Background: an optimization exercise with open tools, aiming at small area and a short achievable clock period. Do not read the settings as production practice.
RTL that was checked went through simulation tests only; none was proved equivalent to the original.
Some runs may be left out. An edit can pass the tests and still lose a function that they never use.
The RTL of runs 2 to 7, 10 and 11 was laid out without a check of its function.

==> flow/design.v <==
module led_driver(input mclk, ready, input [15:0] data, output reg [15:0] LED);         
      always @(posedge(mclk))
          begin            
            if(ready == 1'b1)
                begin
                  case (data[15:12])
                    1:  LED <= 16'b11;
                    2:  LED <= 16'b111;
                    3:  LED <= 16'b1111;
                    4:  LED <= 16'b11111;
                    5:  LED <= 16'b111111;
                    6:  LED <= 16'b1111111; 
                    7:  LED <= 16'b11111111;
                    8:  LED <= 16'b111111111;
                    9:  LED <= 16'b1111111111;
                    10: LED <= 16'b11111111111;
                    11: LED <= 16'b111111111111;
                    12: LED <= 16'b1111111111111;
                    13: LED <= 16'b11111111111111;
                    14: LED <= 16'b111111111111111;
                    15: LED <= 16'b1111111111111111;                        
                    default: LED <= 16'b1; 
                   endcase
                end   
          end
endmodule
module decimal_to_digits(input mclk, input [15:0] data, output reg [3:0] dig0, dig1, dig2, dig3, dig4, dig5, dig6);
    reg [32:0] decimal; 
    always @ (posedge(mclk))
        begin
            decimal = data[15:4];
            if(decimal >= 4093)
                begin
                    dig0 = 0;
                    dig1 = 0;
                    dig2 = 0;
                    dig3 = 0;
                    dig4 = 0;
                    dig5 = 0;
                    dig6 = 1;
                end
            else 
                begin
                    decimal = decimal * 250000;
                    decimal = decimal >> 10;
                    dig0 = decimal % 10;
                    decimal = decimal / 10;
                    dig1 = decimal % 10;
                    decimal = decimal / 10;
                    dig2 = decimal % 10;
                    decimal = decimal / 10;
                    dig3 = decimal % 10;
                    decimal = decimal / 10;
                    dig4 = decimal % 10;
                    decimal = decimal / 10;
                    dig5 = decimal % 10;
                    decimal = decimal / 10; 
                    dig6 = decimal % 10;
                    decimal = decimal / 10; 
                end
        end  
endmodule
module adc_display(
    input         clk,
    input         ready,
    input  [15:0] data,
    output [15:0] LED,
    output [3:0]  dig0,
    output [3:0]  dig1,
    output [3:0]  dig2,
    output [3:0]  dig3,
    output [3:0]  dig4,
    output [3:0]  dig5,
    output [3:0]  dig6
);
    led_driver led_driver_module(.mclk(clk), .ready(ready), .data(data), .LED(LED));
    decimal_to_digits dec_to_dig_module(.mclk(clk), .data(data), .dig0(dig0), .dig1(dig1),
        .dig2(dig2), .dig3(dig3), .dig4(dig4), .dig5(dig5), .dig6(dig6));
endmodule
==> flow/run.sh <==
#!/bin/bash
# synth_recipe.tcl (not shown) runs the flow's synth.tcl, then flattens the netlist and writes it again
# the make line also repeats each setting of config.mk as NAME=value (left out here)
make -C /OpenROAD-flow-scripts/flow DESIGN_CONFIG=/design/flow/config.mk WORK_HOME=/design/flow/orfs CLKGATE_MAP_FILE= SYNTH_SCRIPT=/design/flow/synth_recipe.tcl finish
==> flow/config.mk <==
export PLATFORM = sky130hd
export DESIGN_NAME = adc_display
export DESIGN_NICKNAME = adc_display
export VERILOG_FILES = /design/flow/design.v
export SDC_FILE = /design/flow/constraint.sdc
export NUM_CORES = 4
export LEC_CHECK = 0
export CAP_MARGIN = 20
export CORE_MARGIN = 2
export CORE_UTILIZATION = 40
export SLEW_MARGIN = 20
==> flow/constraint.sdc <==
create_clock -name core_clock -period 25.0 [get_ports {clk}]
set_input_delay 5.0000 -clock core_clock [delete_from_list [all_inputs] [get_ports {clk}]]
set_output_delay 5.0000 -clock core_clock [all_outputs]
set_load 0.01 [all_outputs]
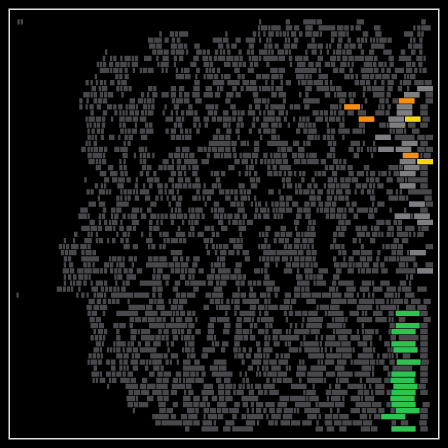
Run 1: sequential cells colored by netlist name
Key: orange = dec_to_dig_module.dig3 [flops 4, where top right]; yellow = dec_to_dig_module.dig6 [flops 2]; green = led_driver_module.LED [flops 15, where bottom right]
register area: 971 um2
Seq/total area: 5.67%

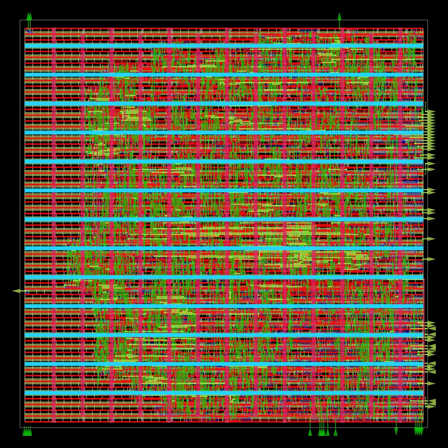
Run 1: final layout
Finished Layout Cells: 2632
IO Pins: 62

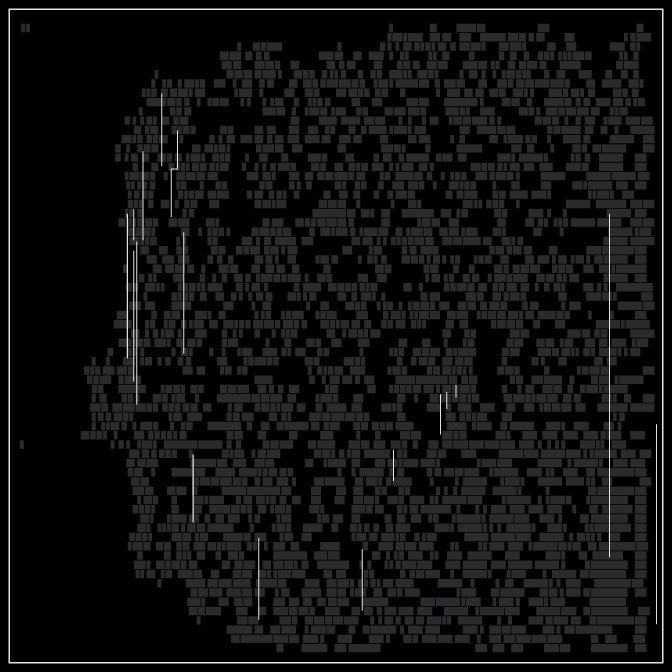
Run 1: signal wires on met4
Cells faint in the background.
17 nets have wire on it. The layer carries 495 um of wire. The longest straight run is 101 um. The layer holds 1.1% of the routed length.
total number of vias: 16200
final WL: 44500 um

==> flow_summary.ini, run 1 <==
[outcome]
status = complete, no violations

[synthesis]
yosys_warnings = 2
synth_area_leaders = ha_1, nand2_1, nor2_1, fa_1, a21oi_1
ys_types = 130
synth_ff_type = dfxtp_1
synth_commonest_cells = nand2_1, nor2_1, a21oi_1
ys_seq_elements = 41
synth_most_common_cell = nand2_1
synth-edff-count = 15
ys_async_sr_fraction_pct = 0
synth_top_area_share_pct = 9.15
yosysSeqAreaShare_pct = 6.89
avgSynthCellArea_um2 = 6.99
synth_top_area_cell = ha_1
netlist_instances = 2014

[routing]
vias_per_cell = 6.14
drc = 0
wl_per_cell_um = 16.9
drt_first_iter_violations = 1589
dr.pass1.iters = 5

[clocking]
cts_resized = 0
cts_tree = built
path_clk_slew_ps = 60
numCtsBuffers = 5
root_buffer = clkbuf_16
cts.sinks = 41
post-cts-setup-buffers = 0
holdBufCountCts = 0
cts.path.max_buffers = 2

[finish]
n_fill_cell = 3456
syn_to_final_growth_pct = 21.6
diodes = 0
multi_input_area_um2 = 12900
drive_above_1_share_pct = 19.2
fin_nets = 2332

[worst_setup_path]
crit_cells = 88
cp-start-kind = input pin
cp_max_fo = 12
crit_path_end_kind = flip-flop
critPathLaunch = data[7]
critPathRequiredTime_ps = 25170
slowest_stage = fa_1
cp.buffers_inverters = 16
cp_top_family = compound AO/OA/AOI/OAI gates
crit_top_cell = buf_4
arrival_ps = 24320
slowest_delay_ps = 570
worst-setup-path-type = in -> reg

[global_routing]
antenna_found_initial = 0
grt_overflow = 0
grt_pass1_vias = 14600
grt_max_degree = 25
grt_pass1_wl_um = 73000
grtUsageTotal_pct = 23.4

[floorplan]
die_width_um = 192
rows = 68
initial_core_util_pct = 40.7
die_area_um2 = 36700
core_um2 = 34600
die_h_um = 192

[min_path]
hp-start = data[12]
whs_endpoint = led_driver_module.LED[1]$_SDFFCE_PP1P_
hold_class = in -> reg

[timing]
worstMarginPinSlew_ps = 1180
setup_viol_count_final = 0
maxSlewViolCount = 0
relSlewSlack_pct = 21.4
finalHoldViolations = 0
max_freq_mhz = 41.4
tns_ps = 0

[placed_design]
dp_hpwl_um = 35200
dp_cells = 2594
io_buffers = 54

[flow_run]
cap_violations = 0
==> run 1: cells in the final DEF, fill, tap and decap left out, types with 10 or more instances in the layout <==
cell / count
buf_4: 203
xnor2_1: 52
o21ai_2: 11
nand4_1: 22
a21oi_1: 127
dfxtp_1: 26
xor2_1: 14
a21oi_2: 12
and3_1: 21
a211oi_1: 21
nand3_1: 83
o211ai_1: 33
edfxtp_1: 15
nand2b_1: 14
nand2_1: 216
maj3_1: 14
ha_1: 99
o2111ai_1: 10
o31ai_1: 22
or3_1: 20
a221oi_1: 10
o21ai_0: 88
mux2i_1: 14
clkdlybuf4s50_1: 54
a21o_1: 21
inv_1: 107
and2_1: 28
nor2_1: 201
nor4_1: 19
o22ai_1: 25
nor3_1: 75
fa_1: 35
o21bai_1: 11
a31oi_1: 33
o21ai_1: 24
o21a_1: 18
==> run 1: metal layers <==
metal | up-vias | GRT usage [%] | share of wire [%]
li1 | 7985 | - | -
met1 | 7608 | 35.0 | 49
met2 | 529 | 37.1 | 44
met3 | 37 | 1.59 | 5.7
met4 | 0 | 4.14 | 1.1
met5 | - | 0 | 0
==> run 1: sequential cells by signal, indices dropped and copies added (netlist names) <==
name,flops
dec_to_dig_module.dig4,4
dec_to_dig_module.dig0,4
led_driver_module.LED,15
dec_to_dig_module.dig6,2
dec_to_dig_module.dig1,4
dec_to_dig_module.dig5,4
dec_to_dig_module.dig3,4
dec_to_dig_module.dig2,4
==> run 1: final cells by class <==
cell class	count	area share, %
Inverter	110	2.44
Tap cell	455	3.33
Multi-Input combinational cell	1758	75.4
Clock buffer	5	0.731
Clock inverter	3	0.256
Sequential cell	41	5.67
Timing Repair Buffer	260	12.2
==> run 1: through the flow <==
step / cell area (um2) / setup slack (ps) / utilization (%)
global placement: 16000 / -77.4 / 46.2
finish: 17100 / 850 / 49.4
global route: 17100 / -133 / 49.4
detailed placement: 16000 / -109 / 46.2
CTS: 16200 / 106 / 46.7
floorplan: 14100 / 1100 / -
==> run 1: cell families after synthesis <==
family	Yosys count	share of synthesized area, %
flops	41	6.89
buf+inv	216	6.78
xor+xnor	73	4.65
fa+ha+maj	153	15.2
mux	26	2.05
compound gates	710	37.3
simple gates	793	27.1
other cells	2	0.0533
Run 1, wire density map:
The die is cut into 38 by 38 equal tiles; black is low, pale yellow is high, scaled to the fullest tile. Values are wire area over tile area, all layers added.
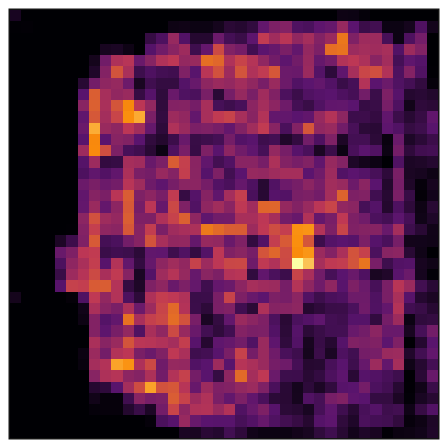

--- run 2 (diff from run 1) ---
==> flow/design.v (replaced) <==
module frac_digits(input [11:0] c, output [3:0] d5, d4, d3, d2, d1, d0);
    wire [14:0] t1 = c * 3'd5;           
    wire [10:0] x1 = t1[10:0];
    wire [13:0] t2 = x1 * 3'd5;
    wire [9:0]  x2 = t2[9:0];
    wire [12:0] t3 = x2 * 3'd5;
    wire [8:0]  x3 = t3[8:0];
    wire [11:0] t4 = x3 * 3'd5;
    wire [7:0]  x4 = t4[7:0];
    wire [10:0] t5 = x4 * 3'd5;
    wire [6:0]  x5 = t5[6:0];
    wire [9:0]  t6 = x5 * 3'd5;
    assign d5 = t1[14:11];
    assign d4 = t2[13:10];
    assign d3 = t3[12:9];
    assign d2 = t4[11:8];
    assign d1 = t5[10:7];
    assign d0 = t6[9:6];
endmodule
module adc_display(
    input         clk,
    input         ready,
    input  [15:0] data,
    output [15:0] LED,
    output [3:0]  dig0,
    output [3:0]  dig1,
    output [3:0]  dig2,
    output [3:0]  dig3,
    output [3:0]  dig4,
    output [3:0]  dig5,
    output [3:0]  dig6
);
    reg [11:0] code;
    reg [3:0]  level;
    always @(posedge clk) begin
        code <= data[15:4];
        if (ready) level <= data[15:12];
    end
    genvar i;
    generate
        for (i = 0; i < 16; i = i + 1) begin : bar
            assign LED[i] = (level >= i);
        end
    endgenerate
    wire full = (code >= 12'd4093);
    wire [3:0] d5, d4, d3, d2, d1, d0;
    frac_digits conv(.c(code), .d5(d5), .d4(d4), .d3(d3), .d2(d2), .d1(d1), .d0(d0));
    assign dig0 = full ? 4'd0 : d0;
    assign dig1 = full ? 4'd0 : d1;
    assign dig2 = full ? 4'd0 : d2;
    assign dig3 = full ? 4'd0 : d3;
    assign dig4 = full ? 4'd0 : d4;
    assign dig5 = full ? 4'd0 : d5;
    assign dig6 = {3'b000, full};
endmodule
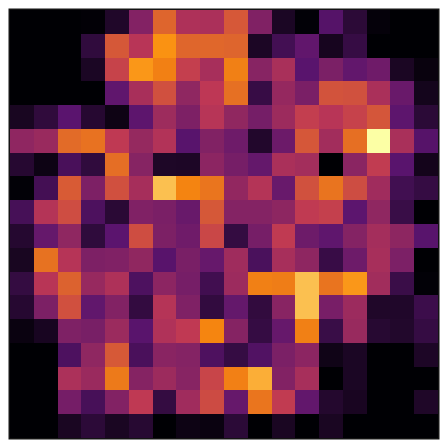
Run 2: wire density map
The die is cut into 18 by 18 equal tiles; black is low, pale yellow is high, scaled to the fullest tile. Values are wire area over tile area, all layers added.
The fullest tile reaches 0.37. The mean over all tiles is 0.11. 15% of the tiles are nearly empty. 20% of the tiles are over half the peak. The densest ninth of the die: top middle.
final WL: 6040 um
Total GRT Usage: 15.1%

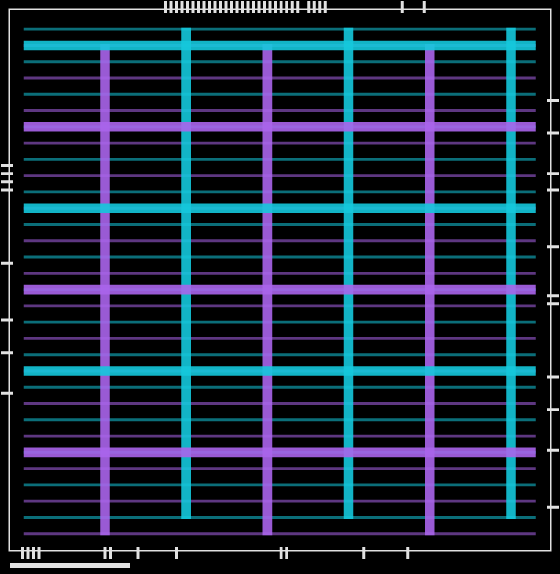
Run 2: power grid
The bar under the picture is 20 um long. Pins as bars on the die edge.
Key: purple = VSS; cyan = VDD
The core has 31 rows. 62 signal pins sit on the boundary. 6 straps on met5. 32 met1 rails follow the rows.
Die Span Y: 90.2 um
die span in x: 90.2 um
Core Area: 7210 um2

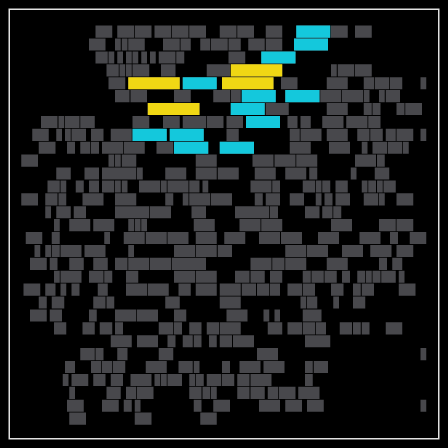
Run 2: sequential cells colored by netlist name
Key: cyan = code [flops 12, where top middle]; yellow = level [flops 4, where top middle]
register area: 360 um2
Seq/total area: 9.98%
Core Util, Final: 50.0%

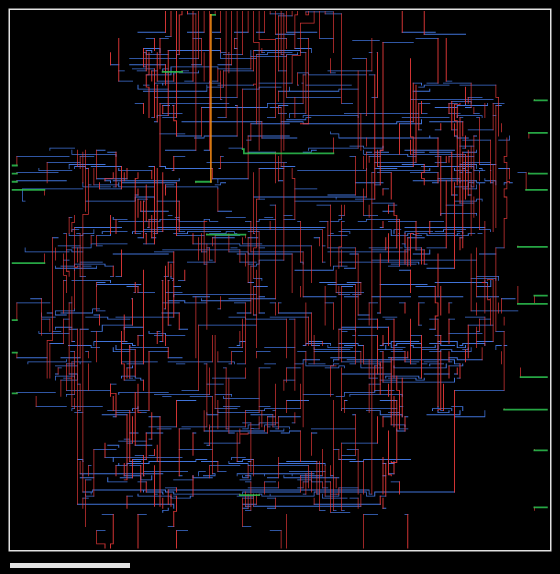
Run 2: metal layers overlaid
The bar under the picture is 20 um long.
Key: green = M3 [wire length 85.5 um]; red = M2 [wire length 2890 um]; blue = M1 [wire length 3030 um]; orange = M4 [wire length 27.9 um]
routed len/inst: 12.3 um
total number of vias: 2595

==> run 2 against run 1 <==
  * Still clean on timing, DRC and antenna
  * Final cell count shrank 81%
  * Synthesized area shrank 79%
  * Clock-buffer cell count shrank 2
  * Critical path depth shrank 63
==> flow_summary.ini, run 2 <==
[finish]
mostFrequentLayoutCell = ha_1
largestRegisters = code (12), level (4)
finalNonFillerCells = 490
diodes = 0
n_fill_cell = 742
drive_above_1_share_pct = 3.32
syn_to_final_growth_pct = 21.3
largest_reg_flops = 12
regMostFlops = code
fin_nets = 496
final_cell_mix = ha_1, clkdlybuf4s50_1, nor2_1, a21oi_1, inv_1

[timing]
timing.final.crit_period_ps = 12450
relSlewSlack_pct = 65.2
finalHoldViolations = 0
setup_viol_count_final = 0
setup_ws_ps = 12550
rsz0062_at_grt = no
fin_crit_sh_pct = 49.8
maxSlewViolCount = 0
worstMarginPinSlew_ps = 521
tns_ps = 0
max_freq_mhz = 80.3

[clocking]
post-cts-setup-buffers = 0
numCtsBuffers = 3
cts_tree = built
path_clk_slew_ps = 60
cts.path.max_buffers = 2
cts_resized = 0
root_buffer = clkbuf_8
cts.sinks = 16
htreeDepth = 1
holdBufCountCts = 0

[routing]
dr.pass1.iters = 4
vias_per_cell = 5.30
drt_first_iter_violations = 65
drc = 0
ant_nets = 0

[global_routing]
use_met1_pct = 19.9
grtUsageMet3_pct = 0.838
grt_overflow = 0
antenna_found_initial = 0
grt_pass1_wl_um = 10800
grt_pass1_vias = 2585
grtUsageMet2_pct = 27.8
grt-busiest-layer = met2
grt_max_degree = 18

[synthesis]
synth_top_area_cell = ha_1
synth_commonest_cells = ha_1, a21oi_1, nor2_1
synth_top_area_share_pct = 34.1
netlist_instances = 346
ys_seq_elements = 16
synth_area_leaders = ha_1, dfxtp_1, xnor2_1, a21o_1, edfxtp_1
synth_area_um2 = 2980
ys_async_sr_fraction_pct = 0
yosys_warnings = 1
ys_types = 53
avgSynthCellArea_um2 = 8.60
synth_ff_type = dfxtp_1
synth_most_common_cell = ha_1
synth-edff-count = 4
yosysSeqAreaShare_pct = 12.1

[worst_setup_path]
critPathRequiredTime_ps = 20000
worst-setup-path-type = reg -> out
cp_max_fo = 5
crit_path_end_kind = primary output
arrival_ps = 7450
cp-start-kind = flip-flop

[floorplan]
ios = 62
initial_core_util_pct = 41.2
die_area_um2 = 8140
rows = 31

[placed_design]
io_buffers = 53
place.gp.congestion = 0.785
dp_slack_ps = 12800
dp_cells = 487
dp_hpwl_um = 5170

[flow_run]
cap_violations = 0

[outcome]
status = complete, no violations

[min_path]
hold_class = in -> reg
run 2: cell types whose count changed after synthesis, sizes merged, moves of 41 or more:
cell,delta
nand2,-206
nor2,-188
a21oi,-118
o21ai,-111
inv,-89
nand3,-86
nor3,-78
clkbuf,-48
buf,-45
xnor2,-41
run 2: logic make-up (layout without fill, tap and decap cells):
family	after synthesis	after routing	synth area share, %
mux	4	4	1.35
flops	16	16	12.1
xor+xnor	29	29	8.54
fa+ha+maj	85	85	36.8
simple gates	80	80	13.7
buf+inv	32	75	4.71
compound gates	98	98	22.6
other cells	2	4	0.252
run 2: final timing paths:
path	startpoint	endpoint	slack (ps)	cells after the start
setup / recovery	code[1]$_DFF_P_	dig0[2]	12550	25
hold / removal	data[4]	code[0]$_DFF_P_	5200	1
run 2: through the flow:
stage	hold WS, ps	utilization [%]	cell area (um2)
6_report	5200	50.0	3610
5_1_grt	5190	50.0	3610
4_1_cts	5190	50.0	3610
3_5_place_dp	5450	49.5	3570
3_3_place_gp	5450	49.5	3570
2_1_floorplan	5030	-	2980
run 2: worst max-delay path: stages, from the launching register on:
cell and delay [ps]:
dfxtp_1 440, ha_1 270, ha_1 270, fa_1 480, ha_1 310, ha_1 340
a21o_2 250, xor2_1 200, ha_1 260, ha_1 360, xor2_1 250, ha_1 270
ha_1 340, xor2_1 290, inv_1 80, ha_1 300, ha_1 330, xnor2_1 270
ha_1 290, ha_1 310, a21oi_1 150, nand2_1 130, a31oi_1 280, xnor2_1 100
nor2_1 110, clkdlybuf4s50_1 550
run 2: final cells by class:
class / count / area, um2 / area share (%)
sequential: 16 / 360 / 9.98
multi-input combinational: 300 / 2480 / 68.8
clock buffer: 3 / 41.3 / 1.14
inverter: 19 / 71.3 / 1.98
tap: 99 / 124 / 3.43
timing repair buffer: 53 / 531 / 14.7
run 2: metal layers:
metal,vias up,part of all wire (%)
met3,2,1.4
met2,29,48
met5,-,0
li1,1372,-
met4,0,0.45
met1,1192,50
Run 2, final layout:
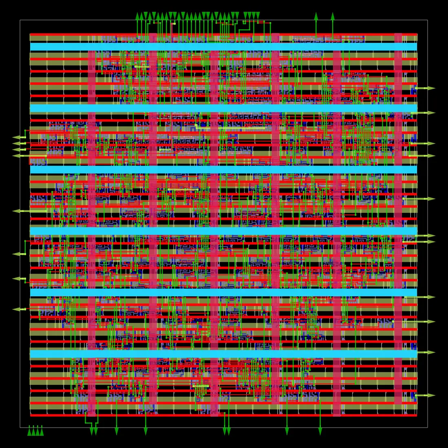

--- run 3 (diff from run 2) ---
--- a/flow/design.v
+++ b/flow/design.v
@@ -1,13 +1,13 @@
 module frac_digits(input [11:0] c, output [3:0] d5, d4, d3, d2, d1, d0);
-    wire [14:0] t1 = c * 3'd5;           
+    wire [14:0] t1 = {c, 2'b00} + c;
     wire [10:0] x1 = t1[10:0];
-    wire [13:0] t2 = x1 * 3'd5;
+    wire [13:0] t2 = {x1, 2'b00} + x1;
     wire [9:0]  x2 = t2[9:0];
-    wire [12:0] t3 = x2 * 3'd5;
+    wire [12:0] t3 = {x2, 2'b00} + x2;
     wire [8:0]  x3 = t3[8:0];
-    wire [11:0] t4 = x3 * 3'd5;
+    wire [11:0] t4 = {x3, 2'b00} + x3;
     wire [7:0]  x4 = t4[7:0];
-    wire [10:0] t5 = x4 * 3'd5;
+    wire [10:0] t5 = {x4, 2'b00} + x4;
     wire [6:0]  x5 = t5[6:0];
-    wire [9:0]  t6 = x5 * 3'd5;
+    wire [9:0]  t6 = {x5, 2'b00} + x5;
     assign d5 = t1[14:11];
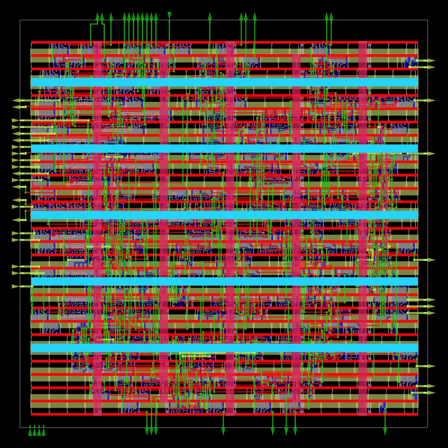
Run 3: final layout
Die Span Y: 83.5 um
Finished Layout Cells: 441
post-route cell area: 3140 um2
Die Area: 6960 um2

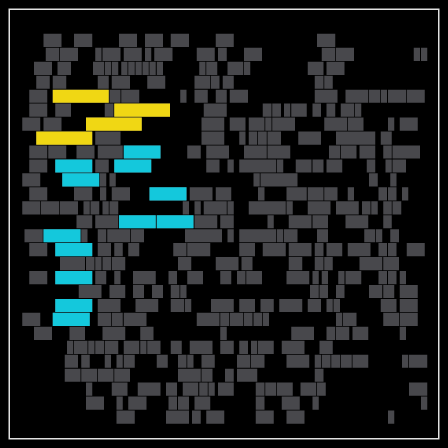
Run 3: sequential cells colored by netlist name
Key: yellow = level [flops 4, where top left]; cyan = code [flops 12, where left middle]
Core Util, Final: 52.2%
Seq/total area: 11.5%

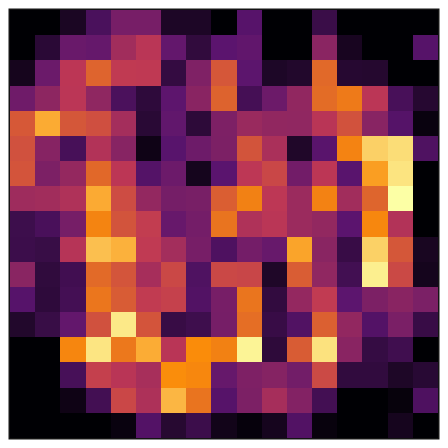
Run 3: wire density map
The die is cut into 17 by 17 equal tiles; black is low, pale yellow is high, scaled to the fullest tile. Values are wire area over tile area, all layers added.
26% of the tiles are over half the peak. The mean over all tiles is 0.12. 13% of the tiles are nearly empty. The fullest tile reaches 0.35.
routed len/inst: 12.2 um
Total GRT Usage: 15.3%
final WL: 5370 um
total number of vias: 2296

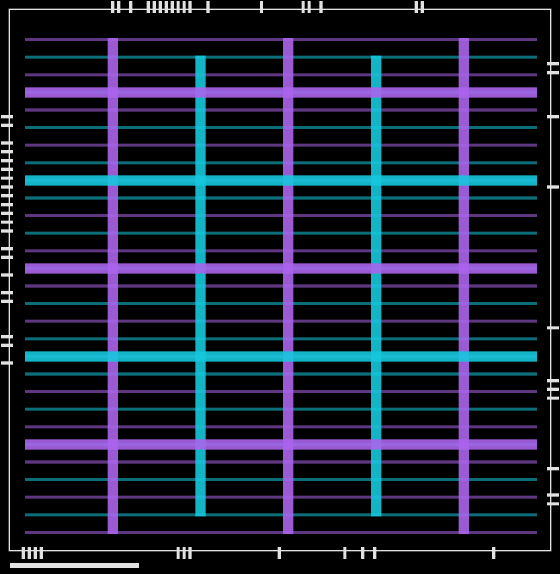
Run 3: power grid
The bar under the picture is 20 um long. Pins as bars on the die edge.
Core Area: 6030 um2
die span in x: 83.5 um

==> run 3 against run 2 <==
  * Design area is 13% lower
  * Sequential cell count unchanged
  * Clock-buffer cell count is the same
  * Die area is 14% lower
  * Non-clock buffer count unchanged
  * Critical path type unchanged
  * Critical endpoint unchanged
==> flow_summary.ini, run 3 <==
[global_routing]
grt_overflow = 0
grt_pass1_wl_um = 9260
grt_pass1_vias = 2132
grt_max_degree = 20
antenna_found_initial = 0

[floorplan]
initial_core_util_pct = 41.9
rows = 28
ios = 62

[timing]
finalHoldViolations = 0
fin_crit_sh_pct = 44.4
setup_viol_count_final = 0
setup_ws_ps = 13910
tns_ps = 0
maxSlewViolCount = 0
max_freq_mhz = 90.1
relSlewSlack_pct = 58.2
worstMarginPinSlew_ps = 621
rsz0062_at_grt = no
timing.final.crit_period_ps = 11090

[finish]
regArea_um2 = 360
largest_reg_flops = 12
diodes = 0
fin_nets = 431
multi_input_area_um2 = 2040
regMostFlops = code
drive_above_1_share_pct = 4.37
final_cell_mix = clkdlybuf4s50_1, ha_1, nor2_1
syn_to_final_growth_pct = 24.5
mostFrequentLayoutCell = clkdlybuf4s50_1
n_fill_cell = 627
largestRegisters = code (12), level (4)

[synthesis]
ys_async_sr_fraction_pct = 0
synth_ff_type = dfxtp_1
synth_top_area_cell = ha_1
synth_area_leaders = ha_1, dfxtp_1, xnor2_1, a21oi_1, nor2_1
synth_area_um2 = 2520
synth-edff-count = 4
yosysSeqAreaShare_pct = 14.3
synth_top_area_share_pct = 20.3
avgSynthCellArea_um2 = 7.97
yosys_warnings = 1
synth_most_common_cell = ha_1
ys_types = 52
synth_commonest_cells = ha_1, nor2_1, a21oi_1
ys_seq_elements = 16
netlist_instances = 317

[placed_design]
io_buffers = 53
dp_slack_ps = 14170
place.gp.congestion = 0.809
dp_cells = 437
dp_hpwl_um = 4440

[min_path]
whs_endpoint = code[3]$_DFF_P_
hp-start = data[7]
hold_path_depth = 1
hold_class = in -> reg

[routing]
dr.pass1.iters = 4
vias_per_cell = 5.21
drc = 0
drt_first_iter_violations = 69
ant_nets = 0

[clocking]
path_clk_slew_ps = 60
holdBufCountCts = 0
root_buffer = clkbuf_8
numCtsBuffers = 3
cts.path.max_buffers = 2
cts.sinks = 16
htreeDepth = 1
cts_resized = 0
cts_tree = built
post-cts-setup-buffers = 0

[worst_setup_path]
worstPathCellList = ha_1 > fa_1 > a21oi_1 > nor2b_1 > or3_1 > nor2b_1 > ha_1 > o21a_1 > o31a_1 > a21oi_1 > ha_1 > xor2_1 > ha_1 > xnor2_1 > ha_1 > xor2_1 > ha_1 > a21oi_1 > nor2b_1 > xnor2_1 > nor2_1 > clkdlybuf4s50_1
cp_max_fo = 7
crit_top_cell = ha_1
worst-setup-path-type = reg -> out
arrival_ps = 6090
slowest_stage = clkdlybuf4s50_1
cp-start-kind = flip-flop
critPathRequiredTime_ps = 20000
slowest_delay_ps = 540
crit_path_end_kind = primary output

[flow_run]
cap_violations = 0

[outcome]
status = complete, no violations
run 3: cell count changes after synthesis, sizes merged, moves of 5 or more:
| cell | previous run | this run |
|---|---|---|
| a21o | 17 | 10 |
| ha | 81 | 41 |
| nand2b | 2 | 8 |
| nor2 | 23 | 34 |
| nor2b | 2 | 7 |
| o21ai | 14 | 21 |
run 3: worst max-delay path by stage:
stage	startpoint	end	slack (ps)	cells past startpoint
floorplan	code[0]$_DFF_P_	dig0[1]	15140	20
global placement	code[0]$_DFF_P_	dig0[2]	14220	22
detailed placement	code[0]$_DFF_P_	dig0[2]	14170	22
CTS	code[0]$_DFF_P_	dig0[2]	13860	22
global route	code[0]$_DFF_P_	dig0[1]	13420	21
finish	code[0]$_DFF_P_	dig0[2]	13910	22
run 3: per-layer routing:
| layer | vias up | global-route usage (%) | part of all wire (%) | wire length, um |
|---|---|---|---|---|
| met5 | - | 0 | 0 | 0 |
| met4 | 0 | 3.08 | 1.2 | 65 |
| met2 | 51 | 25.7 | 45 | 2420 |
| li1 | 1224 | - | - | - |
| met3 | 10 | 1.48 | 3.1 | 169 |
| met1 | 1011 | 21.4 | 51 | 2720 |
run 3: area by class of cell:
type,instances,share of cell area (%)
tap,75,2.98
clock buffer,3,1.31
inverter,21,2.51
timing repair buffer,53,16.9
clock inverter,1,0.119
multi-input combinational,272,64.7
sequential,16,11.5
run 3: worst max-delay path: cells and delay by family (launching register included):
kind	cells	cell delay (ps)
compound gates	5	760
xor+xnor	4	1020
fa+ha+maj	7	2460
buf+inv	1	540
flops	1	350
simple gates	5	700
run 3: kinds of logic after synthesis:
| kind of cell | share of synthesized area, % |
|---|---|
| AND/OR/NAND/NOR | 19.9 |
| AO/OA/AOI/OAI | 23.7 |
| adder cells (fa/ha/maj) | 24.3 |
| XOR/XNOR | 10.8 |
| buffers and inverters | 5.40 |
| flip-flops | 14.3 |
| multiplexers | 1.39 |
| other | 0.297 |
run 3: stage by stage:
step	cell area, um2	hold WS, ps
floorplan	2530	5030
global route	3140	5180
finish	3140	5200
detailed placement	3100	5450
CTS	3140	5190
global placement	3100	5450
Run 3, metal layers overlaid:
The bar under the picture is 20 um long.
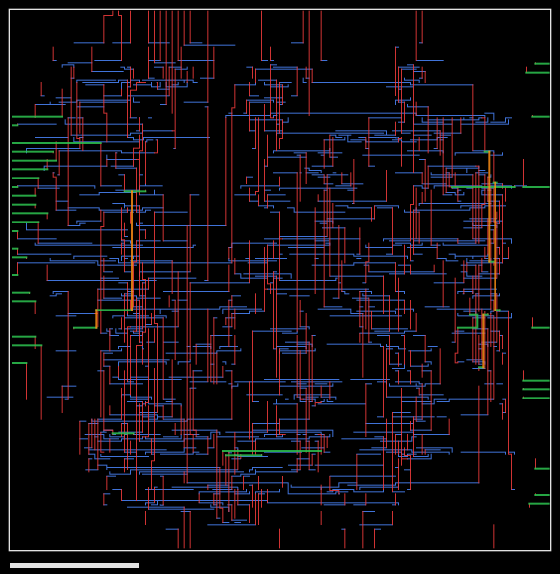

--- run 4 (diff from run 3) ---
==> flow/design.v (replaced) <==
module frac_digits_hi(input [11:0] c, output [3:0] d5, d4, d3, output [8:0] x3);
    wire [14:0] t1 = {c, 2'b00} + c;
    wire [10:0] x1 = t1[10:0];
    wire [13:0] t2 = {x1, 2'b00} + x1;
    wire [9:0]  x2 = t2[9:0];
    wire [12:0] t3 = {x2, 2'b00} + x2;
    assign x3 = t3[8:0];
    assign d5 = t1[14:11];
    assign d4 = t2[13:10];
    assign d3 = t3[12:9];
endmodule
module frac_digits_lo(input [8:0] x3, output [3:0] d2, d1, d0);
    wire [11:0] t4 = {x3, 2'b00} + x3;
    wire [7:0]  x4 = t4[7:0];
    wire [10:0] t5 = {x4, 2'b00} + x4;
    wire [6:0]  x5 = t5[6:0];
    wire [9:0]  t6 = {x5, 2'b00} + x5;
    assign d2 = t4[11:8];
    assign d1 = t5[10:7];
    assign d0 = t6[9:6];
endmodule
module adc_display(
    input         clk,
    input         ready,
    input  [15:0] data,
    output [15:0] LED,
    output [3:0]  dig0,
    output [3:0]  dig1,
    output [3:0]  dig2,
    output [3:0]  dig3,
    output [3:0]  dig4,
    output [3:0]  dig5,
    output [3:0]  dig6
);
    wire [11:0] c = data[15:4];
    wire full = (c >= 12'd4093);
    wire [3:0] d5, d4, d3;
    wire [8:0] x3;
    frac_digits_hi conv_hi(.c(c), .d5(d5), .d4(d4), .d3(d3), .x3(x3));
    reg        full_q;
    reg [3:0]  d5_q, d4_q, d3_q;
    reg [8:0]  x3_q;
    reg [3:0]  level;
    always @(posedge clk) begin
        full_q <= full;
        d5_q   <= full ? 4'd0 : d5;
        d4_q   <= full ? 4'd0 : d4;
        d3_q   <= full ? 4'd0 : d3;
        x3_q   <= full ? 9'd0 : x3;
        if (ready) level <= data[15:12];
    end
    genvar i;
    generate
        for (i = 0; i < 16; i = i + 1) begin : bar
            assign LED[i] = (level >= i);
        end
    endgenerate
    wire [3:0] d2, d1, d0;
    frac_digits_lo conv_lo(.x3(x3_q), .d2(d2), .d1(d1), .d0(d0));
    assign dig0 = d0;
    assign dig1 = d1;
    assign dig2 = d2;
    assign dig3 = d3_q;
    assign dig4 = d4_q;
    assign dig5 = d5_q;
    assign dig6 = {3'b000, full_q};
endmodule
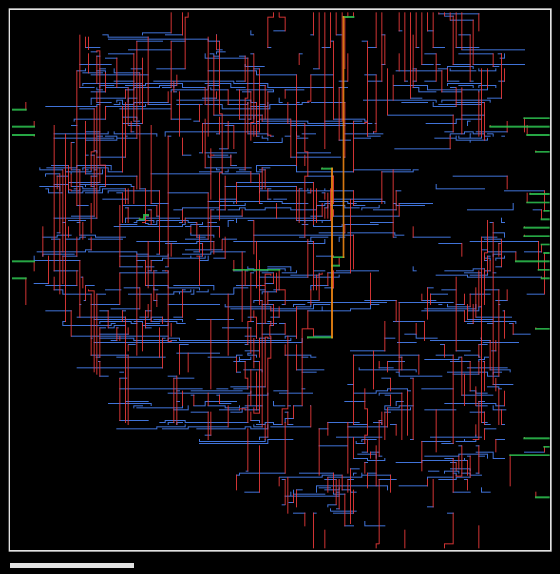
Run 4: metal layers overlaid
The bar under the picture is 20 um long.
Key: green = M3 [wire length 93.6 um]; blue = M1 [wire length 2820 um]; orange = M4 [wire length 66.0 um]; red = M2 [wire length 2310 um]
total number of vias: 2248
routed len/inst: 11.7 um
final WL: 5290 um
Total GRT Usage: 14.4%

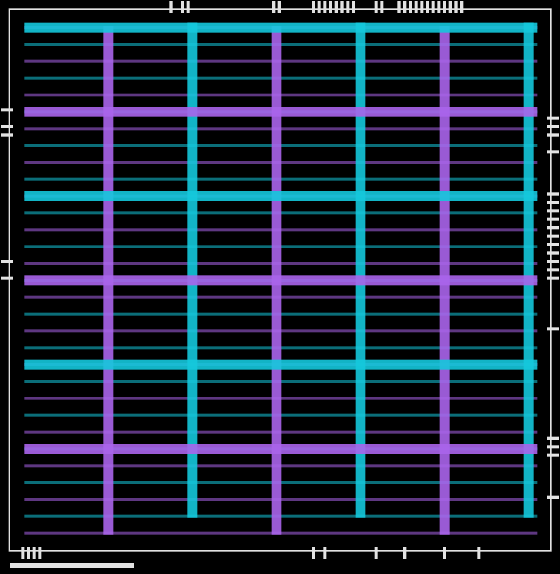
Run 4: power grid
The bar under the picture is 20 um long. Pins as bars on the die edge.
die span in x: 87.2 um
Die Span Y: 87.2 um

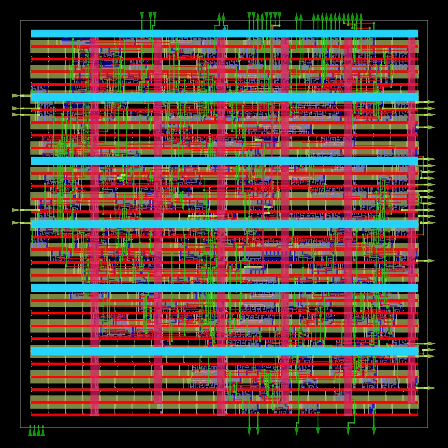
Run 4: final layout
Core Util, Final: 50.4%
std cell rows: 30
post-route cell area: 3410 um2

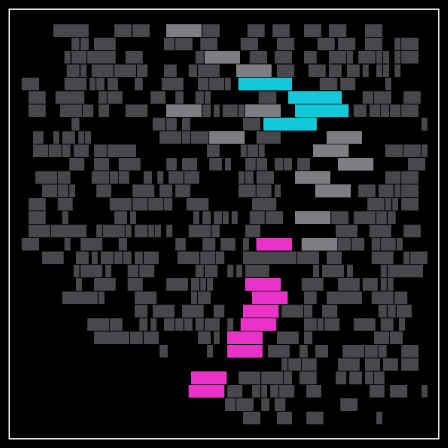
Run 4: sequential cells colored by netlist name
register area: 561 um2
Seq/total area: 16.5%

==> run 4 against run 3 <==
  * Sequential share of layout area up 5.0 points
  * Die area increased by 9.1%
  * Non-clock buffer count is 1 higher
  * Via count shrank 2.1%
  * Wire length fell by 1.5%
  * Final cell count increased by 2.5%
  * Core utilization is 1.8 points lower
==> flow_summary.ini, run 4 <==
[worst_setup_path]
cp_top_family = adder cells
worst-setup-path-type = in -> reg
crit_top_cell = ha_1
crit_path_end_kind = flip-flop
worstPathCellList = clkdlybuf4s50_1 > ha_1 > inv_1 > fa_1 > nor2b_1 > o21a_1 > o21ai_1 > nand2b_1 > a21oi_1 > xnor2_1 > ha_1 > nor2b_1 > o2111ai_1 > o211a_1 > xor2_1 > ha_1 > or4_1 > a31o_1 > mux2i_1
cp_max_fo = 5
cp.buffers_inverters = 2
cp-start-kind = input pin
slowest_delay_ps = 580
arrival_ps = 9250

[timing]
timing.final.crit_period_ps = 9050
finalHoldViolations = 0
tns_ps = 0
fin_crit_sh_pct = 36.2
setup_viol_count_final = 0
rsz0062_at_grt = no
maxSlewViolCount = 0

[min_path]
hold_class = in -> reg
hold_path_depth = 1
hp-start = ready
whs_endpoint = level[0]$_DFFE_PP_

[synthesis]
synth_ff_type = dfxtp_1
avgSynthCellArea_um2 = 8.51
netlist_instances = 325
ys_types = 48
synth_top_area_cell = ha_1
synth_area_um2 = 2770
synth_most_common_cell = ha_1
ys_async_sr_fraction_pct = 0
synth-edff-count = 4
synth_top_area_share_pct = 19.0
synth_area_leaders = ha_1, dfxtp_1, xnor2_1, a21oi_1, edfxtp_1
ys_seq_elements = 26
synth_commonest_cells = ha_1, nor2_1, xnor2_1
yosys_warnings = 1

[finish]
syn_to_final_growth_pct = 23.2
regMostFlops = x3_q
mostFrequentLayoutCell = clkdlybuf4s50_1
fin_nets = 438
largest_reg_flops = 9
n_fill_cell = 693
diodes = 0
final_cell_mix = clkdlybuf4s50_1, ha_1, nor2_1

[clocking]
htreeDepth = 1
cts.path.max_buffers = 2
cts_resized = 0
holdBufCountCts = 0
cts.sinks = 26
cts_tree = built
root_buffer = clkbuf_8
post-cts-setup-buffers = 0

[global_routing]
grt_pass1_vias = 2063
grt_overflow = 0
use_met1_pct = 21.7
grt-busiest-layer = met2
grt_max_degree = 24
antenna_found_initial = 0
grtUsageMet3_pct = 0.569
grt_pass1_wl_um = 9190

[flow_run]
cap_violations = 0

[routing]
ant_nets = 0
vias_per_cell = 4.97
drc = 0

[placed_design]
dp_cells = 448
place.gp.congestion = 0.836
io_buffers = 53
dp_hpwl_um = 4540

[floorplan]
core_um2 = 6760
ios = 62
die_area_um2 = 7600
initial_core_util_pct = 40.9

[outcome]
status = complete, no violations
run 4: changes by cell type after synthesis, sizes merged, moves of 5 or more:
cell and change:
a21o +5, dfxtp +10, nor2 -5, nor3 -5, o21bai +5, xnor2 +6
run 4: final cells by class:
type	instances	share of cell area, %
multi-input combinational	264	60.1
sequential	26	16.5
timing repair buffer	54	15.8
tap	80	2.94
inverter	24	2.64
clock buffer	3	1.21
clock inverter	1	0.881
run 4: per-layer routing:
metal / part of all wire, % / up-vias
li1: - / 1220
met1: 53 / 989
met2: 44 / 34
met3: 1.8 / 5
met4: 1.2 / 0
met5: 0 / -
run 4: kinds of logic after synthesis:
group	after synthesis	share of synthesized area (%)
xor gates and xnor gates	37	12.0
other	2	0.271
buffers and inverters	37	6.24
and+or+nand+nor	82	15.0
adders and majority gates	47	22.6
DFF	26	20.3
AOI/OAI and AO/OA	91	22.5
muxes	3	1.09
run 4: worst max-delay path by stage:
stage / from / end / slack [ps] / cells past startpoint
after floorplan: data[4] / d3_q[2]$_SDFF_PP0_ / 16680 / 18
after global placement: data[4] / d3_q[2]$_SDFF_PP0_ / 15690 / 19
after detailed placement: data[4] / d3_q[2]$_SDFF_PP0_ / 15670 / 19
after CTS: data[4] / d3_q[2]$_SDFF_PP0_ / 15910 / 19
after global routing: data[4] / d3_q[2]$_SDFF_PP0_ / 15620 / 19
final: data[4] / d3_q[2]$_SDFF_PP0_ / 15950 / 19
run 4: per-stage QoR:
stage | worst slack [ps] | hold WS [ps] | utilization, % | area, um2
finish | 15950 | 5420 | 50.4 | 3410
global route | 15620 | 5410 | 50.4 | 3410
CTS | 15910 | 5410 | 50.4 | 3410
detailed placement | 15670 | 5700 | 49.4 | 3340
global placement | 15690 | 5690 | 49.4 | 3340
floorplan | 16680 | 5090 | - | 2770
Run 4, wire density map:
The die is cut into 17 by 17 equal tiles; black is low, pale yellow is high, scaled to the fullest tile. Values are wire area over tile area, all layers added.
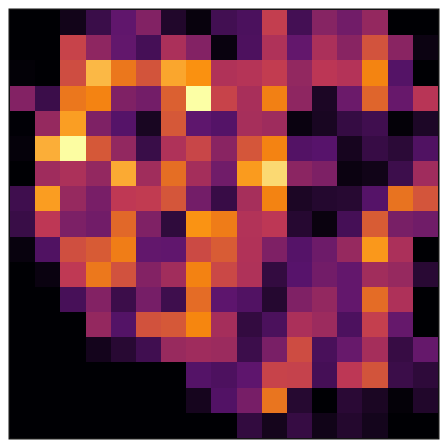

--- run 5 (diff from run 4) ---
==> flow/flow/run.sh (new file) <==
#!/bin/bash
# The standard layout, with the port buffers made of the smallest plain buffer
# (buf_1) instead of the delay buffer that buffer_ports picks on its own.
set -euo pipefail
export BUFFER_PORTS_ARGS="-buffer_cell sky130_fd_sc_hd__buf_1"
bash standard.sh finish > standard.log 2>&1
==> flow/standard.sh (new file) <==
#!/bin/bash
# synth_recipe.tcl (not shown) runs the flow's synth.tcl, then flattens the netlist and writes it again
# the make line also repeats each setting of config.mk as NAME=value (left out here)
make -C /OpenROAD-flow-scripts/flow DESIGN_CONFIG=/design/flow/config.mk WORK_HOME=/design/flow/orfs CLKGATE_MAP_FILE= SYNTH_SCRIPT=/design/flow/synth_recipe.tcl "${@:-finish}"
removed: flow/run.sh
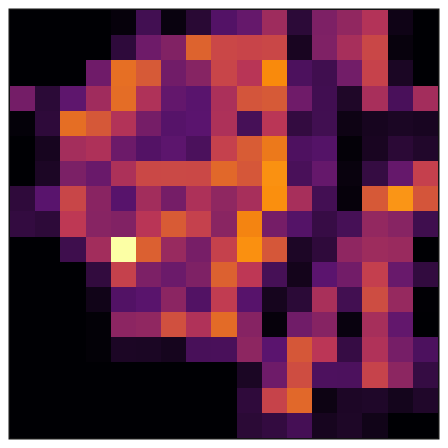
Run 5: wire density map
The die is cut into 17 by 17 equal tiles; black is low, pale yellow is high, scaled to the fullest tile. Values are wire area over tile area, all layers added.
24% of the tiles are nearly empty. The emptiest ninth of the die: bottom left. The mean over all tiles is 0.11. 18% of the tiles are over half the peak.
Total GRT Usage: 14.0%
routed len/inst: 11.8 um
final WL: 5320 um
total number of vias: 2294

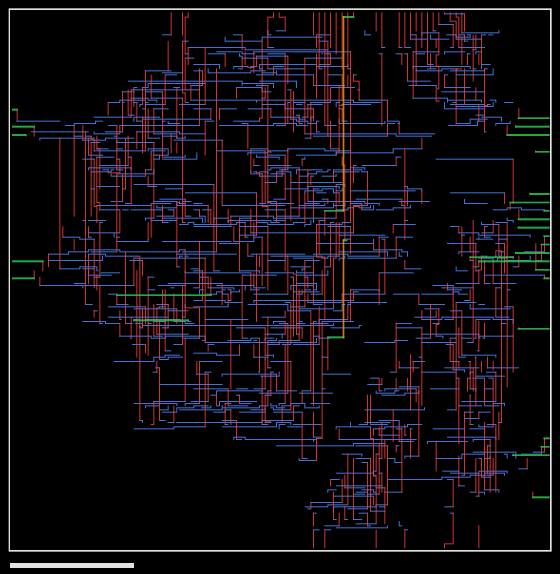
Run 5: metal layers overlaid
The bar under the picture is 20 um long.

==> run 5 against run 4 <==
  * Still clean
  * Via count increased by 2.0%
  * Final cell count is the same
  * Die area is the same
  * Global-route usage fell by 0.35 points
  * Critical path depth is the same
  * Worst setup slack gained 280 ps
  * Sequential share of layout area rose by 1.8 points
  * Non-clock buffer count unchanged
  * Design area is 9.7% lower
  * Wire length rose by 0.55%
  * Maximum frequency rose by 3.2%
  * Critical endpoint unchanged
==> flow_summary.ini, run 5 <==
[outcome]
status = complete, no violations

[clocking]
cts_resized = 0
root_buffer = clkbuf_8
cts.path.max_buffers = 2
htreeDepth = 1
holdBufCountCts = 0
cts_tree = built
numCtsBuffers = 3
path_clk_slew_ps = 90
post-cts-setup-buffers = 0
cts.sinks = 26

[synthesis]
synth_area_leaders = ha_1, dfxtp_1, xnor2_1, a21oi_1, edfxtp_1
synth_xor_area_share_pct = 12.0
synthSimpleGateAreaFrac_pct = 15.0
synth_top_area_cell = ha_1
ys_seq_elements = 26
synth-edff-count = 4
synth_area_um2 = 2770
yosys_warnings = 1
synth_compound_area_share_pct = 22.5
synth_top_area_share_pct = 19.0
netlist_instances = 325
synth_fa_ha_area_share_pct = 22.6
ys_async_sr_fraction_pct = 0
synth_commonest_cells = ha_1, nor2_1, xnor2_1
yosysSeqAreaShare_pct = 20.3
synth.mux.area_fraction_pct = 1.09
synth_ff_type = dfxtp_1
ys_types = 48
synth_most_common_cell = ha_1
synth_top_family_by_area = adder cells
avgSynthCellArea_um2 = 8.51

[worst_setup_path]
critPathRequiredTime_ps = 25200
worstPathCellList = buf_1 > ha_1 > inv_1 > fa_1 > nor2b_1 > o21a_1 > o21ai_1 > nand2b_1 > a21oi_1 > xnor2_1 > ha_1 > nor2b_1 > o2111ai_1 > o211a_1 > xor2_1 > ha_1 > or4_1 > a31o_1 > mux2i_1
arrival_ps = 8970
cp_top_family = adder cells
critPathLaunch = data[4]
slowest_delay_ps = 510
slowest_stage = or4_1
crit_top_cell = ha_1
cp.buffers_inverters = 2
cp-start-kind = input pin
cp_max_fo = 5
worst-setup-path-type = in -> reg
crit_path_end_kind = flip-flop

[timing]
rsz0062_at_grt = no
maxSlewViolCount = 0
setup_viol_count_final = 0
timing.final.crit_period_ps = 8770
tns_ps = 0
hold_slack_ps = 5040
fin_crit_sh_pct = 35.1
finalHoldViolations = 0
max_freq_mhz = 114

[routing]
highest_layer = met4
wl_met2_um = 2350
dr.pass1.iters = 4
wl_met1_um = 2790
drt_first_iter_violations = 70
met3RoutedLength_um = 127
drc = 0
vias_per_cell = 5.08
ant_nets = 0

[floorplan]
initial_core_util_pct = 40.9
die_h_um = 87.2
ios = 62
die_width_um = 87.2
rows = 30
core_um2 = 6760

[min_path]
hp-start = ready
whs_endpoint = level[3]$_DFFE_PP_
hold_class = in -> reg
hold_path_depth = 1

[flow_run]
cap_violations = 0

[finish]
regMostFlops = x3_q
drive_above_1_share_pct = 4.57
mostFrequentLayoutCell = buf_1
final_cell_mix = buf_1, ha_1, nor2_1
n_fill_cell = 702
finalNonFillerCells = 452
syn_to_final_growth_pct = 11.2
fin_nets = 438
diodes = 0
largest_reg_flops = 9

[placed_design]
dp_hpwl_um = 4430
io_buffers = 53
dp_cells = 448
place_area_um2 = 3000
place.gp.congestion = 0.782

[global_routing]
grt_max_degree = 24
grt_pass1_wl_um = 8920
antenna_found_initial = 0
grt_overflow = 0
grt_pass1_vias = 2024
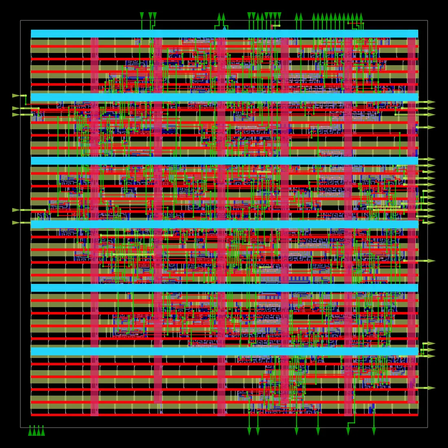
Run 5: final layout
Die Area: 7600 um2
post-route cell area: 3080 um2

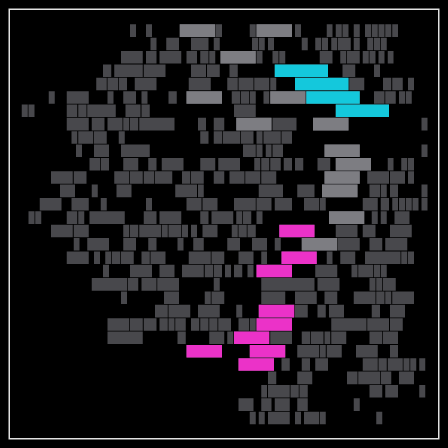
Run 5: sequential cells colored by netlist name
Key: magenta = x3_q [flops 9]; cyan = level [flops 4, where top right]
Another 13 sequential cells are not colored.
Core Util, Final: 45.5%
Seq/total area: 18.2%

==> run 5: worst max-delay path by stage <==
stage / to / slack (ps) / cells after the start
floorplan: d3_q[2]$_SDFF_PP0_ / 16680 / 18
CTS: d3_q[2]$_SDFF_PP0_ / 16180 / 19
global route: d3_q[2]$_SDFF_PP0_ / 15840 / 19
finish: d3_q[2]$_SDFF_PP0_ / 16230 / 19
detailed placement: d3_q[2]$_SDFF_PP0_ / 15930 / 19
global placement: d3_q[2]$_SDFF_PP0_ / 16030 / 19
==> run 5: cell type report <==
class / count / area (um2) / share of cell area (%)
inverters: 24 / 90.1 / 2.93
clock inverters: 1 / 30.0 / 0.976
multi-input cells: 264 / 2050 / 66.6
well taps: 80 / 100 / 3.25
repair buffers: 54 / 206 / 6.71
clock buffers: 3 / 41.3 / 1.34
flip-flops and latches: 26 / 561 / 18.2
==> run 5: cells by family after synthesis <==
group,Yosys count
adder cells (fa/ha/maj),47
XOR/XNOR,37
other,2
flip-flops,26
AND/OR/NAND/NOR,82
buffers and inverters,37
AO/OA/AOI/OAI,91
multiplexers,3
==> run 5: through the flow <==
step	setup slack, ps
finish	16230
CTS	16180
global placement	16030
floorplan	16680
detailed placement	15930
global route	15840
==> run 5: routing by layer <==
layer	GRT usage (%)	vias up
li1	-	1225
met1	20.4	1030
met2	23.0	35
met3	0.379	4
met4	3.78	0
met5	0	-
--- run 6 (diff from run 5) ---
--- a/flow/design.v
+++ b/flow/design.v
@@ -1,21 +1,35 @@
+module times_five #(parameter M = 12) (input [M-1:0] x, output [3:0] d, output [M-2:0] xn);
+    wire [M+2:0] t;
+    wire [M:2]   cy;             
+    assign t[1:0] = x[1:0];
+    assign cy[2] = 1'b0;
+    genvar j;
+    generate
+        for (j = 2; j < M; j = j + 1) begin : add
+            assign t[j]    = x[j] ^ x[j-2] ^ cy[j];
+            assign cy[j+1] = (x[j] & x[j-2]) | (x[j] & cy[j]) | (x[j-2] & cy[j]);
+        end
+    endgenerate
+    wire cm1;
+    assign t[M]   = x[M-2] ^ cy[M];
+    assign cm1    = x[M-2] & cy[M];
+    assign t[M+1] = x[M-1] ^ cm1;
+    assign t[M+2] = x[M-1] & cm1;
+    assign d  = t[M+2:M-1];
+    assign xn = t[M-2:0];
+endmodule
 module frac_digits_hi(input [11:0] c, output [3:0] d5, d4, d3, output [8:0] x3);
-    wire [14:0] t1 = {c, 2'b00} + c;
-    wire [10:0] x1 = t1[10:0];
-    wire [13:0] t2 = {x1, 2'b00} + x1;
-    wire [9:0]  x2 = t2[9:0];
-    wire [12:0] t3 = {x2, 2'b00} + x2;
-    assign x3 = t3[8:0];
-    assign d5 = t1[14:11];
-    assign d4 = t2[13:10];
-    assign d3 = t3[12:9];
+    wire [10:0] x1;
+    wire [9:0]  x2;
+    times_five #(12) s1(.x(c),  .d(d5), .xn(x1));
+    times_five #(11) s2(.x(x1), .d(d4), .xn(x2));
+    times_five #(10) s3(.x(x2), .d(d3), .xn(x3));
 endmodule
 module frac_digits_lo(input [8:0] x3, output [3:0] d2, d1, d0);
-    wire [11:0] t4 = {x3, 2'b00} + x3;
-    wire [7:0]  x4 = t4[7:0];
-    wire [10:0] t5 = {x4, 2'b00} + x4;
-    wire [6:0]  x5 = t5[6:0];
-    wire [9:0]  t6 = {x5, 2'b00} + x5;
-    assign d2 = t4[11:8];
-    assign d1 = t5[10:7];
-    assign d0 = t6[9:6];
+    wire [7:0] x4;
+    wire [6:0] x5;
+    wire [5:0] x6;
+    times_five #(9) s4(.x(x3), .d(d2), .xn(x4));
+    times_five #(8) s5(.x(x4), .d(d1), .xn(x5));
+    times_five #(7) s6(.x(x5), .d(d0), .xn(x6));
 endmodule
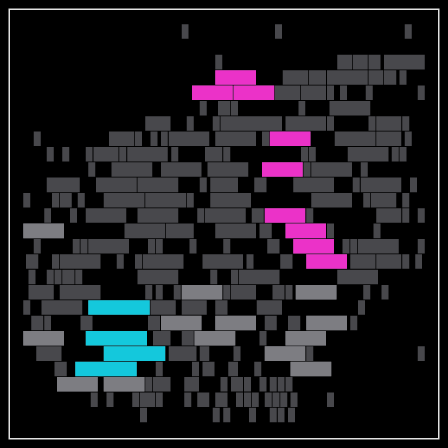
Run 6: sequential cells colored by netlist name
Key: cyan = level [flops 4, where bottom left]; magenta = x3_q [flops 9]
Another 13 sequential cells are not colored.
Seq/total area: 23.7%
Core Util, Final: 46.9%

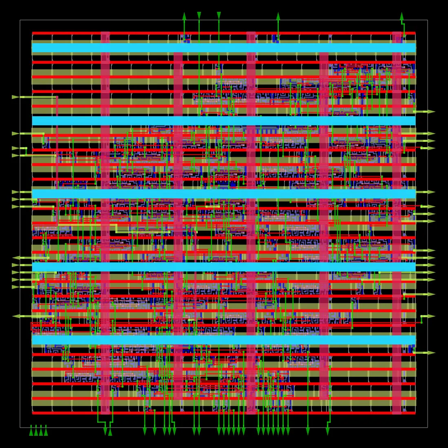
Run 6: final layout
Die Span Y: 75.9 um
die span in x: 75.9 um

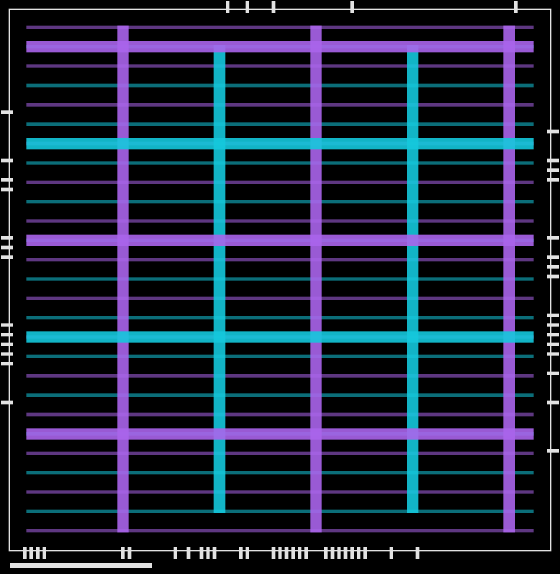
Run 6: power grid
The bar under the picture is 20 um long. Pins as bars on the die edge.
Core Area: 5040 um2

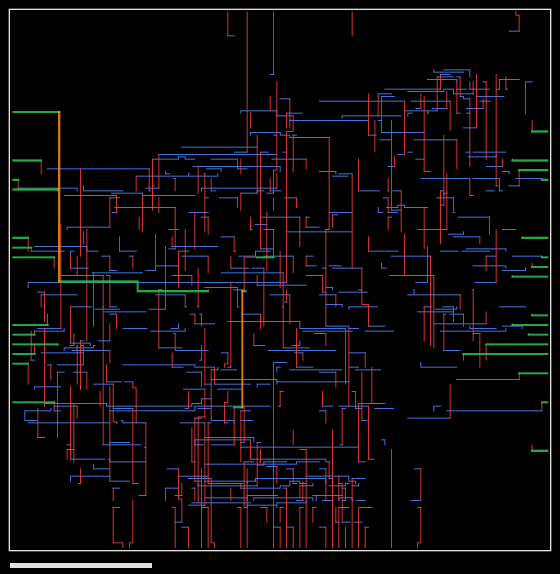
Run 6: metal layers overlaid
The bar under the picture is 20 um long.
routed len/inst: 9.18 um
total number of vias: 1265
Total GRT Usage: 10.6%
final WL: 2850 um

==> run 6 against run 5 <==
  * Core utilization increased by 1.4 points
  * Critical path depth decreased by 1
  * Still clean on timing, DRC and antenna
  * Hold slack got worse by 0.73 ps
  * Highest routed layer unchanged
  * Critical path type unchanged
  * Maximum frequency decreased by 15%
  * Critical endpoint unchanged
  * Global-route usage decreased by 3.4 points
  * Non-clock buffer count decreased by 1
==> flow_summary.ini, run 6 <==
[timing]
setup_viol_count_final = 0
setup_ws_ps = 14710
hold_slack_ps = 5040
fin_crit_sh_pct = 41.1
maxSlewViolCount = 0
tns_ps = 0
finalHoldViolations = 0
max_freq_mhz = 97.2

[synthesis]
synth_commonest_cells = inv_1, fa_1, dfxtp_1
ys_async_sr_fraction_pct = 0
yosysSeqAreaShare_pct = 27.1
synth_fa_ha_area_share_pct = 45.2
netlist_instances = 192
avgSynthCellArea_um2 = 10.8
yosys_warnings = 1
synth_top_area_share_pct = 34.9
synth_top_area_cell = fa_1
synth_top_family_by_area = adder cells
synth-edff-count = 4
ys_types = 29
synth_most_common_cell = inv_1
synth_area_um2 = 2070
synth_ff_type = dfxtp_1
synth.mux.area_fraction_pct = 0

[clocking]
cts_tree = built
post-cts-setup-buffers = 0
cts_resized = 0
numCtsBuffers = 3
cts.sinks = 26
root_buffer = clkbuf_8
path_clk_slew_ps = 90
htreeDepth = 1

[finish]
syn_to_final_growth_pct = 14.4
diodes = 0
regMostFlops = x3_q
fin_nets = 312
mostFrequentLayoutCell = buf_1

[global_routing]
grt_pass1_vias = 1132
grt_pass1_wl_um = 4680
grt_max_degree = 23
antenna_found_initial = 0

[routing]
ant_nets = 0
vias_per_cell = 4.08
drt_first_iter_violations = 15
dr.pass1.iters = 2
drc = 0

[worst_setup_path]
crit_path_end_kind = flip-flop
worst-setup-path-type = in -> reg
slowest_delay_ps = 580
cp-start-kind = input pin
crit_top_cell = fa_1
worstPathCellList = buf_1 > ha_1 > inv_1 > fa_1 > fa_1 > fa_1 > fa_1 > fa_1 > fa_1 > fa_1 > inv_1 > fa_1 > inv_1 > fa_1 > inv_1 > ha_1 > ha_1 > nor2b_1
cp_max_fo = 5
arrival_ps = 10420
slowest_stage = fa_1

[floorplan]
initial_core_util_pct = 41.0
die_area_um2 = 5760

[placed_design]
dp_slack_ps = 14360
dp_hpwl_um = 2530
io_buffers = 53

[outcome]
status = complete, no violations

[pwr]
run 6: cells by family (layout without fill, tap and decap cells):
group / after synthesis / in the layout
buf+inv: 60 / 106
xor+xnor: 2 / 2
other cells: 2 / 4
simple gates: 39 / 39
compound gates: 10 / 10
flops: 26 / 26
fa+ha+maj: 53 / 53
run 6: final cells by class:
type	instances	area [um2]
sequential	26	561
multi-input combinational	108	1260
clock inverter	1	30.0
timing repair buffer	53	199
inverter	49	184
clock buffer	3	41.3
fill	504	2680
tap	70	87.6
run 6: worst max-delay path, delay by kind of cell:
kind,cells,cell delay [ps]
adder cells (fa/ha/maj),12,4790
AND/OR/NAND/NOR,1,120
buffers and inverters,5,500
run 6: path summary, 6_finish.rpt:
| check | start | endpoint | slack (ps) | cells after the start |
|---|---|---|---|---|
| worst min-delay path | data[14] | level[2]$_DFFE_PP_ | 5040 | 1 |
| worst max-delay path | data[4] | d3_q[2]$_SDFF_PP0_ | 14710 | 18 |
run 6: metrics by stage:
step	instances	cell area [um2]	utilization [%]
detailed placement	306	2290	45.5
floorplan	194	2070	-
global placement	306	2290	45.5
CTS	310	2360	46.9
finish	310	2360	46.9
global route	310	2360	46.9
run 6: routing by layer:
layer  GRT usage (%)  share of wire [%]
met1            13.8                 46
met2            17.5                 47
met3            1.98                4.8
met4            4.09                1.4
met5               0                  0
Run 6, wire density map:
The die is cut into 15 by 15 equal tiles; black is low, pale yellow is high, scaled to the fullest tile. Values are wire area over tile area, all layers added.
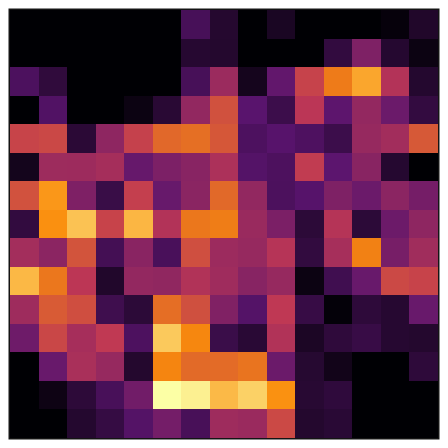

--- run 7 (diff from run 6) ---
--- a/flow/design.v
+++ b/flow/design.v
@@ -20,8 +20,16 @@
 endmodule
-module frac_digits_hi(input [11:0] c, output [3:0] d5, d4, d3, output [8:0] x3);
+module frac_digits_hi(input [11:0] c, output full, output [3:0] d5, d4, d3, output [8:0] x3);
     wire [10:0] x1;
     wire [9:0]  x2;
-    times_five #(12) s1(.x(c),  .d(d5), .xn(x1));
-    times_five #(11) s2(.x(x1), .d(d4), .xn(x2));
-    times_five #(10) s3(.x(x2), .d(d3), .xn(x3));
+    wire [3:0]  e5, e4, e3;
+    wire [8:0]  y3;
+    times_five #(12) s1(.x(c),  .d(e5), .xn(x1));
+    times_five #(11) s2(.x(x1), .d(e4), .xn(x2));
+    times_five #(10) s3(.x(x2), .d(e3), .xn(y3));
+    assign full = &c[11:2] & (c[1] | c[0]);
+    wire keep = ~full;
+    assign d5 = {e5[3] & keep, e5[2:1], e5[0] & keep};
+    assign d4 = {e4[3] & keep, e4[2:1], e4[0] & keep};
+    assign d3 = {e3[3] & keep, e3[2:1], e3[0] & keep};
+    assign x3 = {y3[8:7] & {2{keep}}, y3[6:4], y3[3:0] & {4{keep}}};
 endmodule
@@ -48,7 +56,6 @@
 );
-    wire [11:0] c = data[15:4];
-    wire full = (c >= 12'd4093);
+    wire       full;
     wire [3:0] d5, d4, d3;
     wire [8:0] x3;
-    frac_digits_hi conv_hi(.c(c), .d5(d5), .d4(d4), .d3(d3), .x3(x3));
+    frac_digits_hi conv_hi(.c(data[15:4]), .full(full), .d5(d5), .d4(d4), .d3(d3), .x3(x3));
     reg        full_q;
@@ -59,6 +66,6 @@
         full_q <= full;
-        d5_q   <= full ? 4'd0 : d5;
-        d4_q   <= full ? 4'd0 : d4;
-        d3_q   <= full ? 4'd0 : d3;
-        x3_q   <= full ? 9'd0 : x3;
+        d5_q   <= d5;
+        d4_q   <= d4;
+        d3_q   <= d3;
+        x3_q   <= x3;
         if (ready) level <= data[15:12];
@@ -71,7 +78,3 @@
     endgenerate
-    wire [3:0] d2, d1, d0;
-    frac_digits_lo conv_lo(.x3(x3_q), .d2(d2), .d1(d1), .d0(d0));
-    assign dig0 = d0;
-    assign dig1 = d1;
-    assign dig2 = d2;
+    frac_digits_lo conv_lo(.x3(x3_q), .d2(dig2), .d1(dig1), .d0(dig0));
     assign dig3 = d3_q;
--- a/flow/config.mk
+++ b/flow/config.mk
@@ -7,2 +7,3 @@
 export LEC_CHECK = 0
+export ABC_AREA = 1
 export CAP_MARGIN = 20
@@ -11 +12,2 @@
 export SLEW_MARGIN = 20
+export SYNTH_HIERARCHICAL = 1
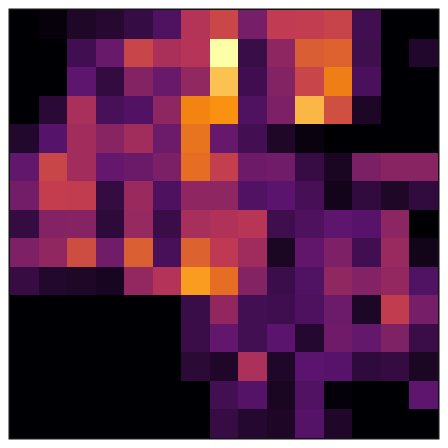
Run 7: wire density map
The die is cut into 15 by 15 equal tiles; black is low, pale yellow is high, scaled to the fullest tile. Values are wire area over tile area, all layers added.
routed len/inst: 9.86 um
total number of vias: 1095
Total GRT Usage: 10.6%
final WL: 2660 um

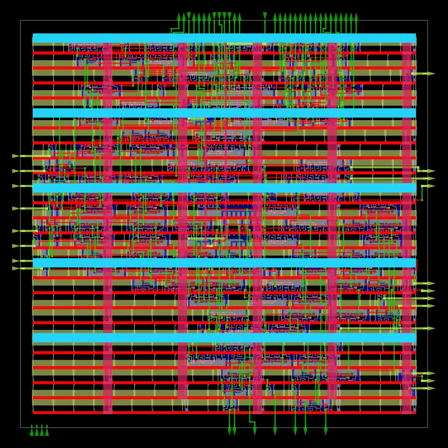
Run 7: final layout
std cell rows: 25
Die Area: 5460 um2
Core Util, Final: 46.4%
die span in x: 73.9 um
Die Span Y: 73.9 um

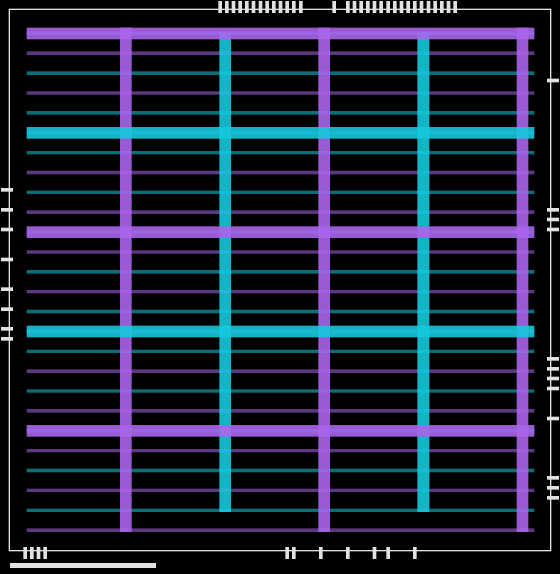
Run 7: power grid
The bar under the picture is 20 um long. Pins as bars on the die edge.
Key: purple = VSS; cyan = VDD
26 met1 rails follow the rows. 62 signal pins sit on the boundary.
Core Area: 4720 um2

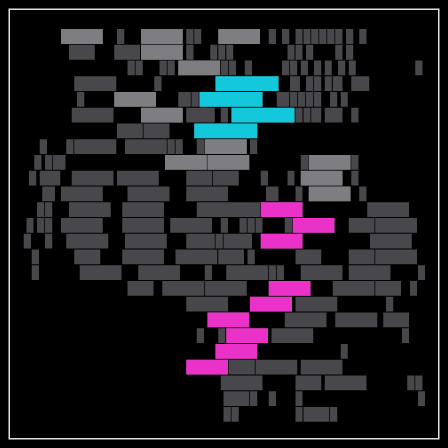
Run 7: sequential cells colored by netlist name
Seq/total area: 25.6%

==> run 7 against run 6 <==
  * Synthesized area is 5.4% lower
  * Die area down 5.1%
  * Largest cell class unchanged
==> flow_summary.ini, run 7 <==
[placed_design]
place_area_um2 = 2120
dp_hpwl_um = 2440
place.gp.congestion = 0.810
dp_cells = 266
io_buffers = 53

[timing]
timing.final.crit_period_ps = 9540
setup_viol_count_final = 0
finalHoldViolations = 0
tns_ps = 0
rsz0062_at_grt = no
max_freq_mhz = 105
hold_slack_ps = 5040
fin_crit_sh_pct = 38.2
maxSlewViolCount = 0

[clocking]
post-cts-setup-buffers = 0
cts_resized = 0
root_buffer = clkbuf_8
cts.sinks = 26
numCtsBuffers = 3
path_clk_slew_ps = 90
htreeDepth = 1
cts.path.max_buffers = 2
cts_tree = built
holdBufCountCts = 0

[finish]
largest_reg_flops = 9
n_fill_cell = 458
drive_above_1_share_pct = 5.91
fin_nets = 279
regMostFlops = x3_q
mostFrequentLayoutCell = buf_1
syn_to_final_growth_pct = 12.0
final_cell_area_um2 = 2190
finalNonFillerCells = 270
diodes = 0
regArea_um2 = 561
multi_input_area_um2 = 1210
final_cell_mix = buf_1, fa_1, nand2_1

[routing]
ant_nets = 0
wl_met1_um = 1180
dr.pass1.iters = 2
vias_per_cell = 4.06
highest_layer = met4
drt_first_iter_violations = 16
wl_met2_um = 1320
met3RoutedLength_um = 109
drc = 0

[global_routing]
grt_overflow = 0
grt_max_degree = 16
antenna_found_initial = 0
grt_pass1_vias = 1083
grt_pass1_wl_um = 4460

[floorplan]
initial_core_util_pct = 41.4
ios = 62

[min_path]
whs_endpoint = level[3]$_DFFE_PP_
hold_path_depth = 1
hp-start = ready
hold_class = in -> reg

[worst_setup_path]
worst-setup-path-type = in -> reg
crit_path_end_kind = flip-flop
cp-start-kind = input pin
critPathRequiredTime_ps = 25160
cp_max_fo = 5
arrival_ps = 9700

[synthesis]
netlist_instances = 161
avgSynthCellArea_um2 = 12.1
yosys_warnings = 7
synth_area_um2 = 1960

[outcome]
status = complete, no violations

[flow_run]
cap_violations = 0
==> run 7: how the worst max path moves through the flow <==
stage / slack, ps / endpoint / from / cells after the start
2_1_floorplan: 15530 / d3_q[2]$_DFF_P_ / data[4] / 12
3_3_place_gp: 15190 / d3_q[3]$_DFF_P_ / data[4] / 15
3_5_place_dp: 15170 / d3_q[3]$_DFF_P_ / data[4] / 15
4_1_cts: 15460 / d3_q[3]$_DFF_P_ / data[4] / 15
5_1_grt: 15280 / d3_q[3]$_DFF_P_ / data[4] / 15
6_report: 15460 / d3_q[3]$_DFF_P_ / data[4] / 15
==> run 7: routing by layer <==
metal | up-vias | GRT usage (%)
met5 | - | 0
met1 | 516 | 13.5
met2 | 24 | 17.4
met3 | 4 | 1.65
met4 | 0 | 5.45
li1 | 551 | -
==> run 7: worst max-delay path, cell delays in order <==
cell	delay [ps]
buf_1	230
ha_1	210
fa_1	470
fa_1	430
fa_1	390
fa_1	390
fa_1	520
fa_1	440
fa_1	400
fa_1	400
fa_1	370
ha_1	190
ha_1	170
nand2_1	60
inv_1	40
==> run 7: final cells by class <==
type                       instances  area share, %
clock buffer                       3           1.89
multi-input combinational        102           55.1
sequential                        26           25.6
clock inverter                     1           1.37
tap                               67           3.83
timing repair buffer              53           9.09
inverter                          18           3.09
==> run 7: metrics by stage <==
stage          util [%]  setup slack [ps]
2_1_floorplan         -             15530
5_1_grt            46.4             15280
3_3_place_gp       44.8             15190
6_report           46.4             15460
4_1_cts            46.4             15460
3_5_place_dp       44.8             15170
Run 7, metal layers overlaid:
The bar under the picture is 20 um long.
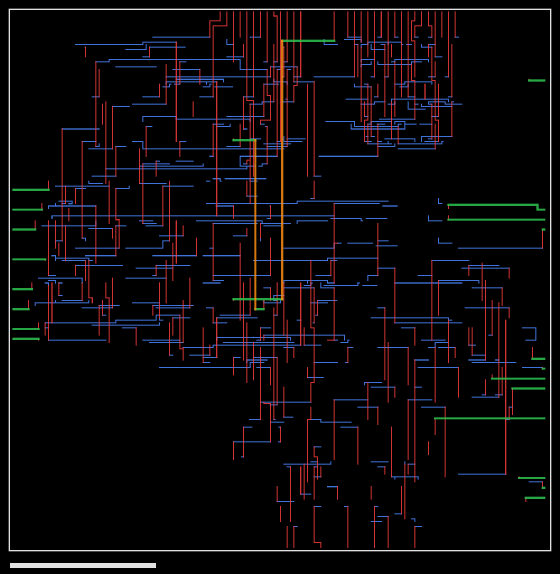

--- run 8 (diff from run 7) ---
--- a/flow/design.v
+++ b/flow/design.v
@@ -20,10 +20,8 @@
 endmodule
-module frac_digits_hi(input [11:0] c, output full, output [3:0] d5, d4, d3, output [8:0] x3);
+module frac_digits_hi(input [11:0] c, output full, output [3:0] d5, d4, output [9:0] x2);
     wire [10:0] x1;
-    wire [9:0]  x2;
-    wire [3:0]  e5, e4, e3;
-    wire [8:0]  y3;
+    wire [9:0]  y2;
+    wire [3:0]  e5, e4;
     times_five #(12) s1(.x(c),  .d(e5), .xn(x1));
-    times_five #(11) s2(.x(x1), .d(e4), .xn(x2));
-    times_five #(10) s3(.x(x2), .d(e3), .xn(y3));
+    times_five #(11) s2(.x(x1), .d(e4), .xn(y2));
     assign full = &c[11:2] & (c[1] | c[0]);
@@ -32,6 +30,6 @@
     assign d4 = {e4[3] & keep, e4[2:1], e4[0] & keep};
-    assign d3 = {e3[3] & keep, e3[2:1], e3[0] & keep};
-    assign x3 = {y3[8:7] & {2{keep}}, y3[6:4], y3[3:0] & {4{keep}}};
+    assign x2 = y2 & {10{keep}};
 endmodule
-module frac_digits_lo(input [8:0] x3, output [3:0] d2, d1, d0);
+module frac_digits_lo(input [9:0] x2, output [3:0] d3, d2, d1, d0);
+    wire [8:0] x3;
     wire [7:0] x4;
@@ -39,5 +37,6 @@
     wire [5:0] x6;
-    times_five #(9) s4(.x(x3), .d(d2), .xn(x4));
-    times_five #(8) s5(.x(x4), .d(d1), .xn(x5));
-    times_five #(7) s6(.x(x5), .d(d0), .xn(x6));
+    times_five #(10) s3(.x(x2), .d(d3), .xn(x3));
+    times_five #(9)  s4(.x(x3), .d(d2), .xn(x4));
+    times_five #(8)  s5(.x(x4), .d(d1), .xn(x5));
+    times_five #(7)  s6(.x(x5), .d(d0), .xn(x6));
 endmodule
@@ -57,8 +56,8 @@
     wire       full;
-    wire [3:0] d5, d4, d3;
-    wire [8:0] x3;
-    frac_digits_hi conv_hi(.c(data[15:4]), .full(full), .d5(d5), .d4(d4), .d3(d3), .x3(x3));
+    wire [3:0] d5, d4;
+    wire [9:0] x2;
+    frac_digits_hi conv_hi(.c(data[15:4]), .full(full), .d5(d5), .d4(d4), .x2(x2));
     reg        full_q;
-    reg [3:0]  d5_q, d4_q, d3_q;
-    reg [8:0]  x3_q;
+    reg [3:0]  d5_q, d4_q;
+    reg [9:0]  x2_q;
     reg [3:0]  level;
@@ -68,4 +67,3 @@
         d4_q   <= d4;
-        d3_q   <= d3;
-        x3_q   <= x3;
+        x2_q   <= x2;
         if (ready) level <= data[15:12];
@@ -78,4 +76,3 @@
     endgenerate
-    frac_digits_lo conv_lo(.x3(x3_q), .d2(dig2), .d1(dig1), .d0(dig0));
-    assign dig3 = d3_q;
+    frac_digits_lo conv_lo(.x2(x2_q), .d3(dig3), .d2(dig2), .d1(dig1), .d0(dig0));
     assign dig4 = d4_q;
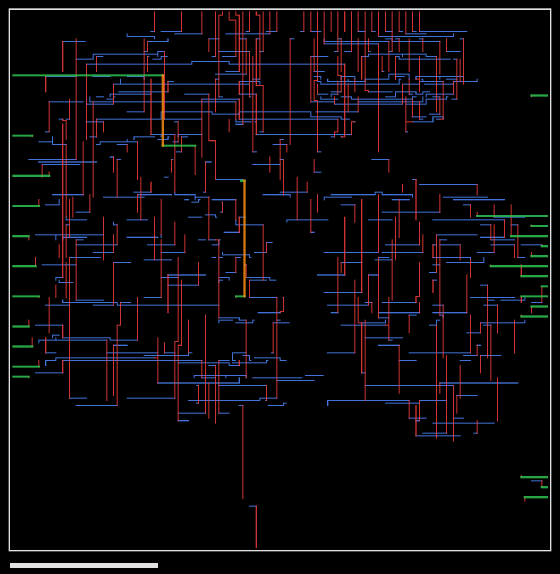
Run 8: metal layers overlaid
The bar under the picture is 20 um long.
final WL: 2600 um
Total GRT Usage: 10.7%

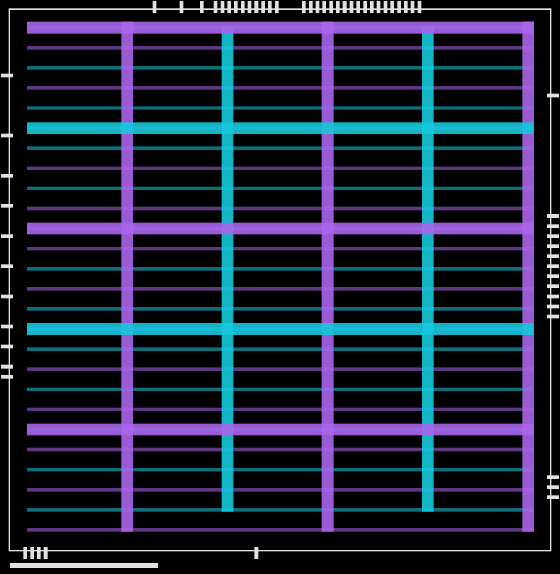
Run 8: power grid
The bar under the picture is 20 um long. Pins as bars on the die edge.
Key: cyan = VDD; purple = VSS
26 met1 rails follow the rows. 62 signal pins sit on the boundary.
Die Span Y: 73.1 um

==> run 8 against run 7 <==
  * Still clean on timing, DRC and antenna
  * Highest routed layer unchanged
  * Clock-buffer cell count unchanged
  * First-iteration DRC count up 88%
  * Design area down 3.9%
==> flow_summary.ini, run 8 <==
[outcome]
status = complete, no violations

[timing]
timing.final.crit_period_ps = 9620
setup_ws_ps = 15380
fin_crit_sh_pct = 38.5
setup_viol_count_final = 0
finalHoldViolations = 0
tns_ps = 0
maxSlewViolCount = 0
max_freq_mhz = 104
rsz0062_at_grt = no

[clocking]
cts_tree = built
post-cts-setup-buffers = 0
htreeDepth = 1
cts.sinks = 23
path_clk_slew_ps = 70
cts_resized = 0
holdBufCountCts = 0
cts.path.max_buffers = 2
root_buffer = clkbuf_8
numCtsBuffers = 3

[synthesis]
yosys_warnings = 7
avgSynthCellArea_um2 = 11.8
synth_area_um2 = 1910
netlist_instances = 162

[worst_setup_path]
critPathRequiredTime_ps = 20000
slowest_delay_ps = 560
worstPathCellList = ha_1 > fa_1 > fa_1 > fa_1 > fa_1 > fa_1 > fa_1 > fa_1 > ha_1 > ha_1 > buf_1
cp-start-kind = flip-flop
arrival_ps = 4620
crit_path_end_kind = primary output
crit_top_cell = fa_1
worst-setup-path-type = reg -> out
slowest_stage = fa_1
cp_max_fo = 4

[min_path]
hp-start = data[4]
hold_class = in -> reg
hold_path_depth = 3
whs_endpoint = x2_q[0]$_DFF_P_

[finish]
fin_nets = 280
largest_reg_flops = 10
diodes = 0
final_cell_mix = buf_1, fa_1, nand2_1
drive_above_1_share_pct = 5.88
regMostFlops = x2_q
syn_to_final_growth_pct = 10.1
n_fill_cell = 467
mostFrequentLayoutCell = buf_1

[routing]
drt_first_iter_violations = 30
dr.pass1.iters = 4
ant_nets = 0
drc = 0
vias_per_cell = 4.35

[floorplan]
core_um2 = 4660
die_area_um2 = 5350
ios = 62
initial_core_util_pct = 41.0
rows = 25

[placed_design]
place.gp.congestion = 0.690
dp_hpwl_um = 2410
io_buffers = 53
dp_slack_ps = 15390

[flow_run]
cap_violations = 0

[global_routing]
grt_pass1_wl_um = 4510
grt_pass1_vias = 1087
grt_max_degree = 16
grt_overflow = 0
antenna_found_initial = 0
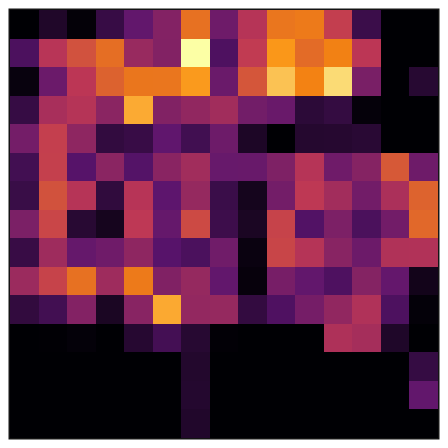
Run 8: wire density map
The die is cut into 15 by 15 equal tiles; black is low, pale yellow is high, scaled to the fullest tile. Values are wire area over tile area, all layers added.
The densest ninth of the die: top middle. The fullest tile reaches 0.29. The emptiest ninth of the die: bottom left. 16% of the tiles are over half the peak. The mean over all tiles is 0.076.
total number of vias: 1122
routed len/inst: 10.1 um

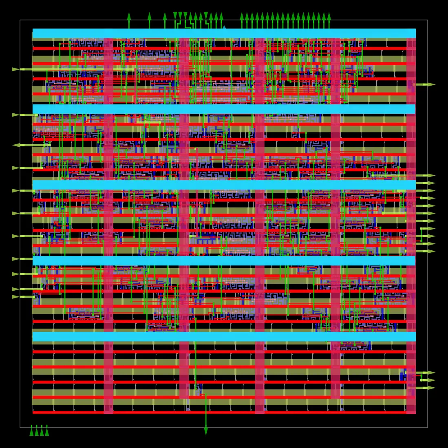
Run 8: final layout
die span in x: 73.1 um
post-route cell area: 2100 um2
Finished Layout Cells: 258

==> run 8: changes by cell type in the layout (fill, tap and decap cells not counted) <==
cell | previous run | this run
dfxtp_1 | 22 | 19
clkinv_2 | 0 | 1
inv_1 | 18 | 20
nand2_1 | 23 | 25
bufinv_16 | 1 | 0
==> run 8: metrics by stage <==
step | std cells | cell area [um2] | utilization [%] | hold WS (ps)
final | 258 | 2100 | 45.1 | 5040
after global routing | 258 | 2100 | 45.1 | 5060
after CTS | 258 | 2100 | 45.1 | 5030
after detailed placement | 254 | 2060 | 44.1 | 5310
after global placement | 254 | 2060 | 44.1 | 5310
after floorplan | 164 | 1920 | - | 5100
==> run 8: metal layers <==
metal,track usage (%),vias to the layer above,part of all wire (%)
met4,3.70,0,0.96
met1,14.9,536,47
li1,-,554,-
met5,0,-,0
met2,17.0,28,48
met3,1.80,4,4.0
==> run 8: layout make-up <==
cell class	instances	area [um2]	area share, %
clock inverter	1	5.00	0.238
multi-input combinational	104	1210	57.8
inverter	20	75.1	3.57
timing repair buffer	53	199	9.46
clock buffer	3	41.3	1.96
sequential	23	500	23.8
tap	54	67.6	3.21
==> run 8: how the worst max path moves through the flow <==
| stage | cells past startpoint | startpoint | slack (ps) | end |
|---|---|---|---|---|
| detailed placement | 13 | data[4] | 15390 | d4_q[2]$_DFF_P_ |
| CTS | 11 | x2_q[0]$_DFF_P_ | 15330 | dig0[2] |
| global route | 11 | x2_q[0]$_DFF_P_ | 15140 | dig0[2] |
| floorplan | 12 | data[4] | 15700 | d4_q[2]$_DFF_P_ |
| global placement | 15 | data[4] | 15430 | d4_q[3]$_DFF_P_ |
| finish | 11 | x2_q[0]$_DFF_P_ | 15380 | dig0[2] |
==> run 8: worst max-delay path: cells and delay by family, from the launching register on <==
kind	cells	cell delay, ps
adder cells (fa/ha/maj)	10	3880
flip-flops	1	350
buffers and inverters	1	140
Run 8, sequential cells colored by netlist name:
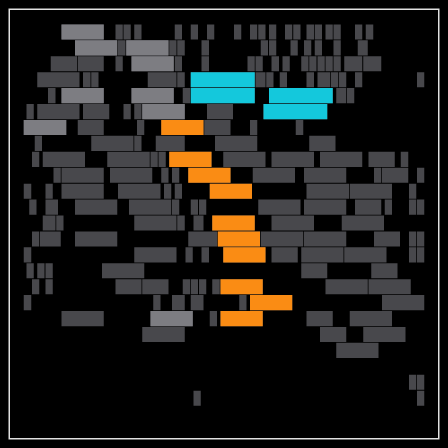

--- run 9 (diff from run 8) ---
==> flow/flow/run.sh (replaced) <==
#!/bin/bash
# The standard layout, with two changes to how it is built:
# - the port buffers are the smallest plain buffer (buf_1) instead of the delay
#   buffer that buffer_ports picks on its own;
# - clock tree synthesis inserts no dummy load cells.
set -euo pipefail
export BUFFER_PORTS_ARGS="-buffer_cell sky130_fd_sc_hd__buf_1"
export CTS_ARGS="-sink_clustering_enable -repair_clock_nets -dont_use_dummy_load"
bash standard.sh finish > standard.log 2>&1
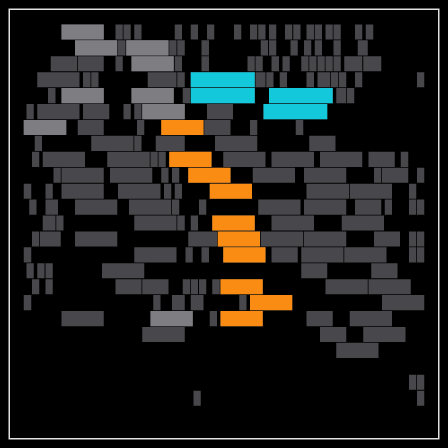
Run 9: sequential cells colored by netlist name
Key: cyan = level [flops 4, where top middle]; orange = x2_q [flops 10, where middle]
Another 9 sequential cells are not colored.
Core Util, Final: 45.0%
Seq/total area: 23.9%
register area: 500 um2

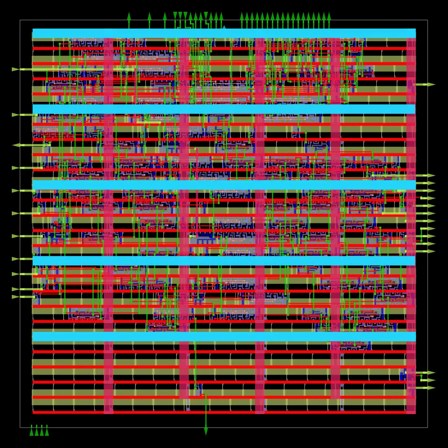
Run 9: final layout
post-route cell area: 2100 um2
Die Area: 5350 um2

==> run 9 against run 8 <==
  * Global-route usage unchanged
  * Non-clock buffer count unchanged
  * Synthesized area unchanged
  * Sequential share of layout area increased by 0.057 points
  * Final cell count fell by 0.39%
  * First-iteration DRC count is 3.3% higher
  * Hold slack better by 9.7 ps
  * Clock-buffer cell count stayed put
  * Critical path type unchanged
  * Largest cell class unchanged
==> flow_summary.ini, run 9 <==
[min_path]
whs_endpoint = x2_q[0]$_DFF_P_
hp-start = data[4]
hold_path_depth = 3
hold_class = in -> reg

[routing]
ant_nets = 0
drt_first_iter_violations = 31
dr.pass1.iters = 4
vias_per_cell = 4.35
drc = 0

[global_routing]
grt_max_degree = 16
antenna_found_initial = 0
grt_pass1_wl_um = 4500
grt_pass1_vias = 1082
grt_overflow = 0
grtUsageTotal_pct = 10.7

[timing]
setup_viol_count_final = 0
timing.final.crit_period_ps = 9610
max_freq_mhz = 104
finalHoldViolations = 0
tns_ps = 0
fin_crit_sh_pct = 38.4
rsz0062_at_grt = no
maxSlewViolCount = 0

[finish]
drive_above_1_share_pct = 5.42
mostFrequentLayoutCell = buf_1
final_cell_mix = buf_1, fa_1, nand2_1
diodes = 0
regMostFlops = x2_q
syn_to_final_growth_pct = 9.82
fin_nets = 280
largest_reg_flops = 10

[clocking]
cts.path.max_buffers = 2
cts.sinks = 23
cts_resized = 0
root_buffer = clkbuf_8
cts_tree = built
htreeDepth = 1
post-cts-setup-buffers = 0
numCtsBuffers = 3
holdBufCountCts = 0
path_clk_slew_ps = 60

[placed_design]
dp_hpwl_um = 2410
place_area_um2 = 2060
place.gp.congestion = 0.690
io_buffers = 53

[outcome]
status = complete, no violations

[worst_setup_path]
critPathLaunch = x2_q[0]$_DFF_P_
cp_max_fo = 4
worst-setup-path-type = reg -> out
arrival_ps = 4610
crit_path_end_kind = primary output
critPathRequiredTime_ps = 20000
cp-start-kind = flip-flop

[floorplan]
die_h_um = 73.1
rows = 25
die_width_um = 73.1
initial_core_util_pct = 41.0
ios = 62
core_um2 = 4660

[synthesis]
yosys_warnings = 7
avgSynthCellArea_um2 = 11.8
netlist_instances = 162
synth_area_um2 = 1910

[flow_run]
cap_violations = 0
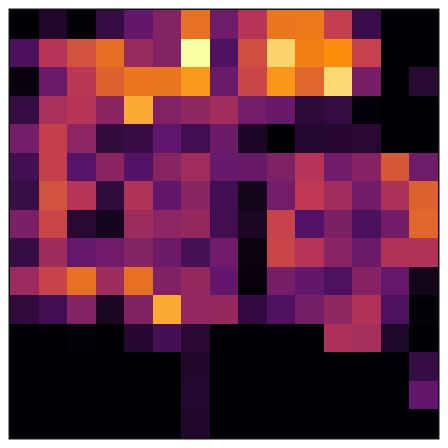
Run 9: wire density map
The die is cut into 15 by 15 equal tiles; black is low, pale yellow is high, scaled to the fullest tile. Values are wire area over tile area, all layers added.
final WL: 2600 um
routed len/inst: 10.1 um

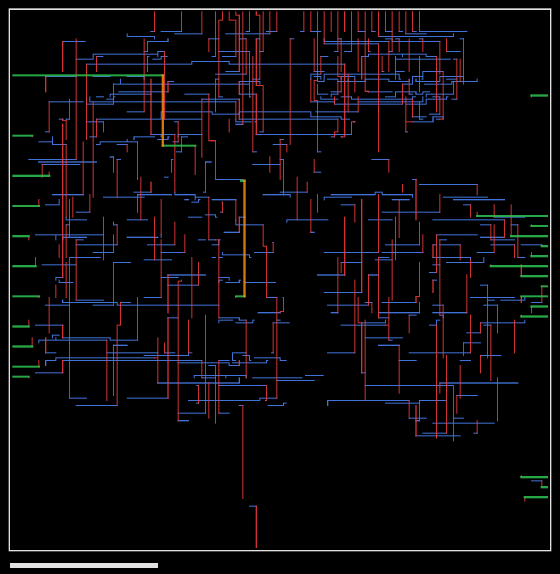
Run 9: metal layers overlaid
The bar under the picture is 20 um long.
Key: blue = M1 [wire length 1230 um]; red = M2 [wire length 1240 um]; orange = M4 [wire length 25.2 um]; green = M3 [wire length 105 um]
total number of vias: 1119

==> run 9: layout make-up <==
cell class                      count  area [um2]
Timing Repair Buffer               53         199
Clock buffer                        3        41.3
Multi-Input combinational cell    104        1210
Tap cell                           54        67.6
Sequential cell                    23         500
Fill cell                         466        2560
Inverter                           20        75.1
==> run 9: worst max path at each step <==
stage / cells after the start / end / slack [ps]
2_1_floorplan: 12 / d4_q[2]$_DFF_P_ / 15700
5_1_grt: 11 / dig0[2] / 15150
3_5_place_dp: 13 / d4_q[2]$_DFF_P_ / 15390
4_1_cts: 11 / dig0[2] / 15340
6_report: 11 / dig0[2] / 15390
3_3_place_gp: 15 / d4_q[3]$_DFF_P_ / 15430
==> run 9: critical path, stage by stage (launching register included) <==
cell,delay [ps]
dfxtp_1,350
ha_1,220
fa_1,560
fa_1,500
fa_1,440
fa_1,510
fa_1,430
fa_1,390
fa_1,370
ha_1,190
ha_1,270
buf_1,140
==> run 9: stage by stage <==
stage / setup WS [ps] / hold WS, ps / std cells
finish: 15390 / 5050 / 257
detailed placement: 15390 / 5310 / 254
global placement: 15430 / 5310 / 254
CTS: 15340 / 5040 / 257
floorplan: 15700 / 5100 / 164
global route: 15150 / 5060 / 257
==> run 9: routing by layer <==
layer | global-route usage (%) | vias up | part of all wire [%]
met1 | 14.8 | 534 | 47
met4 | 3.70 | 0 | 0.96
li1 | - | 553 | -
met5 | 0 | - | 0
met3 | 1.80 | 4 | 4.0
met2 | 17.1 | 28 | 48
--- run 10 (diff from run 9) ---
--- a/flow/design.v
+++ b/flow/design.v
@@ -1,11 +1,21 @@
-module times_five #(parameter M = 12) (input [M-1:0] x, output [3:0] d, output [M-2:0] xn);
-    wire [M+2:0] t;
-    wire [M:2]   cy;             
-    assign t[1:0] = x[1:0];
-    assign cy[2] = 1'b0;
+module full_add(input a, input b, input ci, output s, output co);
+    assign s  = a ^ b ^ ci;
+    assign co = (a & b) | (a & ci) | (b & ci);
+endmodule
+module half_add(input a, input b, output s, output co);
+    assign s  = a ^ b;
+    assign co = a & b;
+endmodule
+module carry3(input a, input b, input ci, output co);
+    assign co = (a & b) | (a & ci) | (b & ci);
+endmodule
+module times_five_hi #(parameter M = 12, parameter L = 3)
+        (input [M-1:0] x, input cin, output [M-2:L] s, output [3:0] d);
+    wire [M+2:L] t;
+    wire [M:L]   cy;             
+    assign cy[L] = cin;
     genvar j;
     generate
-        for (j = 2; j < M; j = j + 1) begin : add
-            assign t[j]    = x[j] ^ x[j-2] ^ cy[j];
-            assign cy[j+1] = (x[j] & x[j-2]) | (x[j] & cy[j]) | (x[j-2] & cy[j]);
+        for (j = L; j < M; j = j + 1) begin : add
+            full_add fa(.a(x[j]), .b(x[j-2]), .ci(cy[j]), .s(t[j]), .co(cy[j+1]));
         end
@@ -13,8 +23,6 @@
     wire cm1;
-    assign t[M]   = x[M-2] ^ cy[M];
-    assign cm1    = x[M-2] & cy[M];
-    assign t[M+1] = x[M-1] ^ cm1;
-    assign t[M+2] = x[M-1] & cm1;
-    assign d  = t[M+2:M-1];
-    assign xn = t[M-2:0];
+    half_add top0(.a(x[M-2]), .b(cy[M]), .s(t[M]),   .co(cm1));
+    half_add top1(.a(x[M-1]), .b(cm1),   .s(t[M+1]), .co(t[M+2]));
+    assign d = t[M+2:M-1];
+    assign s = t[M-2:L];
 endmodule
@@ -24,4 +32,9 @@
     wire [3:0]  e5, e4;
-    times_five #(12) s1(.x(c),  .d(e5), .xn(x1));
-    times_five #(11) s2(.x(x1), .d(e4), .xn(y2));
+    wire        c1_3, c2_3;
+    assign x1[1:0] = c[1:0];
+    half_add h1(.a(c[2]), .b(c[0]), .s(x1[2]), .co(c1_3));
+    times_five_hi #(12, 3) s1(.x(c), .cin(c1_3), .s(x1[10:3]), .d(e5));
+    assign y2[2:0] = c[2:0];
+    assign c2_3 = x1[2] & x1[0];
+    times_five_hi #(11, 3) s2(.x(x1), .cin(c2_3), .s(y2[9:3]), .d(e4));
     assign full = &c[11:2] & (c[1] | c[0]);
@@ -37,6 +50,14 @@
     wire [5:0] x6;
-    times_five #(10) s3(.x(x2), .d(d3), .xn(x3));
-    times_five #(9)  s4(.x(x3), .d(d2), .xn(x4));
-    times_five #(8)  s5(.x(x4), .d(d1), .xn(x5));
-    times_five #(7)  s6(.x(x5), .d(d0), .xn(x6));
+    wire       c3_3, c4_3, c6_4;
+    assign x3[1:0] = x2[1:0];
+    half_add h3(.a(x2[2]), .b(x2[0]), .s(x3[2]), .co(c3_3));
+    times_five_hi #(10, 3) s3(.x(x2), .cin(c3_3), .s(x3[8:3]), .d(d3));
+    assign x4[2:0] = x2[2:0];
+    assign c4_3 = x3[2] & x3[0];
+    times_five_hi #(9, 3) s4(.x(x3), .cin(c4_3), .s(x4[7:3]), .d(d2));
+    assign x5[2:0] = x3[2:0];
+    times_five_hi #(8, 3) s5(.x(x4), .cin(c3_3), .s(x5[6:3]), .d(d1));
+    assign x6[3:0] = x2[3:0];
+    carry3 k6(.a(x5[3]), .b(x5[1]), .ci(c4_3), .co(c6_4));
+    times_five_hi #(7, 4) s6(.x(x5), .cin(c6_4), .s(x6[5:4]), .d(d0));
 endmodule
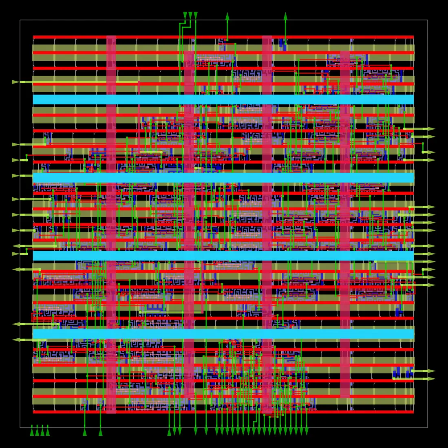
Run 10: final layout
die span in x: 71.0 um
std cell rows: 24

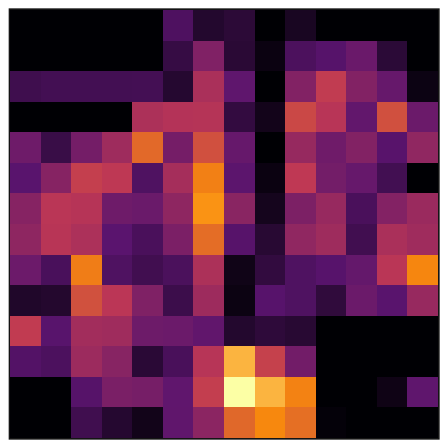
Run 10: wire density map
The die is cut into 14 by 14 equal tiles; black is low, pale yellow is high, scaled to the fullest tile. Values are wire area over tile area, all layers added.
21% of the tiles are nearly empty. The mean over all tiles is 0.082. 12% of the tiles are over half the peak. The densest ninth of the die: bottom middle. The fullest tile reaches 0.32.
total number of vias: 1123
Total GRT Usage: 11.3%
final WL: 2610 um
routed len/inst: 10.1 um

==> run 10 against run 9 <==
  * Worst setup slack worse by 160 ps
  * Critical path depth unchanged
  * Die area down 5.8%
  * First-iteration DRC count down 61%
  * Final cell count up 0.39%
  * Hold slack worse by 51 ps
  * Global-route usage up 0.57 points
  * Clock-buffer cell count unchanged
  * Maximum frequency down 1.6%
==> flow_summary.ini, run 10 <==
[clocking]
cts.sinks = 23
cts.path.max_buffers = 2
path_clk_slew_ps = 70
cts_tree = built
numCtsBuffers = 3
post-cts-setup-buffers = 0
holdBufCountCts = 0
root_buffer = clkbuf_8
cts_resized = 0
htreeDepth = 1

[timing]
finalHoldViolations = 0
timing.final.crit_period_ps = 9760
rsz0062_at_grt = no
maxSlewViolCount = 0
max_freq_mhz = 102
tns_ps = 0
setup_viol_count_final = 0
fin_crit_sh_pct = 39.1

[global_routing]
antenna_found_initial = 0
grt_pass1_wl_um = 4610
grt_overflow = 0
grt_pass1_vias = 1083
grt_max_degree = 16

[worst_setup_path]
crit_cells = 11
cp_top_family = adder cells
crit_top_cell = fa_1
worst-setup-path-type = reg -> out
crit_path_end_kind = primary output
cp_max_fo = 3
worstPathCellList = ha_1 > fa_1 > fa_1 > fa_1 > fa_1 > fa_1 > fa_1 > fa_1 > ha_1 > ha_1 > buf_1
cp.buffers_inverters = 1
arrival_ps = 4760
slowest_stage = fa_1
cp-start-kind = flip-flop
slowest_delay_ps = 520
critPathRequiredTime_ps = 20000

[finish]
final_cell_area_um2 = 2050
drive_above_1_share_pct = 4.37
mostFrequentLayoutCell = buf_1
regMostFlops = x2_q
diodes = 0
finalNonFillerCells = 258
fin_nets = 278
largest_reg_flops = 10
final_cell_mix = buf_1, fa_1, nand2_1
syn_to_final_growth_pct = 14.5

[synthesis]
synth_area_um2 = 1790
synth.mux.area_fraction_pct = 0
yosys_warnings = 7
netlist_instances = 155
synth_ff_type = dfxtp_1
ys_async_sr_fraction_pct = 0
synth_area_leaders = fa_1, dfxtp_1, ha_1, edfxtp_1, nand2_1
synth-edff-count = 4
synth_top_family_by_area = adder cells
synthSimpleGateAreaFrac_pct = 10.5
avgSynthCellArea_um2 = 11.6
synth_top_area_cell = fa_1
synth_top_area_share_pct = 42.4
synth_fa_ha_area_share_pct = 52.2
synth_commonest_cells = fa_1, nand2_1, inv_1
synth_xor_area_share_pct = 0
ys_seq_elements = 23
ys_types = 17
synth_compound_area_share_pct = 1.53
yosysSeqAreaShare_pct = 27.9
synth_most_common_cell = fa_1

[floorplan]
ios = 62
die_area_um2 = 5040
initial_core_util_pct = 41.5

[placed_design]
dp_cells = 255
dp_hpwl_um = 2360
place_area_um2 = 2010
io_buffers = 53
place.gp.congestion = 0.713

[routing]
vias_per_cell = 4.35
dr.pass1.iters = 4
ant_nets = 0
drc = 0
drt_first_iter_violations = 12

[min_path]
hold_path_depth = 3
hold_class = in -> reg

[flow_run]
cap_violations = 0

[outcome]
status = complete, no violations
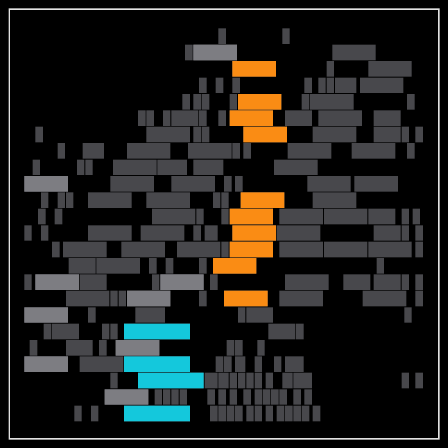
Run 10: sequential cells colored by netlist name
Key: cyan = level [flops 4]; orange = x2_q [flops 10, where middle]
Seq/total area: 24.4%
Core Util, Final: 47.5%

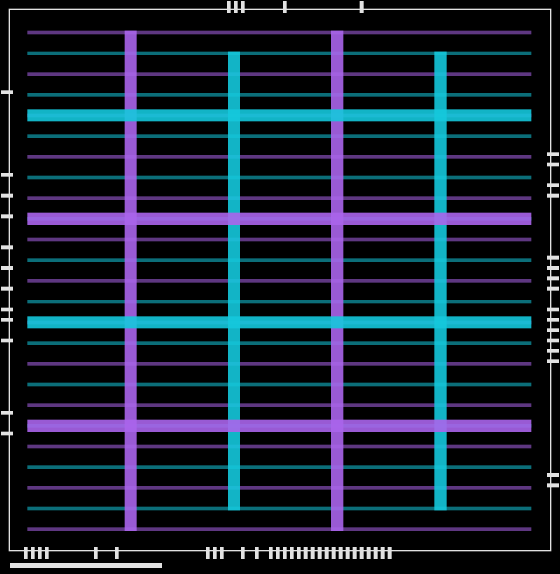
Run 10: power grid
The bar under the picture is 20 um long. Pins as bars on the die edge.
Key: purple = VSS; cyan = VDD
4 straps on met4. The core has 24 rows.
Die Span Y: 71.0 um
Core Area: 4320 um2

run 10: cell count changes in the layout (fill, tap and decap cells not counted), sizes merged:
cell / delta
fa: -1
ha: -4
inv: +2
nand3: +1
nand2: +5
run 10: cells by family (layout without fill, tap and decap cells):
family,after synthesis,after routing
buf+inv,29,78
fa+ha+maj,52,52
simple gates,45,45
other cells,2,4
compound gates,4,4
flops,23,23
run 10: final cells by class:
class | instances | area [um2]
sequential | 23 | 500
timing repair buffer | 53 | 199
fill | 430 | 2270
clock buffer | 3 | 41.3
inverter | 22 | 82.6
tap | 52 | 65.1
multi-input combinational | 105 | 1170
run 10: per-module statistics from Yosys (local to each module, per instance), excerpt:
module          times used  flops+latches
adc_display              1             23
carry3                   1              0
frac_digits_hi           1              0
frac_digits_lo           1              0
full_add                38              0
half_add                14              0
run 10: final timing paths:
kind	slack [ps]	startpoint	to
worst max-delay path	15240	x2_q[2]$_DFF_P_	dig0[2]
worst min-delay path	5000	data[4]	x2_q[0]$_DFF_P_
run 10: routing by layer:
metal / track usage, % / vias to the layer above / part of all wire [%]
li1: - / 560 / -
met1: 14.9 / 529 / 43
met2: 19.1 / 30 / 51
met3: 1.85 / 4 / 4.8
met4: 3.77 / 0 / 1.4
met5: 0 / - / 0
run 10: per-stage QoR:
| step | setup WS [ps] | hold slack (ps) |
|---|---|---|
| after global placement | 15410 | 5270 |
| after CTS | 15180 | 4990 |
| after floorplan | 15670 | 5100 |
| after global routing | 15000 | 5040 |
| after detailed placement | 15390 | 5270 |
| final | 15240 | 5000 |
Run 10, metal layers overlaid:
The bar under the picture is 20 um long.
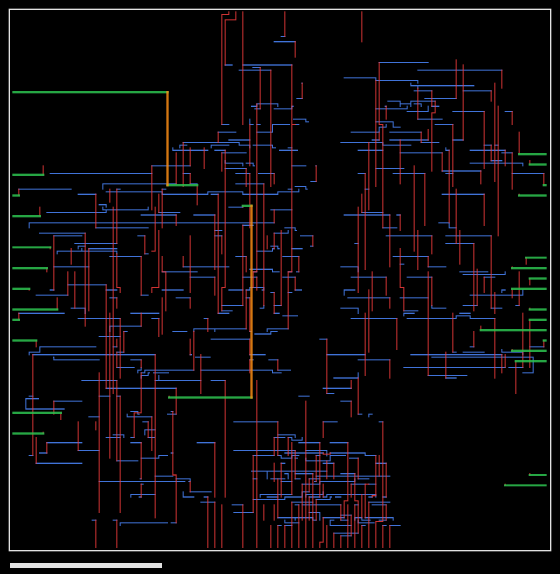

--- run 11 (diff from run 10) ---
--- a/flow/design.v
+++ b/flow/design.v
@@ -7,2 +7,5 @@
     assign co = a & b;
+endmodule
+module and_bit(input a, input b, output y);
+    assign y = a & b;
 endmodule
@@ -41,5 +44,15 @@
     wire keep = ~full;
-    assign d5 = {e5[3] & keep, e5[2:1], e5[0] & keep};
-    assign d4 = {e4[3] & keep, e4[2:1], e4[0] & keep};
-    assign x2 = y2 & {10{keep}};
+    wire [1:0] m5, m4;
+    and_bit k53(.a(e5[3]), .b(keep), .y(m5[1]));
+    and_bit k50(.a(e5[0]), .b(keep), .y(m5[0]));
+    and_bit k43(.a(e4[3]), .b(keep), .y(m4[1]));
+    and_bit k40(.a(e4[0]), .b(keep), .y(m4[0]));
+    assign d5 = {m5[1], e5[2:1], m5[0]};
+    assign d4 = {m4[1], e4[2:1], m4[0]};
+    genvar i;
+    generate
+        for (i = 0; i < 10; i = i + 1) begin : mask
+            and_bit k(.a(y2[i]), .b(keep), .y(x2[i]));
+        end
+    endgenerate
 endmodule
@@ -62,2 +75,10 @@
     times_five_hi #(7, 4) s6(.x(x5), .cin(c6_4), .s(x6[5:4]), .d(d0));
+endmodule
+module led_bar(input [3:0] level, output [15:0] LED);
+    genvar i;
+    generate
+        for (i = 0; i < 16; i = i + 1) begin : bar
+            assign LED[i] = (level >= i);
+        end
+    endgenerate
 endmodule
@@ -91,8 +112,3 @@
     end
-    genvar i;
-    generate
-        for (i = 0; i < 16; i = i + 1) begin : bar
-            assign LED[i] = (level >= i);
-        end
-    endgenerate
+    led_bar bar(.level(level), .LED(LED));
     frac_digits_lo conv_lo(.x2(x2_q), .d3(dig3), .d2(dig2), .d1(dig1), .d0(dig0));
==> flow/flow/run.sh (replaced) <==
#!/bin/bash
# The standard layout, with two changes to how it is built:
# - the port buffers are the smallest plain buffer (buf_1) instead of the delay
#   buffer that buffer_ports picks on its own;
# - clock tree synthesis inserts no dummy load cells and clusters all the
#   flip-flops under one buffer.
set -euo pipefail
export BUFFER_PORTS_ARGS="-buffer_cell sky130_fd_sc_hd__buf_1"
export CTS_ARGS="-sink_clustering_enable -repair_clock_nets -dont_use_dummy_load -sink_clustering_size 30 -sink_clustering_max_diameter 200"
bash standard.sh finish > standard.log 2>&1
--- a/flow/config.mk
+++ b/flow/config.mk
@@ -7,3 +7,2 @@
 export LEC_CHECK = 0
-export ABC_AREA = 1
 export CAP_MARGIN = 20
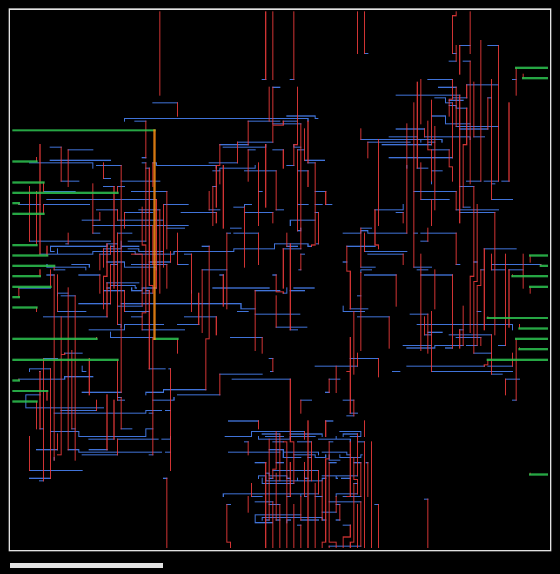
Run 11: metal layers overlaid
The bar under the picture is 20 um long.
Key: blue = M1 [wire length 1100 um]; orange = M4 [wire length 27.2 um]; green = M3 [wire length 149 um]; red = M2 [wire length 1590 um]
total number of vias: 1062
routed len/inst: 12.5 um
final WL: 2870 um
Total GRT Usage: 12.1%

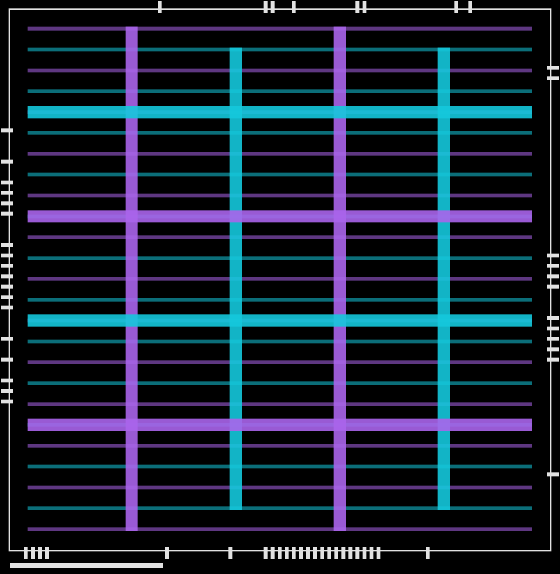
Run 11: power grid
The bar under the picture is 20 um long. Pins as bars on the die edge.
Key: cyan = VDD; purple = VSS
4 straps on met4. 25 met1 rails follow the rows. 4 straps on met5.
Die Span Y: 70.4 um
die span in x: 70.4 um
Core Area: 4290 um2

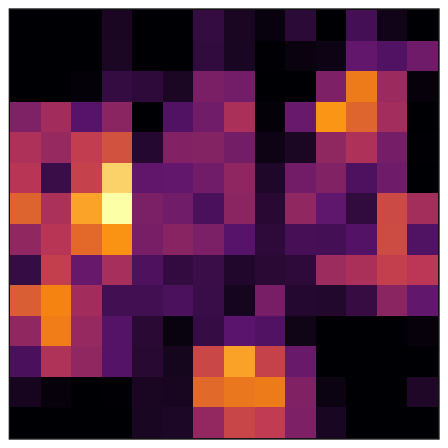
Run 11: wire density map
The die is cut into 14 by 14 equal tiles; black is low, pale yellow is high, scaled to the fullest tile. Values are wire area over tile area, all layers added.

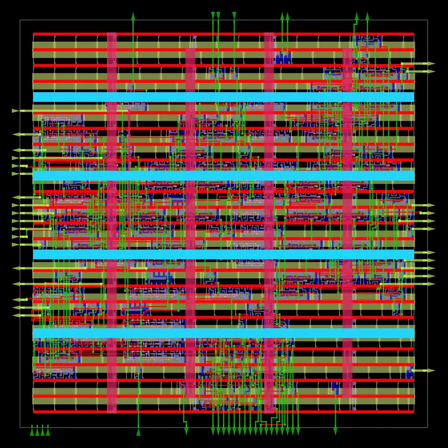
Run 11: final layout
post-route cell area: 2010 um2
Core Util, Final: 46.8%
Finished Layout Cells: 229
Die Area: 4960 um2

==> run 11 against run 10 <==
  * Still clean
  * Non-clock buffer count is the same
  * Critical path depth is the same
  * First-iteration DRC count shrank 58%
  * Die area shrank 1.5%
  * Hold slack gained 45 ps
  * Clock-buffer cell count is the same
  * Design area shrank 2.2%
  * Synthesized cell count shrank 17%
  * Via count shrank 5.4%
  * Sequential share of layout area grew 0.55 points
  * Final cell count shrank 11%
  * Highest routed layer unchanged
==> flow_summary.ini, run 11 <==
[synthesis]
avgSynthCellArea_um2 = 13.8
synth_commonest_cells = fa_1, dfxtp_1, and2_1
ys_types = 28
netlist_instances = 128
synth_area_um2 = 1770
ys_seq_elements = 23
yosysSeqAreaShare_pct = 28.3
synth_ff_type = dfxtp_1
yosys_warnings = 7
synth_top_area_share_pct = 43.1
synth_area_leaders = fa_1, dfxtp_1, ha_1, edfxtp_1, and2_1

[routing]
ant_nets = 0
drc = 0
dr.pass1.iters = 2
drt_first_iter_violations = 5

[floorplan]
ios = 62
rows = 24

[clocking]
root_buffer = clkbuf_8
cts_resized = 0
cts_tree = built
numCtsBuffers = 3
cts.path.max_buffers = 2
post-cts-setup-buffers = 0
path_clk_slew_ps = 80

[finish]
multi_input_area_um2 = 1200
syn_to_final_growth_pct = 13.8
drive_above_1_share_pct = 5.08
regArea_um2 = 500
diodes = 0
fin_nets = 249
n_fill_cell = 405

[placed_design]
dp_hpwl_um = 2530
place.gp.congestion = 0.830

[global_routing]
grt_pass1_vias = 1108
grt_pass1_wl_um = 4750
antenna_found_initial = 0

[min_path]
hold_path_depth = 2
hold_class = in -> reg

[timing]
tns_ps = 0
max_freq_mhz = 101
setup_viol_count_final = 0
timing.final.crit_period_ps = 9860
maxSlewViolCount = 0
fin_crit_sh_pct = 39.4
rsz0062_at_grt = no

[worst_setup_path]
arrival_ps = 4860
slowest_stage = fa_1
cp-start-kind = flip-flop
slowest_delay_ps = 530
worst-setup-path-type = reg -> out
crit_top_cell = fa_1
crit_cells = 11
worstPathCellList = ha_1 > fa_1 > fa_1 > fa_1 > fa_1 > fa_1 > fa_1 > fa_1 > ha_1 > ha_1 > buf_1
cp_max_fo = 3
cp.buffers_inverters = 1

[outcome]
status = complete, no violations

[flow_run]
cap_violations = 0
## run 11: worst max path at each step
stage / start / to
floorplan: data[6] / d4_q[3]$_DFF_P_
global placement: data[6] / d4_q[3]$_DFF_P_
detailed placement: data[6] / d4_q[3]$_DFF_P_
CTS: x2_q[2]$_DFF_P_ / dig0[2]
global route: x2_q[2]$_DFF_P_ / dig0[2]
finish: x2_q[2]$_DFF_P_ / dig0[2]
## run 11: layout make-up
type | instances | share of cell area (%)
Clock buffer | 3 | 2.05
Inverter | 2 | 0.374
Multi-Input combinational cell | 96 | 59.5
Sequential cell | 23 | 24.9
Tap cell | 52 | 3.24
Timing Repair Buffer | 53 | 9.90
## run 11: metal layers
layer / GRT usage, % / up-vias / part of all wire, %
li1: - / 506 / -
met1: 13.4 / 524 / 38
met2: 22.4 / 30 / 55
met3: 2.60 / 2 / 5.2
met4: 4.70 / 0 / 0.94
met5: 0 / - / 0
## run 11: cells by family (layout without fill, tap and decap cells)
group | count (synthesis) | in the layout | share of synthesized area [%]
adder cells (fa/ha/maj) | 53 | 53 | 53.6
AND/OR/NAND/NOR | 32 | 32 | 10.3
flip-flops | 23 | 23 | 28.3
buffers and inverters | 11 | 58 | 4.32
AO/OA/AOI/OAI | 7 | 7 | 2.98
other | 2 | 4 | 0.425
## run 11: stage by stage
| step | hold WS (ps) | std cells | setup slack [ps] | area [um2] |
|---|---|---|---|---|
| after CTS | 5050 | 229 | 15110 | 2010 |
| after floorplan | 5100 | 130 | 15630 | 1770 |
| after global routing | 5060 | 229 | 14920 | 2010 |
| after global placement | 5310 | 226 | 15360 | 1970 |
| after detailed placement | 5320 | 226 | 15310 | 1970 |
| final | 5040 | 229 | 15140 | 2010 |
## run 11: per-module statistics from Yosys (local to each module, per instance), excerpt
module	flops+latches	copies in the design	cells inside
frac_digits_hi	0	1	6
half_add	0	14	1
and_bit	0	14	1
carry3	0	1	1
adc_display	23	1	28
frac_digits_lo	0	1	1
full_add	0	38	1
led_bar	0	1	26

-- re-timing with driven ports --
No port has a modelled driver above. Below, the same layouts with a new extraction and two added sets of constraints.
Step 1, drivers: a clkbuf_16 drives clk and a buf_2 each remaining input, both assumed.
Step 2, shift: input delay + t, output delay - t, t = (earliest + latest rising clock arrival at the registers) / 2. This alone moves slack from input paths to output paths.
Three values: ideal, step 1, step 2; two values: the first two.
run | shift t [ns] | slack for setup (ns) | hold WS [ns] | worst setup path after step 2 | latest minus earliest clock arrival (ns)
run 1 | 0.319 | 0.850 / 0.857 / 0.539 | 5.639 / 5.628 / 5.752 | input to register | 0.006 / 0.007
run 2 | 0.261 | 12.545 / 12.526 / 12.787 | 5.197 / 5.202 / 5.463 | register to output | 0.001 / 0.000
run 3 | 0.267 | 13.906 / 13.886 / 14.153 | 5.196 / 5.196 / 5.463 | register to output | 0.008 / 0.008
run 4 | 0.287 | 15.947 / 15.948 / 15.661 | 5.423 / 5.423 / 5.710 | input to register | 0.010 / 0.010
run 5 | 0.288 | 16.228 / 16.230 / 15.942 | 5.043 / 5.042 / 5.331 | input to register | 0.009 / 0.009
run 6 | 0.293 | 14.713 / 14.714 / 14.421 | 5.042 / 5.037 / 5.330 | input to register | 0.004 / 0.004
run 7 | 0.287 | 15.458 / 15.462 / 15.175 | 5.045 / 5.041 / 5.329 | input to register | 0.009 / 0.009
run 8 | 0.277 | 15.378 / 15.356 / 15.405 | 5.040 / 5.036 / 5.313 | input to register | 0.006 / 0.006
run 9 | 0.274 | 15.390 / 15.368 / 15.408 | 5.050 / 5.046 / 5.319 | input to register | 0.014 / 0.013
run 10 | 0.278 | 15.235 / 15.213 / 15.384 | 4.998 / 5.000 / 5.278 | input to register | 0.001 / 0.001
run 11 | 0.278 | 15.143 / 15.117 / 15.332 | 5.044 / 5.043 / 5.321 | input to register | 0.016 / 0.016
After both steps every run listed still meets setup and hold. For run 1, which loses most, drivers alone change the setup slack by +0.007 ns; drivers and shift together by -0.311 ns.
